Background: an optimization exercise with open tools, aiming at small area. Do not read the settings as production practice.
Only simulation tests tie the RTL to the original design; equivalence was not proved.
Some runs may be left out. An edit can pass the tests and still lose a function that they never use.
Power and IR drop assume default switching activity.

File: flow/design.v
module tb_dp #(
    parameter BHT_ENTERIES    = 128,
    parameter BTB_ENTERIES    = 32,
    parameter INSTR_SIZE_BYTE = 4
) 
(
    clk,
    rst_n,
    in_fetch_pc,
    in_fetch_nop,
    in_exe_pc,
    in_exe_nop,
    in_exe_branch_taken,
    in_exe_branch_offset,
    out_pc_offset,
    out_fetch_branch_taken
);
input clk;
input rst_n;
input in_fetch_nop;
input [INSTR_SIZE_BYTE*8-1 :0] in_fetch_pc;
input in_exe_nop;
input [INSTR_SIZE_BYTE*8-1 :0] in_exe_pc;
input in_exe_branch_taken;
input [INSTR_SIZE_BYTE*8-1 :0] in_exe_branch_offset;
output [INSTR_SIZE_BYTE*8-1 :0] out_pc_offset;
output out_fetch_branch_taken;
reg [1:0] bht_entry [0:BHT_ENTERIES-1];
reg [INSTR_SIZE_BYTE*8-1 :0] btb_entry [0:BTB_ENTERIES-1];
reg [24:0] btb_tag [0:BTB_ENTERIES-1];
assign out_pc_offset = btb_entry[in_fetch_pc[6:2]];
assign out_fetch_branch_taken = bht_entry[in_fetch_pc[8:2]][1]&&(btb_tag[in_fetch_pc[6:2]]==in_fetch_pc[31:7]);
always@(posedge clk or negedge rst_n) begin
    if(rst_n) begin
        if(!in_exe_nop) begin
            if(in_exe_branch_taken) begin
                bht_entry[in_exe_pc[8:2]]  <= (bht_entry[in_exe_pc[8:2]]==2'b11) ? bht_entry[in_exe_pc[8:2]] : bht_entry[in_exe_pc[8:2]] + 1'b1   ;
                btb_entry[in_exe_pc[6:2]]  <=  in_exe_branch_offset;
                btb_tag[in_exe_pc[6:2]]    <=  in_exe_pc[31:7];
            end
            else if(!in_exe_branch_taken) begin
                bht_entry[in_exe_pc[8:2]]  <= (bht_entry[in_exe_pc[8:2]]==2'b00) ? bht_entry[in_exe_pc[8:2]] : bht_entry[in_exe_pc[8:2]] - 1'b1   ;
            end
        end
    end
    else if(!rst_n) begin
        bht_entry[0]  <=   0 ;bht_entry[1]  <=   0 ;bht_entry[2]  <=   0 ;bht_entry[3]  <=   0 ;bht_entry[4]  <=   0 ;bht_entry[5]  <=   0 ;bht_entry[6]  <=   0 ;bht_entry[7]  <=   0 ;bht_entry[8]  <=   0 ;bht_entry[9]  <=   0 ;
        bht_entry[10]  <=   0 ;bht_entry[11]  <=   0 ;bht_entry[12]  <=   0 ;bht_entry[13]  <=   0 ;bht_entry[14]  <=   0 ;bht_entry[15]  <=   0 ;bht_entry[16]  <=   0 ;bht_entry[17]  <=   0 ;bht_entry[18]  <=   0 ;bht_entry[19]  <=   0 ;
        bht_entry[20]  <=   0 ;bht_entry[21]  <=   0 ;bht_entry[22]  <=   0 ;bht_entry[23]  <=   0 ;bht_entry[24]  <=   0 ;bht_entry[25]  <=   0 ;bht_entry[26]  <=   0 ;bht_entry[27]  <=   0 ;bht_entry[28]  <=   0 ;bht_entry[29]  <=   0 ;
        bht_entry[30]  <=   0 ;bht_entry[31]  <=   0 ;bht_entry[32]  <=   0 ;bht_entry[33]  <=   0 ;bht_entry[34]  <=   0 ;bht_entry[35]  <=   0 ;bht_entry[36]  <=   0 ;bht_entry[37]  <=   0 ;bht_entry[38]  <=   0 ;bht_entry[39]  <=   0 ;
        bht_entry[40]  <=   0 ;bht_entry[41]  <=   0 ;bht_entry[42]  <=   0 ;bht_entry[43]  <=   0 ;bht_entry[44]  <=   0 ;bht_entry[45]  <=   0 ;bht_entry[46]  <=   0 ;bht_entry[47]  <=   0 ;bht_entry[48]  <=   0 ;bht_entry[49]  <=   0 ;
        bht_entry[50]  <=   0 ;bht_entry[51]  <=   0 ;bht_entry[52]  <=   0 ;bht_entry[53]  <=   0 ;bht_entry[54]  <=   0 ;bht_entry[55]  <=   0 ;bht_entry[56]  <=   0 ;bht_entry[57]  <=   0 ;bht_entry[58]  <=   0 ;bht_entry[59]  <=   0 ;
        bht_entry[60]  <=   0 ;bht_entry[61]  <=   0 ;bht_entry[62]  <=   0 ;bht_entry[63]  <=   0 ;bht_entry[64]  <=   0 ;bht_entry[65]  <=   0 ;bht_entry[66]  <=   0 ;bht_entry[67]  <=   0 ;bht_entry[68]  <=   0 ;bht_entry[69]  <=   0 ;
        bht_entry[70]  <=   0 ;bht_entry[71]  <=   0 ;bht_entry[72]  <=   0 ;bht_entry[73]  <=   0 ;bht_entry[74]  <=   0 ;bht_entry[75]  <=   0 ;bht_entry[76]  <=   0 ;bht_entry[77]  <=   0 ;bht_entry[78]  <=   0 ;bht_entry[79]  <=   0 ;
        bht_entry[80]  <=   0 ;bht_entry[81]  <=   0 ;bht_entry[82]  <=   0 ;bht_entry[83]  <=   0 ;bht_entry[84]  <=   0 ;bht_entry[85]  <=   0 ;bht_entry[86]  <=   0 ;bht_entry[87]  <=   0 ;bht_entry[88]  <=   0 ;bht_entry[89]  <=   0 ;
        bht_entry[90]  <=   0 ;bht_entry[91]  <=   0 ;bht_entry[92]  <=   0 ;bht_entry[93]  <=   0 ;bht_entry[94]  <=   0 ;bht_entry[95]  <=   0 ;bht_entry[96]  <=   0 ;bht_entry[97]  <=   0 ;bht_entry[98]  <=   0 ;bht_entry[99]  <=   0 ;
        bht_entry[100]  <=   0 ;bht_entry[101]  <=   0 ;bht_entry[102]  <=   0 ;bht_entry[103]  <=   0 ;bht_entry[104]  <=   0 ;bht_entry[105]  <=   0 ;bht_entry[106]  <=   0 ;bht_entry[107]  <=   0 ;bht_entry[108]  <=   0 ;bht_entry[109]  <=   0 ;
        bht_entry[110]  <=   0 ;bht_entry[111]  <=   0 ;bht_entry[112]  <=   0 ;bht_entry[113]  <=   0 ;bht_entry[114]  <=   0 ;bht_entry[115]  <=   0 ;bht_entry[116]  <=   0 ;bht_entry[117]  <=   0 ;bht_entry[118]  <=   0 ;bht_entry[119]  <=   0 ;
        bht_entry[120]  <=   0 ;bht_entry[121]  <=   0 ;bht_entry[122]  <=   0 ;bht_entry[123]  <=   0 ;bht_entry[124]  <=   0 ;bht_entry[125]  <=   0 ;bht_entry[126]  <=   0 ;bht_entry[127]  <=   0 ;
        btb_entry[0]  <=   0;
        btb_tag[0]    <=   0;
        btb_entry[1]  <=   0;
        btb_tag[1]    <=   0;
        btb_entry[2]  <=   0;
        btb_tag[2]    <=   0;
        btb_entry[3]  <=   0;
        btb_tag[3]    <=   0;
        btb_entry[4]  <=   0;
        btb_tag[4]    <=   0;
        btb_entry[5]  <=   0;
        btb_tag[5]    <=   0;
        btb_entry[6]  <=   0;
        btb_tag[6]    <=   0;
        btb_entry[7]  <=   0;
        btb_tag[7]    <=   0;
        btb_entry[8]  <=   0;
        btb_tag[8]    <=   0;
        btb_entry[9]  <=   0;
        btb_tag[9]    <=   0;
        btb_entry[10]  <=   0;
        btb_tag[10]    <=   0;
        btb_entry[11]  <=   0;
        btb_tag[11]    <=   0;
        btb_entry[12]  <=   0;
        btb_tag[12]    <=   0;
        btb_entry[13]  <=   0;
        btb_tag[13]    <=   0;
        btb_entry[14]  <=   0;
        btb_tag[14]    <=   0;
        btb_entry[15]  <=   0;
        btb_tag[15]    <=   0;
        btb_entry[16]  <=   0;
        btb_tag[16]    <=   0;
        btb_entry[17]  <=   0;
        btb_tag[17]    <=   0;
        btb_entry[18]  <=   0;
        btb_tag[18]    <=   0;
        btb_entry[19]  <=   0;
        btb_tag[19]    <=   0;
        btb_entry[20]  <=   0;
        btb_tag[20]    <=   0;
        btb_entry[21]  <=   0;
        btb_tag[21]    <=   0;
        btb_entry[22]  <=   0;
        btb_tag[22]    <=   0;
        btb_entry[23]  <=   0;
        btb_tag[23]    <=   0;
        btb_entry[24]  <=   0;
        btb_tag[24]    <=   0;
        btb_entry[25]  <=   0;
        btb_tag[25]    <=   0;
        btb_entry[26]  <=   0;
        btb_tag[26]    <=   0;
        btb_entry[27]  <=   0;
        btb_tag[27]    <=   0;
        btb_entry[28]  <=   0;
        btb_tag[28]    <=   0;
        btb_entry[29]  <=   0;
        btb_tag[29]    <=   0;
        btb_entry[30]  <=   0;
        btb_tag[30]    <=   0;
        btb_entry[31]  <=   0;
        btb_tag[31]    <=   0;
    end
end
endmodule
File: flow/run.sh
#!/bin/bash
# synth_recipe.tcl (not shown) runs the flow's synth.tcl, then flattens the netlist and writes it again
# the make line also repeats each setting of config.mk as NAME=value (left out here)
make -C /OpenROAD-flow-scripts/flow DESIGN_CONFIG=/design/flow/config.mk WORK_HOME=/design/flow/orfs CLKGATE_MAP_FILE= SYNTH_SCRIPT=/design/flow/synth_recipe.tcl finish
File: flow/config.mk
export PLATFORM = sky130hd
export DESIGN_NAME = tb_dp
export DESIGN_NICKNAME = tb_dp
export VERILOG_FILES = /design/flow/design.v
export SDC_FILE = /design/flow/constraint.sdc
export NUM_CORES = 4
export LEC_CHECK = 0
export CAP_MARGIN = 20
export CORE_MARGIN = 2
export CORE_UTILIZATION = 30
export SETUP_SLACK_MARGIN = 0.5
export SLEW_MARGIN = 20
File: flow/constraint.sdc
create_clock -name core_clock -period 10.0 [get_ports {clk}]
set_input_delay 2.0000 -clock core_clock [delete_from_list [all_inputs] [get_ports {clk}]]
set_output_delay 2.0000 -clock core_clock [all_outputs]
set_load 0.01 [all_outputs]
==> flow_summary.json, run 1 <==
{
  "ys_seq_elements": 2080,
  "whs_endpoint": "bht_entry[125][0]$_DFFE_PN0P_",
  "largestClassByArea": "flip-flops and latches",
  "yosys.area.top_type": "dfrtp_1",
  "grt_pass1_vias": 68772,
  "report.final.slew_viol_count": 0,
  "die_h_um": 561,
  "rsz0062_at_grt": "false",
  "netlist_top_cells_area": "dfrtp_1, mux2_2, a22oi_1, nand2_1, o21ai_0",
  "synth_edf_count": 0,
  "required_ns": 8.00,
  "rrSetupSlack_ns": 5.52,
  "cts_root_buf": "clkbuf_16",
  "seq_cell_count": 2080,
  "hold_viol": 0,
  "hpwl_um": 216000,
  "non_clock_inverter_count": 24,
  "use_met3": 0.0450,
  "p_seq_frac": 0.477,
  "io_buffers": 128,
  "synthesis.nets": 7691,
  "drc": 0,
  "critPathArrivalTime_ns": 7.55,
  "worst_pin_slew_ns": 1.26,
  "cp_common_cell": "buf_4",
  "antenna_found_initial": 28,
  "cts_hold_buffers": 0,
  "fillers": 30179,
  "clk_path_buf_depth": 3,
  "synth_top_cells_by_count": "dfrtp_1, mux2_2, a22oi_1",
  "r2r_end": "bht_entry[120][1]$_DFFE_PN0P_",
  "ys_seq_area_frac": 0.559,
  "core-area_mm2": 0.309,
  "ir_worst_vdd_uv": 170,
  "synth_area_per_cell_um2": 12.3,
  "taps": 4120,
  "power-top-group": "registers",
  "r2r_cells": 10,
  "power_switching_share": 0.252,
  "outcome": "complete, no violations",
  "postCtsSetupRepairBufs": 7,
  "h-tree-depth": 4,
  "drtAntennaViolNets": 0,
  "ys_async_sr_fraction": 1.00,
  "clk_pin_slew_worst_paths_ns": 0.05,
  "crit_fanout": 29,
  "grt_usage": 0.229,
  "clkCellAreaFrac": 0.0729,
  "slew_headroom": 0.158,
  "whs_ns": 0.475,
  "fin_nets": 7597,
  "yosysMostFrequentCell": "dfrtp_1",
  "grt_pass1_wl_um": 522000,
  "tns_ns": 0,
  "crit_buf_inv": 4,
  "fin_crit_sh": 0.955,
  "crit_type": "in2out",
  "fin_total_pwr_mw": 21.0,
  "cts_inserted_buffers": 219,
  "cts_tree": "yes",
  "p_sw_mw": 5.29,
  "holdPathStages": 2,
  "multi_input_area_share": 0.362,
  "powerDensity_mw_per_mm2": 196,
  "synth_flop_cell": "dfrtp_1",
  "gp_congestion": 0.941,
  "final-setup-viol-count": 0,
  "buffer_area_frac": 0.0320,
  "buffers_excl_clock": 398,
  "p_int_mw": 15.8,
  "multi_input_area_mm2": 0.0389,
  "slowest_stage": "nor2_4",
  "layout_commonest_cell": "dfrtp_1",
  "p_leak_nw": 48.9,
  "clock_sinks": 2080,
  "period_minus_slack_ns": 9.55,
  "min_path_type": "reg2reg",
  "pwr-share-clk": 0.422,
  "p_comb_frac": 0.102,
  "crit_start": "in_fetch_pc[6]",
  "endpoint_kind": "primary output",
  "nMultiInputCombCells": 4773,
  "grt_max_degree": 179,
  "layout_common_cells": "dfrtp_1, mux2_2, a22oi_1",
  "min-delay-start": "bht_entry[125][0]$_DFFE_PN0P_",
  "yosys_warnings": 4,
  "initial_utilization": 0.302,
  "mappedNetlistArea_mm2": 0.0931,
  "maxCapViolations": 0,
  "fmax_ghz": 0.105,
  "clock_latency_ns": 0.90,
  "overflow": 0,
  "placed_cell_area_mm2": 0.0996
}
## run 1: worst register-to-register path, cell delays in order, from the launching register on
cell       delay (ns)
dfrtp_1          0.45
and3_1           0.21
a221oi_1         0.20
o21ai_0          0.10
and3_1           0.20
a2111oi_0        0.54
nand4b_1         0.26
o21a_1           0.30
o21ai_4          0.68
buf_4            0.89
o21ai_0          0.44
## run 1: flip-flops by register name, indices dropped and copies added, names as in the netlist
register	count
btb_entry	1024
bht_entry	256
btb_tag	800
## run 1: cells by family (layout without fill, tap and decap cells)
| group | after synthesis | after routing | synth area share |
|---|---|---|---|
| AOI/OAI and AO/OA | 1413 | 1413 | 0.105 |
| xor gates and xnor gates | 9 | 9 | 0.000847 |
| adders and majority gates | 1 | 1 | 0.000107 |
| buffers and inverters | 737 | 828 | 0.0317 |
| DFF | 2080 | 2080 | 0.559 |
| muxes | 1874 | 1874 | 0.226 |
| other | 0 | 11 | 0 |
| and+or+nand+nor | 1476 | 1476 | 0.0767 |
## run 1: per-layer routing
metal  share of wire  up-vias
li1                -    27690
met1            0.40    36559
met2            0.46     3600
met3           0.084      970
met4           0.053       16
met5         0.00025        -
==> run_1/wires.png <==
Scale: 1 px per um. Two of the layers only.
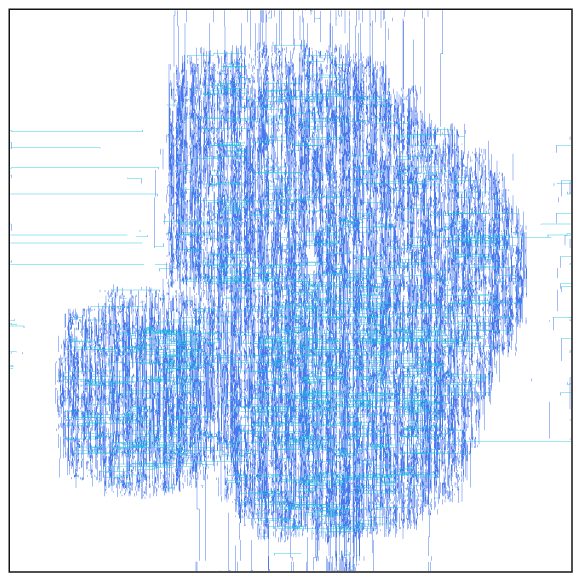
- metal 2: blue (wire length 171 mm)
- metal 3: cyan (wire length 30.9 mm)
via count: 68835
WL final: 369000 um
Routed WL per cell: 31.2 um

==> run_1/flops_by_reg.png <==
Scale: 1 px per um. Other cells in gray.
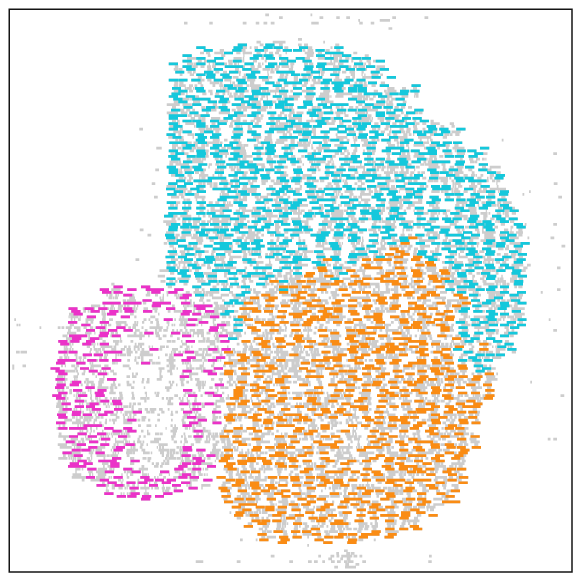
- `bht_entry`: magenta (flops 256)
- `btb_entry`: cyan (flops 1024)
- `btb_tag`: orange (flops 800)
Core Util, Final: 0.348
register area: 0.0520 mm^2
P_seq: 10.0 mW
Seq area share: 0.484

==> run_1/layout.png <==
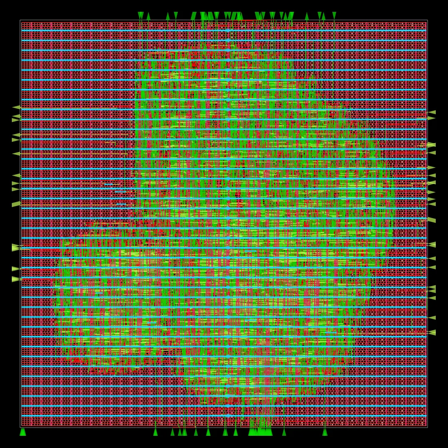
io pins: 134
final std cells w/o fill: 11812
number of core rows: 204
die footprint: 0.315 mm^2
Design Area, Final: 0.107 mm^2

--- run 2 (diff from run 1) ---
==> flow/design.v (replaced) <==
module tb_dp (
    clk,
    rst_n,
    in_fetch_pc,
    in_fetch_nop,
    in_exe_pc,
    in_exe_nop,
    in_exe_branch_taken,
    in_exe_branch_offset,
    out_pc_offset,
    out_fetch_branch_taken
);
input clk;
input rst_n;
input in_fetch_nop;
input [31:0] in_fetch_pc;
input in_exe_nop;
input [31:0] in_exe_pc;
input in_exe_branch_taken;
input [31:0] in_exe_branch_offset;
output [31:0] out_pc_offset;
output out_fetch_branch_taken;
reg [1:0]  bht_entry [0:127];
reg [31:0] btb_entry [0:31];
reg [24:0] btb_tag   [0:31];
wire upd   = !in_exe_nop;
wire taken = in_exe_branch_taken;
genvar i;
generate
    for (i = 0; i < 128; i = i + 1) begin : g_bht
        wire sel = upd && (in_exe_pc[8:2] == i);
        always @(posedge clk or negedge rst_n) begin
            if (!rst_n)
                bht_entry[i] <= 2'b00;
            else if (sel) begin
                if (taken) begin
                    if (bht_entry[i] != 2'b11) bht_entry[i] <= bht_entry[i] + 2'b01;
                end else begin
                    if (bht_entry[i] != 2'b00) bht_entry[i] <= bht_entry[i] - 2'b01;
                end
            end
        end
    end
    for (i = 0; i < 32; i = i + 1) begin : g_btb
        wire we = upd && taken && (in_exe_pc[6:2] == i);
        always @(posedge clk) begin
            if (we) begin
                btb_entry[i] <= in_exe_branch_offset;
                btb_tag[i]   <= in_exe_pc[31:7];
            end
        end
    end
endgenerate
assign out_pc_offset = btb_entry[in_fetch_pc[6:2]];
assign out_fetch_branch_taken = bht_entry[in_fetch_pc[8:2]][1] && (btb_tag[in_fetch_pc[6:2]] == in_fetch_pc[31:7]);
endmodule
--- a/flow/config.mk
+++ b/flow/config.mk
@@ -7,6 +7,6 @@
 export LEC_CHECK = 0
 export CAP_MARGIN = 20
 export CORE_MARGIN = 2
-export CORE_UTILIZATION = 30
+export CORE_UTILIZATION = 60
 export SETUP_SLACK_MARGIN = 0.5
 export SLEW_MARGIN = 20
==> run_2/logic_types.png <==
Scale: 1.5 px per um.
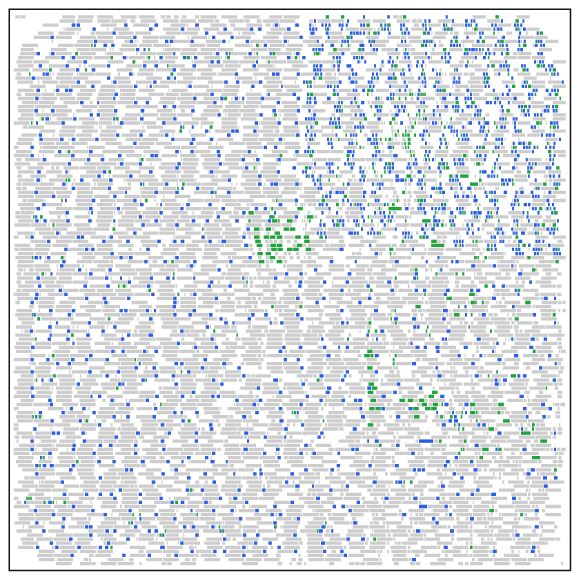
- inverting AOI/OAI gates: blue (cells 1704; where all over the die)
- NOR gates: green (cells 557; where all over the die)
commonest non-fill, non-tap cell in the layout: edfxtp_1
fraction of area in multi-input gates: 0.213
final std cells w/o fill: 7872

==> run_2/layout.png <==
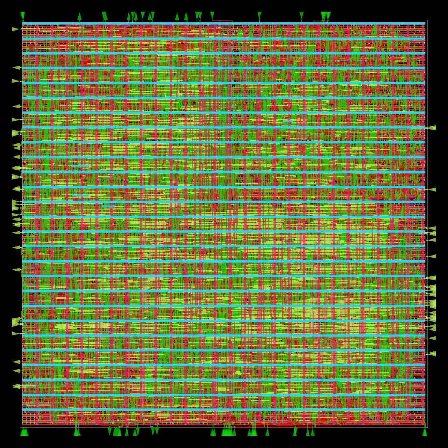
die footprint: 0.139 mm^2
WL final: 283000 um
Die Y: 373 um
Core Util, Final: 0.685

==> run 2 against run 1 <==
Synthesized area shrank 12%. Register-to-register slack gained 3.4 ns. Largest cell class unchanged. Still clean. Worst setup slack gained 0.47 ns. Clock skew shrank 0.0091 ns. Core utilization grew 34 points. Largest power group unchanged. Sequential share of layout area grew 18 points. Combinational power shrank about 60%. Flip-flop and latch count is the same. Clock power shrank 16%. Routed wire length shrank 23%. Cell count shrank 33%.
==> flow_summary.json, run 2 <==
{
  "outcome": "complete, no violations",
  "cts_resized": 0,
  "clk_pin_slew_worst_paths_ns": 0.06,
  "yosysMostFrequentCell": "edfxtp_1",
  "yosys.area_share.simple": 0.0836,
  "mappedNetlistArea_mm2": 0.0818,
  "synthMuxAreaShare": 0.00979,
  "reg.largest.list": "btb_entry: 1024 flops, btb_tag: 800 flops, bht_entry: 256 flops",
  "path_cells": "buf_4, or3b_2, nor2_4, buf_4, a22oi_1, o2111ai_1, or3_1, a2bb2o_1, a2111o_1, nor4_1, o2111a_1, clkdlybuf4s50_1",
  "cp_common_cell": "buf_4",
  "crit_type": "in2out",
  "required_ns": 8.00,
  "fin_crit_sh": 0.908,
  "critPathCapture": "out_fetch_branch_taken",
  "top_usage_layer": "met2",
  "cts_root_buf": "clkbuf_16",
  "synthesis.nets": 5781,
  "synth_compound_area_frac": 0.140,
  "report.final.slew_viol_count": 0,
  "clk_path_buf_depth": 3,
  "synthToLayoutAreaGrowth_pct": 13.3,
  "yosys.area.top_type": "edfxtp_1",
  "num_rows": 135,
  "synth_cell_types": 80,
  "grt_pass1_wl_um": 393000,
  "ys_seq_area_frac": 0.748,
  "tns_ns": 0,
  "min-delay-start": "bht_entry[73][0]$_DFFE_PN0P_",
  "gp_congestion": 0.918,
  "drtAntennaViolNets": 0,
  "clock_sinks": 2080,
  "met1_length_um": 103000,
  "synth_top_cells_by_count": "edfxtp_1, a22oi_1, nand2_1",
  "yosys_warnings": 4,
  "crit_fanout": 43,
  "ioPinCount": 134,
  "powerDensity_mw_per_mm2": 193,
  "hpwl_um": 155000,
  "fmax_ghz": 0.110,
  "largest_reg_flops": 1024,
  "clock_latency_ns": 0.86,
  "cts_tree": "yes",
  "synth_flop_cell": "edfxtp_1",
  "crit_buf_inv": 3,
  "synth_area_per_cell_um2": 14.4,
  "layout_common_cells": "edfxtp_1, a22oi_1, nand2_1",
  "slowest_stage": "or3b_2",
  "via_count": 57056,
  "grt.met1_usage": 0.573,
  "slew_headroom": 0.163,
  "maxCapViolations": 0,
  "synthAdderAreaFrac": 0,
  "antenna_found_initial": 12,
  "rrSetupSlack_ns": 8.96,
  "grt_pass1_vias": 52251,
  "ys_async_sr_fraction": 0.123,
  "drive_above_1_share": 0.107,
  "crit_start": "in_fetch_pc[4]",
  "first_pass_iters": 6,
  "grt_max_degree": 112,
  "dr.max_layer_used": "met5",
  "initial_utilization": 0.604,
  "whs_endpoint": "bht_entry[73][1]$_DFFE_PN0P_",
  "final-setup-viol-count": 0,
  "cts_hold_buffers": 0,
  "cts_inserted_buffers": 205,
  "drc": 0,
  "worst_pin_slew_ns": 1.25,
  "drtIter0Drc": 9299,
  "rsz0062_at_grt": "false",
  "skew_ns": 0.0264,
  "netlist_top_cells_area": "edfxtp_1, dfrtp_1, a22oi_1, o21ai_0, nand2_1",
  "core-area_mm2": 0.135,
  "hold_viol": 0,
  "h-tree-depth": 4,
  "holdPathStages": 2,
  "r2r_start": "bht_entry[61][1]$_DFFE_PN0P_",
  "use_met3": 0.0887,
  "start_kind": "input port",
  "ys_seq_elements": 2080,
  "synth_xor_area_frac": 0.000964,
  "period_minus_slack_ns": 9.08,
  "netlist_instances": 5680,
  "use_met2": 0.610,
  "ir_worst_vdd_uv": 208,
  "grt_usage": 0.402,
  "p_leak_nw": 30.4,
  "wl_met3_um": 39700,
  "die_w_um": 373,
  "vias_per_cell": 7.25,
  "io_buffers": 128,
  "synth_top_area_frac": 0.670,
  "critPathMaxStageDelay_ns": 0.69,
  "overflow": 0,
  "synth_top_family_by_area": "compound AO/OA/AOI/OAI gates",
  "dp.cells": 7487,
  "postCtsSetupRepairBufs": 0,
  "r2r_cells": 3,
  "crit_family": "simple AND/OR/NAND/NOR gates",
  "wire_per_inst_um": 35.9,
  "synth_edf_count": 1824,
  "min_path_type": "reg2reg",
  "wl_met2_um": 127000,
  "regMostFlops": "btb_entry",
  "fin_nets": 6015,
  "r2r_end": "bht_entry[61][0]$_DFFE_PN0P_",
  "worstSetupPathDepth": 12,
  "endpoint_kind": "primary output",
  "critPathArrivalTime_ns": 7.08
}
==> run_2/flops_by_reg.png <==
Scale: 1.5 px per um. Other cells in gray.
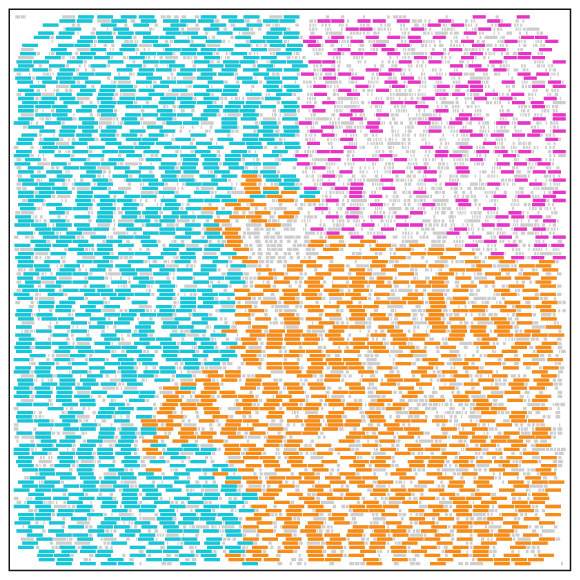
- `btb_tag`: orange (flops 800)
- `btb_entry`: cyan (flops 1024)
- `bht_entry`: magenta (flops 256)

## run 2: cell types whose count changed after synthesis, moves of 148 or more
| cell | delta |
|---|---|
| dfrtp_1 | -1824 |
| edfxtp_1 | +1824 |
| mux2_2 | -1803 |
| a21oi_1 | +235 |
| nor2_1 | +190 |
| buf_1 | -188 |
| nand2_1 | -185 |
| clkbuf_1 | -160 |
| o21ai_0 | +148 |
## run 2: power breakdown
group | internal (mW) | switching, mW
Combinational | 0.235 | 0.617
Clock | 4.09 | 3.34
Sequential | 9.52 | 0.0356
## run 2: final cells by class
type	count	area (um^2)
Sequential cell	2080	61200
Clock buffer	269	5470
Clock inverter	110	911
Tap cell	1781	2230
Fill cell	9286	42600
Inverter	21	83.8
Antenna cell	5	12.5
Multi-Input combinational cell	3251	19700
Timing Repair Buffer	355	3040
## run 2: stage by stage
step	instance area [um^2]	hold WS [ns]	setup WS (ns)	total power, mW	utilization
2_1_floorplan	81800	0.513	3.51	10.1	-
3_3_place_gp	86200	0.521	1.24	10.5	0.637
3_5_place_dp	86300	0.542	1.22	10.6	0.638
4_1_cts	92700	0.556	1.21	17.8	0.685
5_1_grt	92600	0.605	1.06	18.2	0.685
6_report	92700	0.556	0.919	17.8	0.685
==> run_2/wires.png <==
Scale: 1 px per um. Two of the layers only.
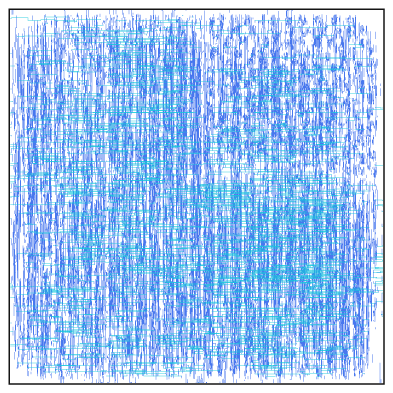

--- run 3 (diff from run 2) ---
==> flow/design.v (replaced) <==
module bp_dec5 (
    input  [4:0]  a,
    output [31:0] y
);
assign y = 32'd1 << a;
endmodule
module bp_aoi3 (
    input  [2:0] s,
    input  [2:0] d,
    output       y
);
assign y = ~|(s & d);
endmodule
module bp_aoi2 (
    input  [1:0] s,
    input  [1:0] d,
    output       y
);
assign y = ~|(s & d);
endmodule
module bp_ao32 (
    input  [31:0] s,
    input  [31:0] d,
    output        q
);
wire [10:0] n;
genvar g;
generate
    for (g = 0; g < 10; g = g + 1) begin : g_t
        bp_aoi3 u_t (.s(s[3*g +: 3]), .d(d[3*g +: 3]), .y(n[g]));
    end
endgenerate
bp_aoi2 u_l (.s(s[31:30]), .d(d[31:30]), .y(n[10]));
assign q = ~&n;
endmodule
module bp_bht_upd (
    input  [1:0] q,
    input        lo,
    input        hi,
    input  [1:0] hn,
    output [1:0] d
);
wire ns = ~(lo & hi);
assign d = (q & {2{ns}}) | ({2{lo}} & hn);
endmodule
module tb_dp (
    clk,
    rst_n,
    in_fetch_pc,
    in_fetch_nop,
    in_exe_pc,
    in_exe_nop,
    in_exe_branch_taken,
    in_exe_branch_offset,
    out_pc_offset,
    out_fetch_branch_taken
);
input clk;
input rst_n;
input in_fetch_nop;
input [31:0] in_fetch_pc;
input in_exe_nop;
input [31:0] in_exe_pc;
input in_exe_branch_taken;
input [31:0] in_exe_branch_offset;
output [31:0] out_pc_offset;
output out_fetch_branch_taken;
reg [1:0]  bht_entry [0:127];
reg [31:0] btb_entry [0:31];
reg [24:0] btb_tag   [0:31];
wire upd   = !in_exe_nop;
wire taken = in_exe_branch_taken;
wire [31:0] f_dec;
bp_dec5 u_fdec (.a(in_fetch_pc[6:2]), .y(f_dec));
wire [31:0] rd_tgt;
wire [24:0] rd_tag;
wire [3:0]  rd_bht;
genvar i, b;
generate
    for (b = 0; b < 32; b = b + 1) begin : g_rtgt
        wire [31:0] col;
        for (i = 0; i < 32; i = i + 1) begin : g_c
            assign col[i] = btb_entry[i][b];
        end
        bp_ao32 u_ao (.s(f_dec), .d(col), .q(rd_tgt[b]));
    end
    for (b = 0; b < 25; b = b + 1) begin : g_rtag
        wire [31:0] col;
        for (i = 0; i < 32; i = i + 1) begin : g_c
            assign col[i] = btb_tag[i][b];
        end
        bp_ao32 u_ao (.s(f_dec), .d(col), .q(rd_tag[b]));
    end
    for (b = 0; b < 4; b = b + 1) begin : g_rbht
        wire [31:0] col;
        for (i = 0; i < 32; i = i + 1) begin : g_c
            assign col[i] = bht_entry[b*32+i][1];
        end
        bp_ao32 u_ao (.s(f_dec), .d(col), .q(rd_bht[b]));
    end
endgenerate
assign out_pc_offset = rd_tgt;
assign out_fetch_branch_taken = rd_bht[in_fetch_pc[8:7]] && (rd_tag == in_fetch_pc[31:7]);
wire [31:0] e_dec;
bp_dec5 u_edec (.a(in_exe_pc[6:2]), .y(e_dec));
wire [7:0] e_grp;
generate
    for (b = 0; b < 8; b = b + 1) begin : g_ebht
        wire [31:0] col;
        for (i = 0; i < 32; i = i + 1) begin : g_c
            assign col[i] = bht_entry[(b>>1)*32+i][b&1];
        end
        bp_ao32 u_ao (.s(e_dec), .d(col), .q(e_grp[b]));
    end
endgenerate
wire [1:0] e_cnt = {e_grp[{in_exe_pc[8:7], 1'b1}], e_grp[{in_exe_pc[8:7], 1'b0}]};
wire [1:0] e_nxt = taken ? ((e_cnt == 2'b11) ? e_cnt : e_cnt + 2'b01)
                         : ((e_cnt == 2'b00) ? e_cnt : e_cnt - 2'b01);
wire [3:0] e_hi = {4{upd}} & (4'd1 << in_exe_pc[8:7]);
generate
    for (i = 0; i < 128; i = i + 1) begin : g_bht
        wire [1:0] d;
        bp_bht_upd u_upd (.q(bht_entry[i]), .lo(e_dec[i%32]), .hi(e_hi[i/32]),
                          .hn({2{e_hi[i/32]}} & e_nxt), .d(d));
        always @(posedge clk or negedge rst_n) begin
            if (!rst_n)
                bht_entry[i] <= 2'b00;
            else
                bht_entry[i] <= d;
        end
    end
    for (i = 0; i < 32; i = i + 1) begin : g_btb
        always @(posedge clk) begin
            if (upd && taken && e_dec[i]) begin
                btb_entry[i] <= in_exe_branch_offset;
                btb_tag[i]   <= in_exe_pc[31:7];
            end
        end
    end
endgenerate
endmodule
--- a/flow/config.mk
+++ b/flow/config.mk
@@ -8,5 +8,7 @@
 export CAP_MARGIN = 20
 export CORE_MARGIN = 2
 export CORE_UTILIZATION = 60
-export SETUP_SLACK_MARGIN = 0.5
+export CTS_BUF_LIST = sky130_fd_sc_hd__clkbuf_4 sky130_fd_sc_hd__clkbuf_8
+export SETUP_SLACK_MARGIN = 0.1
 export SLEW_MARGIN = 20
+export SYNTH_HIERARCHICAL = 1
==> run_3/wires.png <==
Scale: 1 px per um. Two of the layers only.
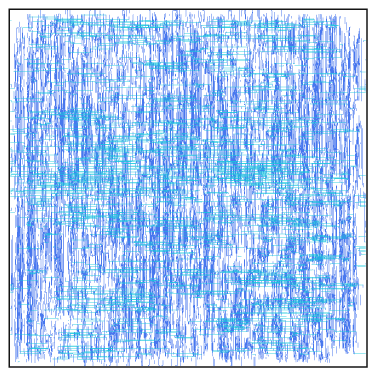
- metal 3: cyan (wire length 31.3 mm)
- metal 2: blue (wire length 103 mm)

==> run_3/layout.png <==
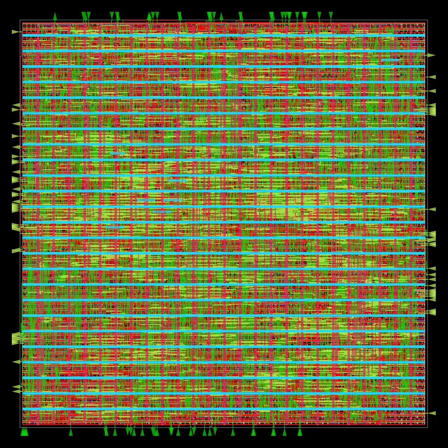
die extent in x: 356 um
die footprint: 0.127 mm^2
Core Util, Final: 0.694
Design Area, Final: 0.0856 mm^2
WL final: 225000 um

==> run_3/flops_by_reg.png <==
Scale: 1.5 px per um. Other cells in gray.
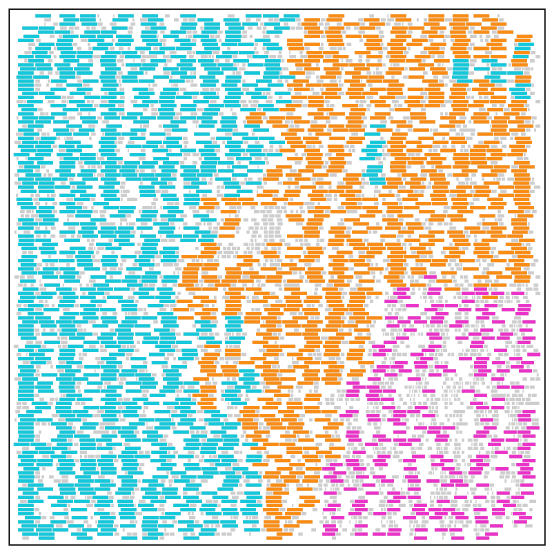
- `btb_tag`: orange (flops 800)
- `btb_entry`: cyan (flops 1024)
- `bht_entry`: magenta (flops 256; where south-east)

==> run 3 against run 2 <==
Clock-buffer cell count up 182. Largest cell class unchanged. Flip-flop and latch count did not move. Routed wire length shrank 20%.
==> flow_summary.json, run 3 <==
{
  "drtAntennaViolNets": 0,
  "fin_crit_sh": 0.934,
  "synth_compound_area_frac": 0.135,
  "whs_ns": 0.498,
  "synthMuxAreaShare": 0.000891,
  "p_comb_uw": 640,
  "mappedNetlistArea_mm2": 0.0744,
  "min-delay-start": "bht_entry[26][0]$_DFF_PN0_",
  "synthesis.nets": 3792,
  "buffers_excl_clock": 295,
  "ys_seq_area_frac": 0.822,
  "largestClassByArea": "flip-flops and latches",
  "period_minus_slack_ns": 9.34,
  "start_kind": "input port",
  "drtIter0Drc": 9591,
  "nMultiInputCombCells": 1596,
  "min_path_type": "reg2reg",
  "clk_pin_slew_worst_paths_ns": 0.05,
  "grt_pass1_vias": 44899,
  "rrSetupSlack_ns": 6.10,
  "skew_ns": 0.0190,
  "layout_commonest_cell": "edfxtp_1",
  "crit_fanout": 16,
  "powerDensity_mw_per_mm2": 200,
  "maxCapViolations": 0,
  "synthToLayoutAreaGrowth_pct": 15.0,
  "rsz0062_at_grt": "false",
  "required_ns": 8.00,
  "largest_reg_flops": 1024,
  "report.final.slew_viol_count": 0,
  "via_count": 45930,
  "ir_worst_vdd_uv": 183,
  "whs_endpoint": "bht_entry[26][0]$_DFF_PN0_",
  "non_clock_inverter_count": 6,
  "ys_async_sr_fraction": 0.123,
  "synth_top_area_frac": 0.736,
  "cts_hold_buffers": 0,
  "p_clk_mw": 6.90,
  "fillers": 7862,
  "gp_congestion": 0.916,
  "power-top-group": "registers",
  "synth_flop_cell": "edfxtp_1",
  "synth_xor_area_frac": 0.00282,
  "crit_family": "simple AND/OR/NAND/NOR gates",
  "grt_max_degree": 95,
  "ys_seq_elements": 2080,
  "synth_cell_types": 28,
  "nClkBuffers": 451,
  "yosys_warnings": 13,
  "cts_tree": "yes",
  "synthAdderAreaFrac": 0.000151,
  "taps": 1637,
  "synth_area_per_cell_um2": 20.2,
  "h-tree-depth": 5,
  "holdPathStages": 1,
  "cts_inserted_buffers": 335,
  "outcome": "complete, no violations",
  "seqCellArea_mm2": 0.0612,
  "fin_total_pwr_mw": 17.1,
  "yosys.area.top_type": "edfxtp_1",
  "initial_utilization": 0.603,
  "core-area_mm2": 0.123,
  "diodes": 3,
  "critPathArrivalTime_ns": 7.34,
  "multi_input_area_mm2": 0.0136,
  "dpl_worst_slack_ns": 0.830,
  "critPathMaxStageDelay_ns": 0.80,
  "pwr-share-clk": 0.402,
  "worst_slack_ns": 0.661,
  "yosysMostFrequentCell": "edfxtp_1",
  "fin_nets": 4415,
  "p_sw_mw": 3.62,
  "r2r_start": "bht_entry[108][0]$_DFF_PN0_",
  "num_rows": 129,
  "buffer_area_frac": 0.0303,
  "sh_seq_area": 0.715,
  "netlist_top_cells_area": "edfxtp_1, a222oi_1, dfrtp_1, a22o_1, nand4_1",
  "clkCellAreaFrac": 0.0723,
  "p_int_mw": 13.5,
  "ioPinCount": 134,
  "pg_seq_mw": 9.60,
  "hold_viol": 0,
  "clock_latency_ns": 0.98,
  "wire_per_inst_um": 36.5,
  "netlist_instances": 3691,
  "endpoint_kind": "primary output",
  "r2r_end": "bht_entry[27][1]$_DFF_PN0_",
  "drc": 0,
  "clock_sinks": 2080,
  "layout_common_cells": "edfxtp_1, a222oi_1, clkbuf_8",
  "multi_input_area_share": 0.158,
  "tns_ns": 0,
  "hpwl_um": 126000,
  "cp_common_cell": "clkdlybuf4s50_1",
  "cts_root_buf": "clkbuf_8",
  "overflow": 0,
  "grt_usage": 0.354,
  "vias_per_cell": 7.44,
  "reg.largest.list": "btb_entry: 1024 flops, btb_tag: 800 flops, bht_entry: 256 flops",
  "clk_path_buf_depth": 4,
  "p_leak_nw": 28.4,
  "worst_pin_slew_ns": 1.12,
  "p_comb_frac": 0.037,
  "first_pass_iters": 13,
  "worstSetupPathDepth": 12,
  "slowest_stage": "nor4_1",
  "postCtsSetupRepairBufs": 0,
  "io_buffers": 128,
  "path_cells": "clkdlybuf4s50_1, nand2b_1, nor2_4, buf_4, a222oi_1, nand4_1, or3_1, xor2_1, nor4_1, nand3_1, nor3_1, clkdlybuf4s50_1",
  "crit_type": "in2out",
  "synth_top_cells_by_count": "edfxtp_1, a222oi_1, a22o_1, dfrtp_1, nand4_1",
  "power_switching_share": 0.211,
  "regMostFlops": "btb_entry",
  "grt_pass1_wl_um": 317000,
  "synth_top_family_by_area": "compound AO/OA/AOI/OAI gates"
}
run 3: cell types whose count changed after synthesis, sizes merged, moves of 123 or more:
cell    change
a21oi     -339
a222oi    +677
a22o      +221
a22oi     -581
buf       -123
clkbuf    -196
nand2     -353
nor2      -266
o21ai     -458
run 3: stage by stage:
stage               cell area, um^2  instances
floorplan                     74400       3691
detailed placement            79500       5614
global route                  85600       6168
global placement              79400       5612
CTS                           85700       6167
finish                        85600       6170
run 3: worst max-delay path by stage:
stage	from	slack [ns]	to
final	in_fetch_pc[6]	0.66	out_fetch_branch_taken
after floorplan	in_fetch_pc[2]	0.99	out_fetch_branch_taken
after CTS	in_fetch_pc[6]	0.78	out_fetch_branch_taken
after global routing	in_fetch_pc[6]	0.67	out_fetch_branch_taken
after global placement	in_fetch_pc[6]	0.95	out_fetch_branch_taken
after detailed placement	in_fetch_pc[6]	0.83	out_fetch_branch_taken
run 3: metal layers:
layer,GRT usage,up-vias,part of all wire
met5,0,-,0.00041
met1,0.502,23444,0.37
met4,0.132,14,0.036
li1,-,18328,-
met3,0.0927,516,0.14
met2,0.538,3628,0.46
==> run_3/logic_types.png <==
Scale: 1.5 px per um.
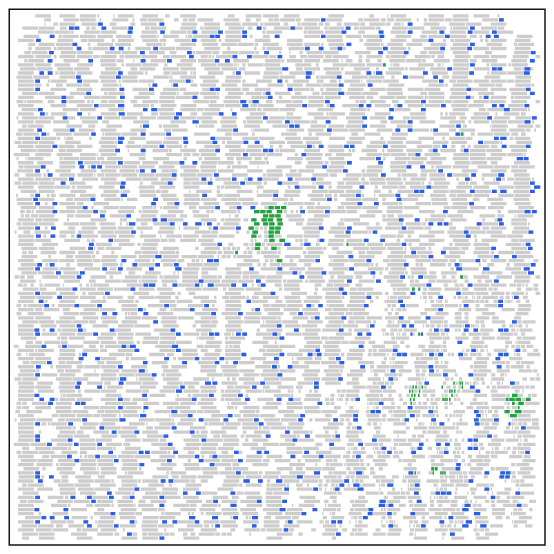

--- run 4 (diff from run 3) ---
==> flow/flow/run.sh (new file) <==
#!/bin/bash
# Own layout flow: the standard flow (standard.sh) from synthesis to the
# final layout, with two changes passed to ORFS through its environment:
#  - port buffers use the smallest buffer cell (every port still gets one);
#  - clock tree synthesis uses clkbuf_16 only, larger sink clusters and no
#    dummy loads, which makes the clock tree much smaller.
# Each make/openroad run writes its own logs under orfs/logs; the full make
# output also goes to flow_make.log in the work folder.
set -euo pipefail
export BUFFER_PORTS_ARGS="-buffer_cell sky130_fd_sc_hd__buf_1"
export CTS_ARGS="-sink_clustering_enable -repair_clock_nets -dont_use_dummy_load -buf_list sky130_fd_sc_hd__clkbuf_16 -sink_clustering_size 30 -sink_clustering_max_diameter 60"
bash standard.sh > flow_make.log 2>&1
==> flow/standard.sh (new file) <==
#!/bin/bash
# synth_recipe.tcl (not shown) runs the flow's synth.tcl, then flattens the netlist and writes it again
# the make line also repeats each setting of config.mk as NAME=value (left out here)
make -C /OpenROAD-flow-scripts/flow DESIGN_CONFIG=/design/flow/config.mk WORK_HOME=/design/flow/orfs CLKGATE_MAP_FILE= SYNTH_SCRIPT=/design/flow/synth_recipe.tcl "${@:-finish}"
--- a/flow/config.mk
+++ b/flow/config.mk
@@ -8,7 +8,6 @@
 export CAP_MARGIN = 20
 export CORE_MARGIN = 2
 export CORE_UTILIZATION = 60
-export CTS_BUF_LIST = sky130_fd_sc_hd__clkbuf_4 sky130_fd_sc_hd__clkbuf_8
 export SETUP_SLACK_MARGIN = 0.1
 export SLEW_MARGIN = 20
 export SYNTH_HIERARCHICAL = 1
removed: flow/run.sh
==> run_4/logic_types.png <==
Scale: 1.5 px per um.
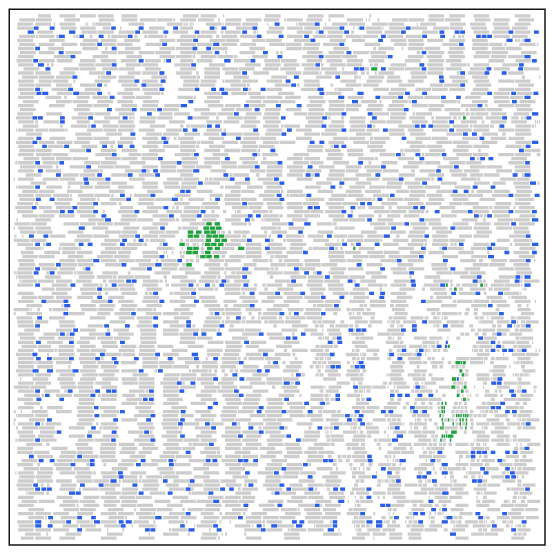
- NOR gates: green (cells 83)
- inverting AOI/OAI gates: blue (cells 762; where all over the die)

==> run_4/layout.png <==
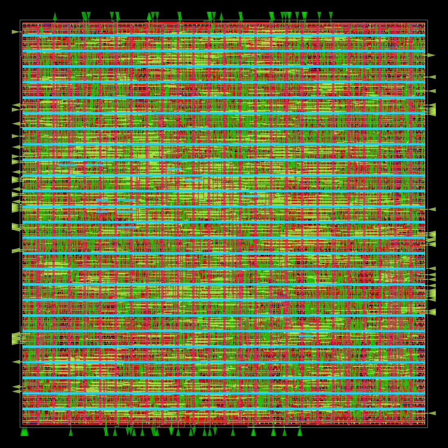
Core Util, Final: 0.667
Design Area, Final: 0.0823 mm^2

==> run 4 against run 3 <==
Routed wire length is 0.35% higher. Clock skew is 0.032 ns higher. Maximum frequency up 12%. Cell count down 6.6%. Largest power group unchanged. Non-clock buffer count increased by 4.
==> flow_summary.json, run 4 <==
{
  "diodes": 5,
  "grt.met1_usage": 0.494,
  "num_rows": 129,
  "worst_slack_ns": 1.69,
  "h-tree-depth": 4,
  "clock_sinks": 2080,
  "wl_met2_um": 106000,
  "drc": 0,
  "reg.largest.list": "btb_entry: 1024 flops, btb_tag: 800 flops, bht_entry: 256 flops",
  "fin_crit_sh": 0.831,
  "endpoint_kind": "primary output",
  "holdPathStages": 1,
  "synth_area_per_cell_um2": 20.2,
  "fillers": 8113,
  "drtAntennaViolNets": 0,
  "ys_async_sr_fraction": 0.123,
  "met1_length_um": 81000,
  "cts_tree": "yes",
  "critPathArrivalTime_ns": 6.31,
  "clk_path_buf_depth": 3,
  "grt_max_degree": 75,
  "powerDensity_mw_per_mm2": 186,
  "report.final.slew_viol_count": 0,
  "largestClassByArea": "flip-flops and latches",
  "period_minus_slack_ns": 8.31,
  "r2r_end": "bht_entry[21][0]$_DFF_PN0_",
  "clkCellAreaFrac": 0.0426,
  "multi_input_area_share": 0.165,
  "first_pass_iters": 11,
  "dp.cells": 5615,
  "fin_cells": 5763,
  "antenna_found_initial": 16,
  "buffers_excl_clock": 299,
  "placed_cell_area_mm2": 0.0786,
  "yosys.area.top_type": "edfxtp_1",
  "fmax_ghz": 0.120,
  "vias_per_cell": 7.77,
  "final-setup-viol-count": 0,
  "min_path_type": "reg2reg",
  "dr.max_layer_used": "met5",
  "clk_pin_slew_worst_paths_ns": 0.06,
  "whs_endpoint": "bht_entry[4][0]$_DFF_PN0_",
  "cts_resized": 0,
  "synth_cell_types": 28,
  "overflow": 0,
  "die_w_um": 356,
  "crit_type": "in2out",
  "sh_seq_area": 0.744,
  "yosys_warnings": 13,
  "nClkBuffers": 140,
  "outcome": "complete, no violations",
  "synth_flop_cell": "edfxtp_1",
  "rrSetupSlack_ns": 6.17,
  "crit_start": "in_fetch_pc[6]",
  "synthesis.nets": 3792,
  "largest_reg_flops": 1024,
  "cts_hold_buffers": 0,
  "taps": 1637,
  "synth_edf_count": 1824,
  "ir_worst_vdd_uv": 176,
  "synth_top_area_frac": 0.736,
  "skew_ns": 0.0510,
  "critPathCapture": "out_fetch_branch_taken",
  "seqCellArea_mm2": 0.0612,
  "nMultiInputCombCells": 1596,
  "ioPinCount": 134,
  "synthToLayoutAreaGrowth_pct": 10.6,
  "non_clock_inverter_count": 6,
  "maxCapViolations": 0,
  "core-area_mm2": 0.123,
  "min-delay-start": "bht_entry[4][0]$_DFF_PN0_",
  "start_kind": "input port",
  "yosysMostFrequentCell": "edfxtp_1",
  "fin_total_pwr_mw": 15.3,
  "worst_pin_slew_ns": 1.25,
  "netlist_instances": 3691,
  "p_leak_nw": 26.6,
  "seq_cell_count": 2080,
  "buffer_area_frac": 0.0238,
  "clock_latency_ns": 0.78,
  "gp_congestion": 0.833,
  "required_ns": 8.00,
  "cts_root_buf": "clkbuf_16",
  "die_h_um": 356,
  "hold_viol": 0,
  "hpwl_um": 124000,
  "grt_pass1_vias": 43199,
  "fin_nets": 4224,
  "whs_ns": 0.497,
  "initial_utilization": 0.603,
  "drtIter0Drc": 9751,
  "rsz0062_at_grt": "false",
  "use_met3": 0.0797,
  "r2r_start": "bht_entry[79][0]$_DFF_PN0_",
  "synth_top_cells_by_count": "edfxtp_1, a222oi_1, a22o_1, dfrtp_1, nand4_1",
  "r2r_cells": 8,
  "layout_common_cells": "edfxtp_1, a222oi_1, a22o_1, dfrtp_1, buf_4",
  "layout_commonest_cell": "edfxtp_1",
  "tns_ns": 0,
  "mappedNetlistArea_mm2": 0.0744,
  "slew_headroom": 0.168,
  "netlist_top_cells_area": "edfxtp_1, a222oi_1, dfrtp_1, a22o_1, nand4_1",
  "ys_seq_elements": 2080,
  "regMostFlops": "btb_entry",
  "top_usage_layer": "met2",
  "die_area_mm2": 0.127,
  "drive_above_1_share": 0.126,
  "ys_seq_area_frac": 0.822,
  "crit_fanout": 24,
  "multi_input_area_mm2": 0.0135,
  "use_met2": 0.556,
  "io_buffers": 128,
  "cts_inserted_buffers": 140,
  "wl_met3_um": 30500,
  "grt_pass1_wl_um": 314000,
  "dpl_worst_slack_ns": 1.52,
  "postCtsSetupRepairBufs": 0
}
==> run_4/wires.png <==
Scale: 1 px per um. Two of the layers only.
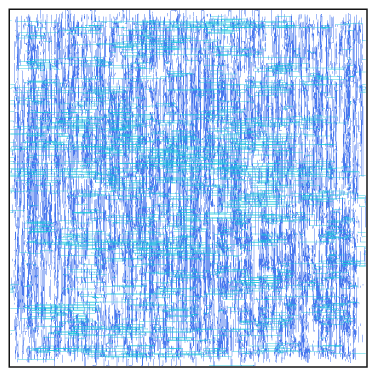
- metal 3: cyan (wire length 30.5 mm)
- metal 2: blue (wire length 106 mm)
via count: 44753
Total GRT Usage: 0.353
Routed WL per cell: 39.2 um
WL final: 226000 um

==> run 4: worst max-delay path, stage by stage <==
cell	delay, ns
buf_1	0.13
nand2b_1	0.69
nor2_4	0.42
buf_4	0.36
a222oi_1	0.37
nand4_1	0.22
or3_1	0.44
xor2_1	0.16
nor4_2	0.72
nand4_1	0.17
nor3_1	0.37
buf_1	0.22
==> run 4: cells by family (layout without fill, tap and decap cells) <==
logic type / Yosys count / after routing / share of synthesized area
flops: 2080 / 2080 / 0.822
compound gates: 1019 / 1019 / 0.135
simple gates: 548 / 548 / 0.0383
xor+xnor: 24 / 24 / 0.00282
buf+inv: 15 / 445 / 0.000757
mux: 4 / 4 / 0.000891
fa+ha+maj: 1 / 1 / 0.000151
other cells: 0 / 5 / 0
==> run 4: Yosys stat by module, one instance, submodules excluded <==
module / copies in the design / flip-flops and latches
bp_dec5: 2 / 0
bp_aoi3: 690 / 0
bp_aoi2: 69 / 0
bp_bht_upd: 128 / 0
bp_ao32: 69 / 0
tb_dp: 1 / 2080
==> run 4: power by group <==
part	total [mW]	switching, mW	internal [mW]
registers	9.58	0.0453	9.54
clock network	5.10	2.63	2.48
logic	0.595	0.433	0.162
==> run_4/flops_by_reg.png <==
Scale: 1.5 px per um. Other cells in gray.
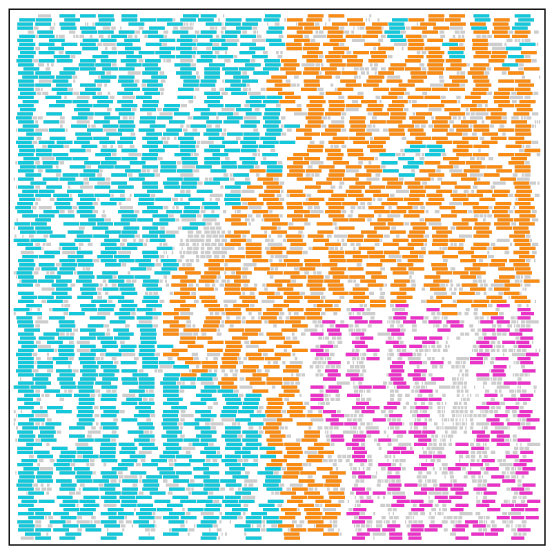

--- run 5 (diff from run 4) ---
==> flow/flow/run.sh (replaced) <==
#!/bin/bash
# Own layout flow: the standard flow (standard.sh) from synthesis to the
# final layout, with two changes passed to ORFS through its environment:
#  - port buffers use the smallest buffer cell (every port still gets one);
#  - clock tree synthesis uses clkbuf_8 only, at most 14 sinks per leaf buffer and no
#    dummy loads, which makes the clock tree much smaller.
# Each make/openroad run writes its own logs under orfs/logs; the full make
# output also goes to flow_make.log in the work folder.
set -euo pipefail
export BUFFER_PORTS_ARGS="-buffer_cell sky130_fd_sc_hd__buf_1"
export CTS_ARGS="-sink_clustering_enable -repair_clock_nets -dont_use_dummy_load -buf_list sky130_fd_sc_hd__clkbuf_8 -sink_clustering_size 14 -sink_clustering_max_diameter 60"
bash standard.sh > flow_make.log 2>&1
==> run_5/flops_by_reg.png <==
Scale: 1.5 px per um. Other cells in gray.
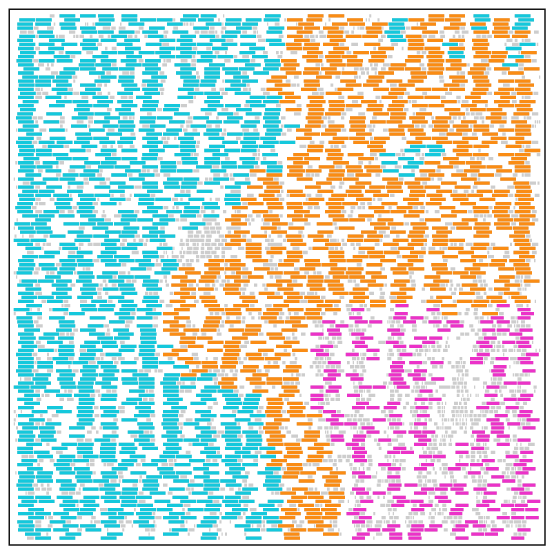
- `bht_entry`: magenta (flops 256; where south-east)
- `btb_entry`: cyan (flops 1024)
- `btb_tag`: orange (flops 800)

==> run_5/logic_types.png <==
Scale: 1.5 px per um.
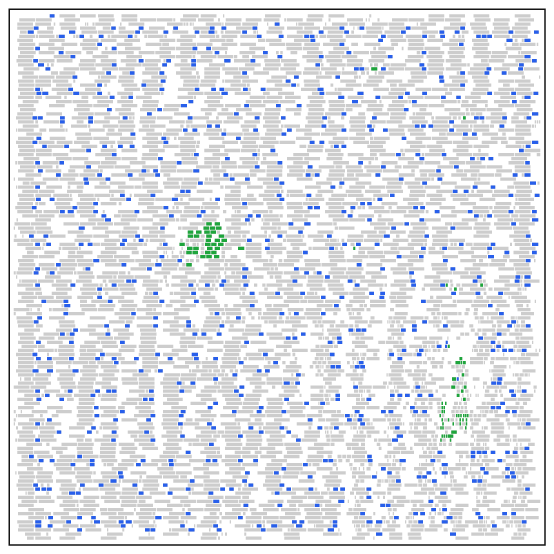
- inverting AOI/OAI gates: blue (cells 762; where all over the die)
- NOR gates: green (cells 83)
final std cells w/o fill: 5797
fraction of area in multi-input gates: 0.167

==> run_5/wires.png <==
Scale: 1 px per um. Two of the layers only.
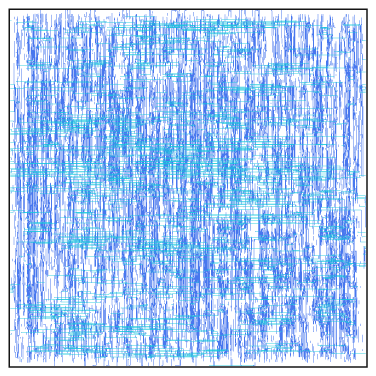
- metal 2: blue (wire length 106 mm)
- metal 3: cyan (wire length 30.7 mm)

==> run 5 against run 4 <==
Synthesized area unchanged. Non-clock buffer count is 2 higher. Sequential share of layout area is 1.0 points higher. First-iteration DRC count shrank 0.58%. Global-route usage increased by 0.093 points. Highest routed layer unchanged. Via count is essentially flat. Core utilization fell by 0.90 points. Worst setup slack lost 0.18 ns. Still clean on timing, DRC and antenna. Largest power group unchanged. Sequential power is essentially flat.
==> flow_summary.json, run 5 <==
{
  "outcome": "complete, no violations",
  "synthesis.nets": 3792,
  "min_path_type": "reg2reg",
  "via_count": 44736,
  "cp_common_cell": "buf_1",
  "crit_type": "in2out",
  "tns_ns": 0,
  "num_rows": 129,
  "slowest_stage": "nor2_4",
  "holdPathStages": 1,
  "use_met2": 0.556,
  "grt_usage": 0.354,
  "grt_pass1_wl_um": 315000,
  "io_buffers": 128,
  "regMostFlops": "btb_entry",
  "ys_seq_area_frac": 0.822,
  "period_minus_slack_ns": 8.49,
  "synth_top_cells_by_count": "edfxtp_1, a222oi_1, a22o_1, dfrtp_1, nand4_1",
  "endpoint_kind": "primary output",
  "synth_top_area_frac": 0.736,
  "power-top-group": "registers",
  "slew_headroom": 0.181,
  "fmax_ghz": 0.118,
  "drive_above_1_share": 0.133,
  "yosys_warnings": 13,
  "drtIter0Drc": 9694,
  "maxCapViolations": 0,
  "die_h_um": 356,
  "mappedNetlistArea_mm2": 0.0744,
  "p_leak_nw": 26.1,
  "die_area_mm2": 0.127,
  "use_met3": 0.0867,
  "reg.largest.list": "btb_entry: 1024 flops, btb_tag: 800 flops, bht_entry: 256 flops",
  "crit_family": "simple AND/OR/NAND/NOR gates",
  "netlist_top_cells_area": "edfxtp_1, a222oi_1, dfrtp_1, a22o_1, nand4_1",
  "synth_edf_count": 1824,
  "initial_utilization": 0.603,
  "grt.met1_usage": 0.492,
  "crit_fanout": 28,
  "ys_async_sr_fraction": 0.123,
  "layout_common_cells": "edfxtp_1, a222oi_1, a22o_1, dfrtp_1, clkbuf_8",
  "postCtsSetupRepairBufs": 0,
  "p_comb_uw": 595,
  "start_kind": "input port",
  "report.final.slew_viol_count": 0,
  "p_int_mw": 11.2,
  "worstSetupPathDepth": 12,
  "r2r_cells": 8,
  "cts_root_buf": "clkbuf_8",
  "yosys.area.top_type": "edfxtp_1",
  "drc": 0,
  "overflow": 0,
  "fillers": 8248,
  "netlist_instances": 3691,
  "critPathMaxStageDelay_ns": 0.98,
  "pg_seq_mw": 9.58,
  "power_switching_share": 0.212,
  "grt_max_degree": 75,
  "skew_ns": 0.0542,
  "hpwl_um": 124000,
  "clock_sinks": 2080,
  "met1_length_um": 81200,
  "fin_nets": 4257,
  "crit_start": "in_fetch_pc[3]",
  "rsz0062_at_grt": "false",
  "top_usage_layer": "met2",
  "core-area_mm2": 0.123,
  "largest_reg_flops": 1024,
  "layout_commonest_cell": "edfxtp_1",
  "first_pass_iters": 13,
  "ioPinCount": 134,
  "p_clk_mw": 4.07,
  "cts_inserted_buffers": 171,
  "die_w_um": 356,
  "ir_worst_vdd_uv": 162,
  "wl_met2_um": 106000,
  "hold_viol": 0,
  "synth_cell_types": 28,
  "dpl_worst_slack_ns": 1.52,
  "critPathCapture": "out_fetch_branch_taken",
  "r2r_end": "bht_entry[22][0]$_DFF_PN0_",
  "cts_hold_buffers": 0,
  "fin_crit_sh": 0.849,
  "min-delay-start": "bht_entry[52][0]$_DFF_PN0_",
  "gp_congestion": 0.833,
  "dr.max_layer_used": "met5",
  "antenna_found_initial": 18,
  "r2r_start": "bht_entry[79][0]$_DFF_PN0_",
  "p_comb_frac": 0.042,
  "path_cells": "buf_1, or3b_1, nor2_4, buf_4, a222oi_1, nand4_1, or3_1, xor2_1, nor4_1, nand3_1, nor3_1, buf_1",
  "critPathArrivalTime_ns": 6.49,
  "clock_latency_ns": 0.90,
  "yosysMostFrequentCell": "edfxtp_1",
  "pwr-share-clk": 0.286,
  "clk_path_buf_depth": 3,
  "p_sw_mw": 3.02,
  "ys_seq_elements": 2080,
  "synthToLayoutAreaGrowth_pct": 9.07,
  "wire_per_inst_um": 39.0,
  "rrSetupSlack_ns": 6.20,
  "worst_slack_ns": 1.51,
  "synth_area_per_cell_um2": 20.2,
  "routed_wl_um": 226000,
  "p_seq_frac": 0.673,
  "wl_met3_um": 30700,
  "powerDensity_mw_per_mm2": 175,
  "grt_pass1_vias": 43438,
  "worst_pin_slew_ns": 1.23
}
## run 5: cell counts after synthesis
Identical to the previous run, type by type.
## run 5: per-stage QoR
| step | cell area (um^2) | power [mW] | cells | hold WS (ns) | util |
|---|---|---|---|---|---|
| after floorplan | 74400 | 10.0 | 3691 | 0.462 | - |
| after global placement | 78500 | 10.3 | 5611 | 0.478 | 0.637 |
| after detailed placement | 78600 | 10.4 | 5615 | 0.479 | 0.637 |
| after CTS | 80900 | 14.3 | 5786 | 0.501 | 0.656 |
| after global routing | 81200 | 14.6 | 5794 | 0.511 | 0.658 |
| final | 81200 | 14.2 | 5797 | 0.506 | 0.658 |
## run 5: cell type report
class / instances / area [um^2] / area share
diodes: 6 / 15.0 / 0.000185
clock buffers: 171 / 2350 / 0.0290
inverters: 6 / 22.5 / 0.000277
multi-input cells: 1596 / 13500 / 0.167
flip-flops and latches: 2080 / 61200 / 0.754
well taps: 1637 / 2050 / 0.0252
repair buffers: 301 / 1990 / 0.0246
## run 5: cells by family after synthesis
kind of cell	Yosys count	share of synthesized area
simple gates	548	0.0383
flops	2080	0.822
compound gates	1019	0.135
mux	4	0.000891
fa+ha+maj	1	0.000151
buf+inv	15	0.000757
xor+xnor	24	0.00282
==> run_5/layout.png <==
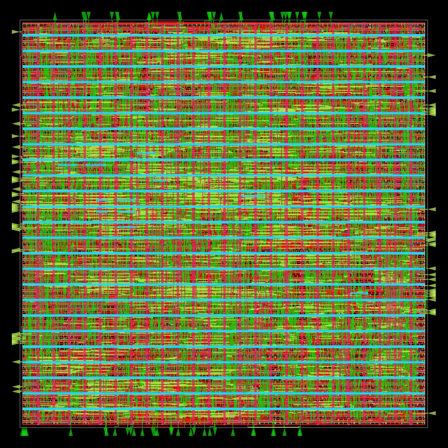

--- run 6 (diff from run 5) ---
==> flow/flow/run.sh (replaced) <==
#!/bin/bash
# Own layout flow: the standard flow (standard.sh) from synthesis to the
# final layout, with two changes passed to ORFS through its environment:
#  - port buffers use the smallest buffer cell (every port still gets one);
#  - clock tree synthesis uses clkbuf_8 only, at most 17 sinks per leaf buffer and no
#    dummy loads, which makes the clock tree much smaller.
# Each make/openroad run writes its own logs under orfs/logs; the full make
# output also goes to flow_make.log in the work folder.
set -euo pipefail
export BUFFER_PORTS_ARGS="-buffer_cell sky130_fd_sc_hd__buf_1"
export CTS_ARGS="-sink_clustering_enable -repair_clock_nets -dont_use_dummy_load -buf_list sky130_fd_sc_hd__clkbuf_8 -sink_clustering_size 17 -sink_clustering_max_diameter 60"
bash standard.sh > flow_make.log 2>&1
==> run_6/layout.png <==
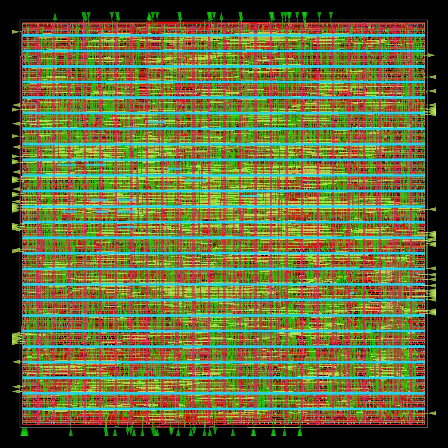
Die Y: 356 um
Design Area, Final: 0.0809 mm^2
Core Util, Final: 0.656
number of core rows: 129
final std cells w/o fill: 5779

==> run_6/wires.png <==
Scale: 1 px per um. Two of the layers only.
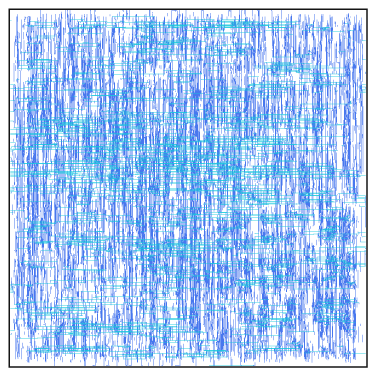
- metal 2: blue (wire length 106 mm)
- metal 3: cyan (wire length 30.6 mm)
via count: 44602
Total GRT Usage: 0.353
WL final: 226000 um
Routed WL per cell: 39.0 um

==> run_6/flops_by_reg.png <==
Scale: 1.5 px per um. Other cells in gray.
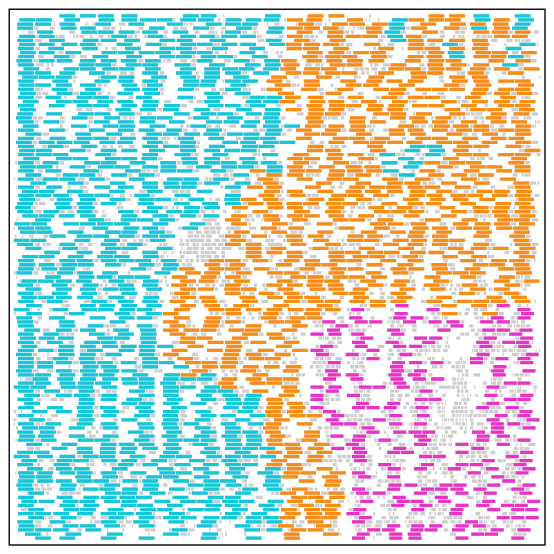
- `btb_tag`: orange (flops 800)
- `bht_entry`: magenta (flops 256; where south-east)
- `btb_entry`: cyan (flops 1024)

==> run 6 against run 5 <==
Still clean. Hold slack got worse by 0.0066 ns. Synthesized area did not move. Maximum frequency rose by 0.84%. Register-to-register slack improved by 0.02 ns. Cell count fell by 0.31%. Clock skew rose by 0.017 ns. Core utilization fell by 0.24 points.
==> flow_summary.json, run 6 <==
{
  "cts_hold_buffers": 0,
  "crit_type": "in2out",
  "whs_ns": 0.499,
  "antenna_found_initial": 20,
  "seq_cell_count": 2080,
  "slew_headroom": 0.156,
  "hpwl_um": 124000,
  "ir_worst_vdd_uv": 155,
  "fin_nets": 4236,
  "fmax_ghz": 0.119,
  "yosys_warnings": 13,
  "mappedNetlistArea_mm2": 0.0744,
  "yosys.area.top_type": "edfxtp_1",
  "synthAdderAreaFrac": 0.000151,
  "start_kind": "input port",
  "min_path_type": "reg2reg",
  "diodes": 9,
  "synthToLayoutAreaGrowth_pct": 8.67,
  "report.final.slew_viol_count": 0,
  "layout_commonest_cell": "edfxtp_1",
  "ys_seq_elements": 2080,
  "ys_seq_area_frac": 0.822,
  "r2r_end": "bht_entry[21][0]$_DFF_PN0_",
  "synth_top_cells_by_count": "edfxtp_1, a222oi_1, a22o_1, dfrtp_1, nand4_1",
  "non_clock_inverter_count": 6,
  "cts_root_buf": "clkbuf_8",
  "buffers_excl_clock": 299,
  "rsz0062_at_grt": "false",
  "pwr-share-clk": 0.275,
  "netlist_top_cells_area": "edfxtp_1, a222oi_1, dfrtp_1, a22o_1, nand4_1",
  "outcome": "complete, no violations",
  "path_cells": "buf_1, or3b_1, nor2_4, buf_4, a222oi_1, nand4_1, or3_1, xor2_1, nor4_1, nand3_1, nor3_1, buf_1",
  "min-delay-start": "bht_entry[68][0]$_DFF_PN0_",
  "nClkBuffers": 152,
  "synth_top_area_frac": 0.736,
  "nMultiInputCombCells": 1596,
  "yosysMostFrequentCell": "edfxtp_1",
  "crit_family": "simple AND/OR/NAND/NOR gates",
  "p_comb_frac": 0.042,
  "hold_viol": 0,
  "core-area_mm2": 0.123,
  "largest_reg_flops": 1024,
  "pg_seq_mw": 9.58,
  "cp_common_cell": "buf_1",
  "grt_pass1_wl_um": 313000,
  "p_clk_mw": 3.85,
  "drc": 0,
  "netlist_instances": 3691,
  "powerDensity_mw_per_mm2": 173,
  "taps": 1637,
  "r2r_cells": 8,
  "synth_area_per_cell_um2": 20.2,
  "synthesis.nets": 3792,
  "layout_common_cells": "edfxtp_1, a222oi_1, a22o_1, dfrtp_1, buf_4",
  "synth_cell_types": 28,
  "die_area_mm2": 0.127,
  "skew_ns": 0.0714,
  "p_comb_uw": 595,
  "slowest_stage": "nor2_4",
  "grt.met1_usage": 0.494,
  "grt_pass1_vias": 43152,
  "use_met2": 0.556,
  "p_seq_frac": 0.683,
  "critPathMaxStageDelay_ns": 0.99,
  "fillers": 8247,
  "multi_input_area_share": 0.168,
  "r2r_start": "bht_entry[79][0]$_DFF_PN0_",
  "postCtsSetupRepairBufs": 0,
  "clk_path_buf_depth": 3,
  "reg.largest.list": "btb_entry: 1024 flops, btb_tag: 800 flops, bht_entry: 256 flops",
  "regMostFlops": "btb_entry",
  "crit_fanout": 28
}
[run 6: per-layer routing]
layer,up-vias,routed length (um)
met5,-,158
met4,26,7980
met3,503,30600
met2,3515,106000
met1,22839,80800
li1,17719,-
[run 6: worst max path at each step]
stage	from	end	slack [ns]	cells past startpoint
after detailed placement	in_fetch_pc[3]	out_fetch_branch_taken	1.52	12
final	in_fetch_pc[3]	out_fetch_branch_taken	1.58	12
after global placement	in_fetch_pc[4]	out_fetch_branch_taken	1.51	12
after CTS	in_fetch_pc[3]	out_fetch_branch_taken	1.51	12
after floorplan	in_fetch_pc[2]	out_fetch_branch_taken	0.99	9
after global routing	in_fetch_pc[4]	out_fetch_branch_taken	1.50	12
[run 6: per-stage QoR]
step | instance area [um^2] | worst slack, ns | instances | power, mW
2_1_floorplan | 74400 | 0.991 | 3691 | 10.0
3_3_place_gp | 78500 | 1.51 | 5611 | 10.3
3_5_place_dp | 78600 | 1.52 | 5615 | 10.4
4_1_cts | 80700 | 1.51 | 5767 | 14.1
5_1_grt | 80900 | 1.50 | 5774 | 14.4
6_report | 80900 | 1.58 | 5779 | 14.0
==> run_6/logic_types.png <==
Scale: 1.5 px per um.
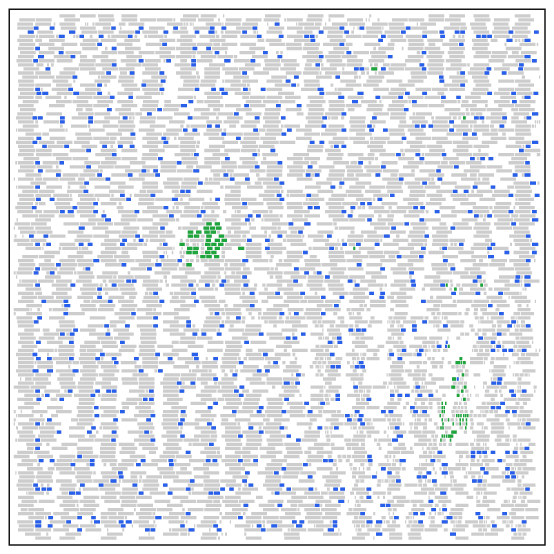

--- run 7 (diff from run 6) ---
--- a/flow/config.mk
+++ b/flow/config.mk
@@ -7,7 +7,8 @@
 export LEC_CHECK = 0
 export CAP_MARGIN = 20
 export CORE_MARGIN = 2
-export CORE_UTILIZATION = 60
+export CORE_UTILIZATION = 70
+export PLACE_DENSITY = 0.9
 export SETUP_SLACK_MARGIN = 0.1
 export SLEW_MARGIN = 20
 export SYNTH_HIERARCHICAL = 1
==> run_7/logic_types.png <==
Scale: 1.5 px per um.
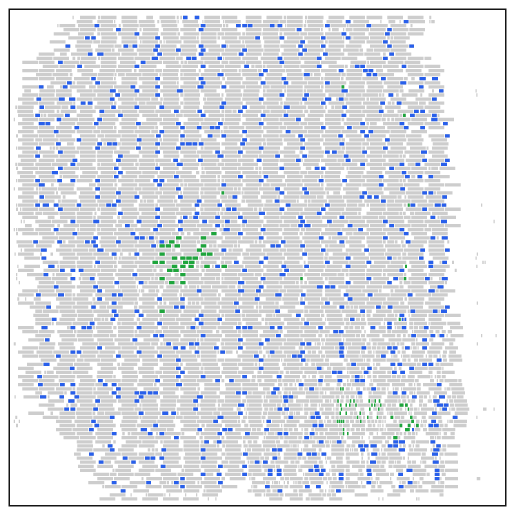
- NOR gates: green (cells 83)
- inverting AOI/OAI gates: blue (cells 762; where all over the die)

==> run_7/flops_by_reg.png <==
Scale: 1.5 px per um. Other cells in gray.
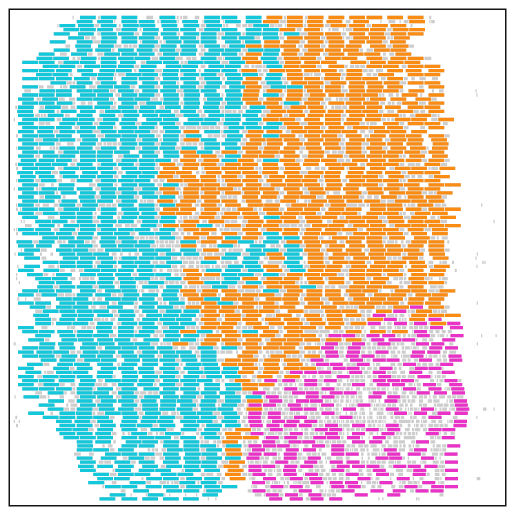
- `btb_tag`: orange (flops 800)
- `btb_entry`: cyan (flops 1024)
- `bht_entry`: magenta (flops 256)
register area: 0.0612 mm^2
P_seq: 9.59 mW
Core Util, Final: 0.763
Seq area share: 0.761

==> run_7/wires.png <==
Scale: 1 px per um. Two of the layers only.
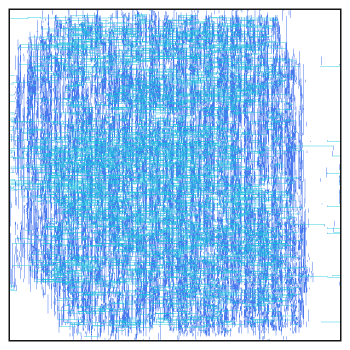
- metal 2: blue (wire length 101 mm)
- metal 3: cyan (wire length 44.5 mm)

==> run 7 against run 6 <==
Still clean. Worst setup slack worse by 0.96 ns. Clock power about the same. First-iteration DRC count up 46%. Cell area down 0.57%. Sequential share of layout area up 0.43 points. Cell count down 4.6%. Combinational power up 2%. Via count up 7.0%. Global-route usage up 5.7 points. Flip-flop and latch count unchanged. Routed wire length up 0.76%. Total power down 0.12%. Largest cell class unchanged.
==> flow_summary.json, run 7 <==
{
  "synth_area_per_cell_um2": 20.2,
  "powerDensity_mw_per_mm2": 174,
  "grt_pass1_wl_um": 315000,
  "path_cells": "buf_1, nand2b_1, nor2_4, buf_4, a222oi_1, nand4_1, or3_1, xor2_1, nor4_1, nand4_1, nor3_1, buf_1",
  "fillers": 5146,
  "h-tree-depth": 4,
  "crit_family": "simple AND/OR/NAND/NOR gates",
  "wire_per_inst_um": 41.2,
  "ys_seq_area_frac": 0.822,
  "skew_ns": 0.0599,
  "min_path_type": "reg2reg",
  "rsz0062_at_grt": "false",
  "synth_top_area_frac": 0.736,
  "largest_reg_flops": 1024,
  "placed_cell_area_mm2": 0.0782,
  "routed_wl_um": 227000,
  "mappedNetlistArea_mm2": 0.0744,
  "fin_total_pwr_mw": 14.0,
  "seq_cell_count": 2080,
  "via_count": 47743,
  "critPathMaxStageDelay_ns": 1.18,
  "cts_root_buf": "clkbuf_8",
  "die_area_mm2": 0.109,
  "synthToLayoutAreaGrowth_pct": 8.06,
  "p_clk_mw": 3.82,
  "synthAdderAreaFrac": 0.000151,
  "yosys_warnings": 13,
  "hold_viol": 0,
  "crit_fanout": 37,
  "slowest_stage": "nor2_4",
  "synth_top_cells_by_count": "edfxtp_1, a222oi_1, a22o_1, dfrtp_1, nand4_1",
  "multi_input_area_share": 0.168,
  "worst_pin_slew_ns": 1.29,
  "ys_seq_elements": 2080,
  "slew_headroom": 0.136,
  "dp.cells": 5350,
  "grt_max_degree": 83,
  "cts_hold_buffers": 0,
  "non_clock_inverter_count": 6,
  "crit_type": "in2out",
  "yosysMostFrequentCell": "edfxtp_1",
  "grt_pass1_vias": 46889,
  "worst_slack_ns": 0.620,
  "reg.largest.list": "btb_entry: 1024 flops, btb_tag: 800 flops, bht_entry: 256 flops",
  "clk_path_buf_depth": 3,
  "synthesis.nets": 3792,
  "ir_worst_vdd_uv": 157,
  "num_rows": 119,
  "p_seq_frac": 0.684,
  "synth_xor_area_frac": 0.00282,
  "outcome": "complete, no violations",
  "core-area_mm2": 0.105,
  "gp_congestion": 0.907,
  "whs_ns": 0.504,
  "fin_nets": 4212,
  "buffers_excl_clock": 285,
  "antenna_found_initial": 21,
  "p_comb_frac": 0.043,
  "regMostFlops": "btb_entry",
  "grt_usage": 0.411,
  "nClkBuffers": 142,
  "postCtsSetupRepairBufs": 0,
  "cts_tree": "yes",
  "p_comb_uw": 607,
  "hpwl_um": 117000,
  "fin_cells": 5514,
  "layout_common_cells": "edfxtp_1, a222oi_1, a22o_1, dfrtp_1, clkbuf_8",
  "netlist_top_cells_area": "edfxtp_1, a222oi_1, dfrtp_1, a22o_1, nand4_1",
  "layout_commonest_cell": "edfxtp_1",
  "nMultiInputCombCells": 1596,
  "die_h_um": 330,
  "drc": 0,
  "yosys.area.top_type": "edfxtp_1",
  "design_area_mm2": 0.0804,
  "taps": 1391,
  "dpl_worst_slack_ns": 1.37,
  "diodes": 14,
  "crit_buf_inv": 3,
  "fin_crit_sh": 0.938,
  "report.final.slew_viol_count": 0
}
-- run 7: per-layer routing --
layer | track usage | share of wire | wire (um) | vias to the layer above
met3 | 0.156 | 0.20 | 44500 | 1429
li1 | - | - | - | 17672
met4 | 0.247 | 0.081 | 18400 | 20
met1 | 0.523 | 0.28 | 63700 | 22402
met2 | 0.609 | 0.44 | 101000 | 6220
met5 | 0.00652 | 0.00057 | 129 | -
-- run 7: worst paths after layout --
check / slack, ns / depth (start not counted) / endpoint / startpoint
worst max register to register: 5.82 / 8 / bht_entry[42][0]$_DFF_PN0_ / bht_entry[15][0]$_DFF_PN0_
worst min register to register: 0.50 / 1 / bht_entry[65][0]$_DFF_PN0_ / bht_entry[65][0]$_DFF_PN0_
worst max-delay path: 0.62 / 12 / out_fetch_branch_taken / in_fetch_pc[4]
worst min-delay path: 0.50 / 1 / bht_entry[65][0]$_DFF_PN0_ / bht_entry[65][0]$_DFF_PN0_
max in group asynchronous: 6.92 / 3 / bht_entry[68][1]$_DFF_PN0_ / rst_n
min in group asynchronous: 1.23 / 1 / bht_entry[70][1]$_DFF_PN0_ / rst_n

## static timing again, ports no longer ideal
Ports are ideal in the flow. The routed layouts listed here were re-timed in OpenROAD.
Step 1 (the two cells are an assumption about what drives the block):
set clk [get_ports {clk}]
set_driving_cell -lib_cell sky130_fd_sc_hd__clkbuf_16 $clk
set_driving_cell -lib_cell sky130_fd_sc_hd__buf_2 [delete_from_list [all_inputs] $clk]
Step 2 times the ports against the registers' clock, not the clock port: input delays grow and output delays shrink by t, the midpoint of the rising clock arrivals with the driver on.
Slacks: no drivers / after step 1 / after step 2; pairs: no drivers / after step 1.
| run | t, ns | setup slack, ns | worst hold slack (ns) | worst slew at a driven data input, ns |
|---|---|---|---|---|
| run 1 | 0.981 | 0.451 / 0.374 / 0.374 | 0.475 / 0.475 / 0.475 | 0.20 |
| run 2 | 0.939 | 0.919 / 0.886 / 0.886 | 0.556 / 0.556 / 0.556 | 0.13 |
| run 3 | 1.061 | 0.661 / 0.502 / 0.502 | 0.498 / 0.498 / 0.498 | 0.19 |
| run 4 | 0.848 | 1.688 / 1.555 / 1.555 | 0.497 / 0.497 / 0.497 | 0.23 |
| run 5 | 0.962 | 1.510 / 1.386 / 1.386 | 0.506 / 0.506 / 0.506 | 0.25 |
| run 6 | 0.971 | 1.580 / 1.443 / 1.443 | 0.499 / 0.499 / 0.499 | 0.24 |
| run 7 | 0.933 | 0.620 / 0.597 / 0.597 | 0.504 / 0.504 / 0.504 | 0.20 |
After both steps setup and hold are still met in every run listed. The setup slack of run 3, which loses most, moves by -0.159 ns with the drivers and by -0.159 ns with both steps.
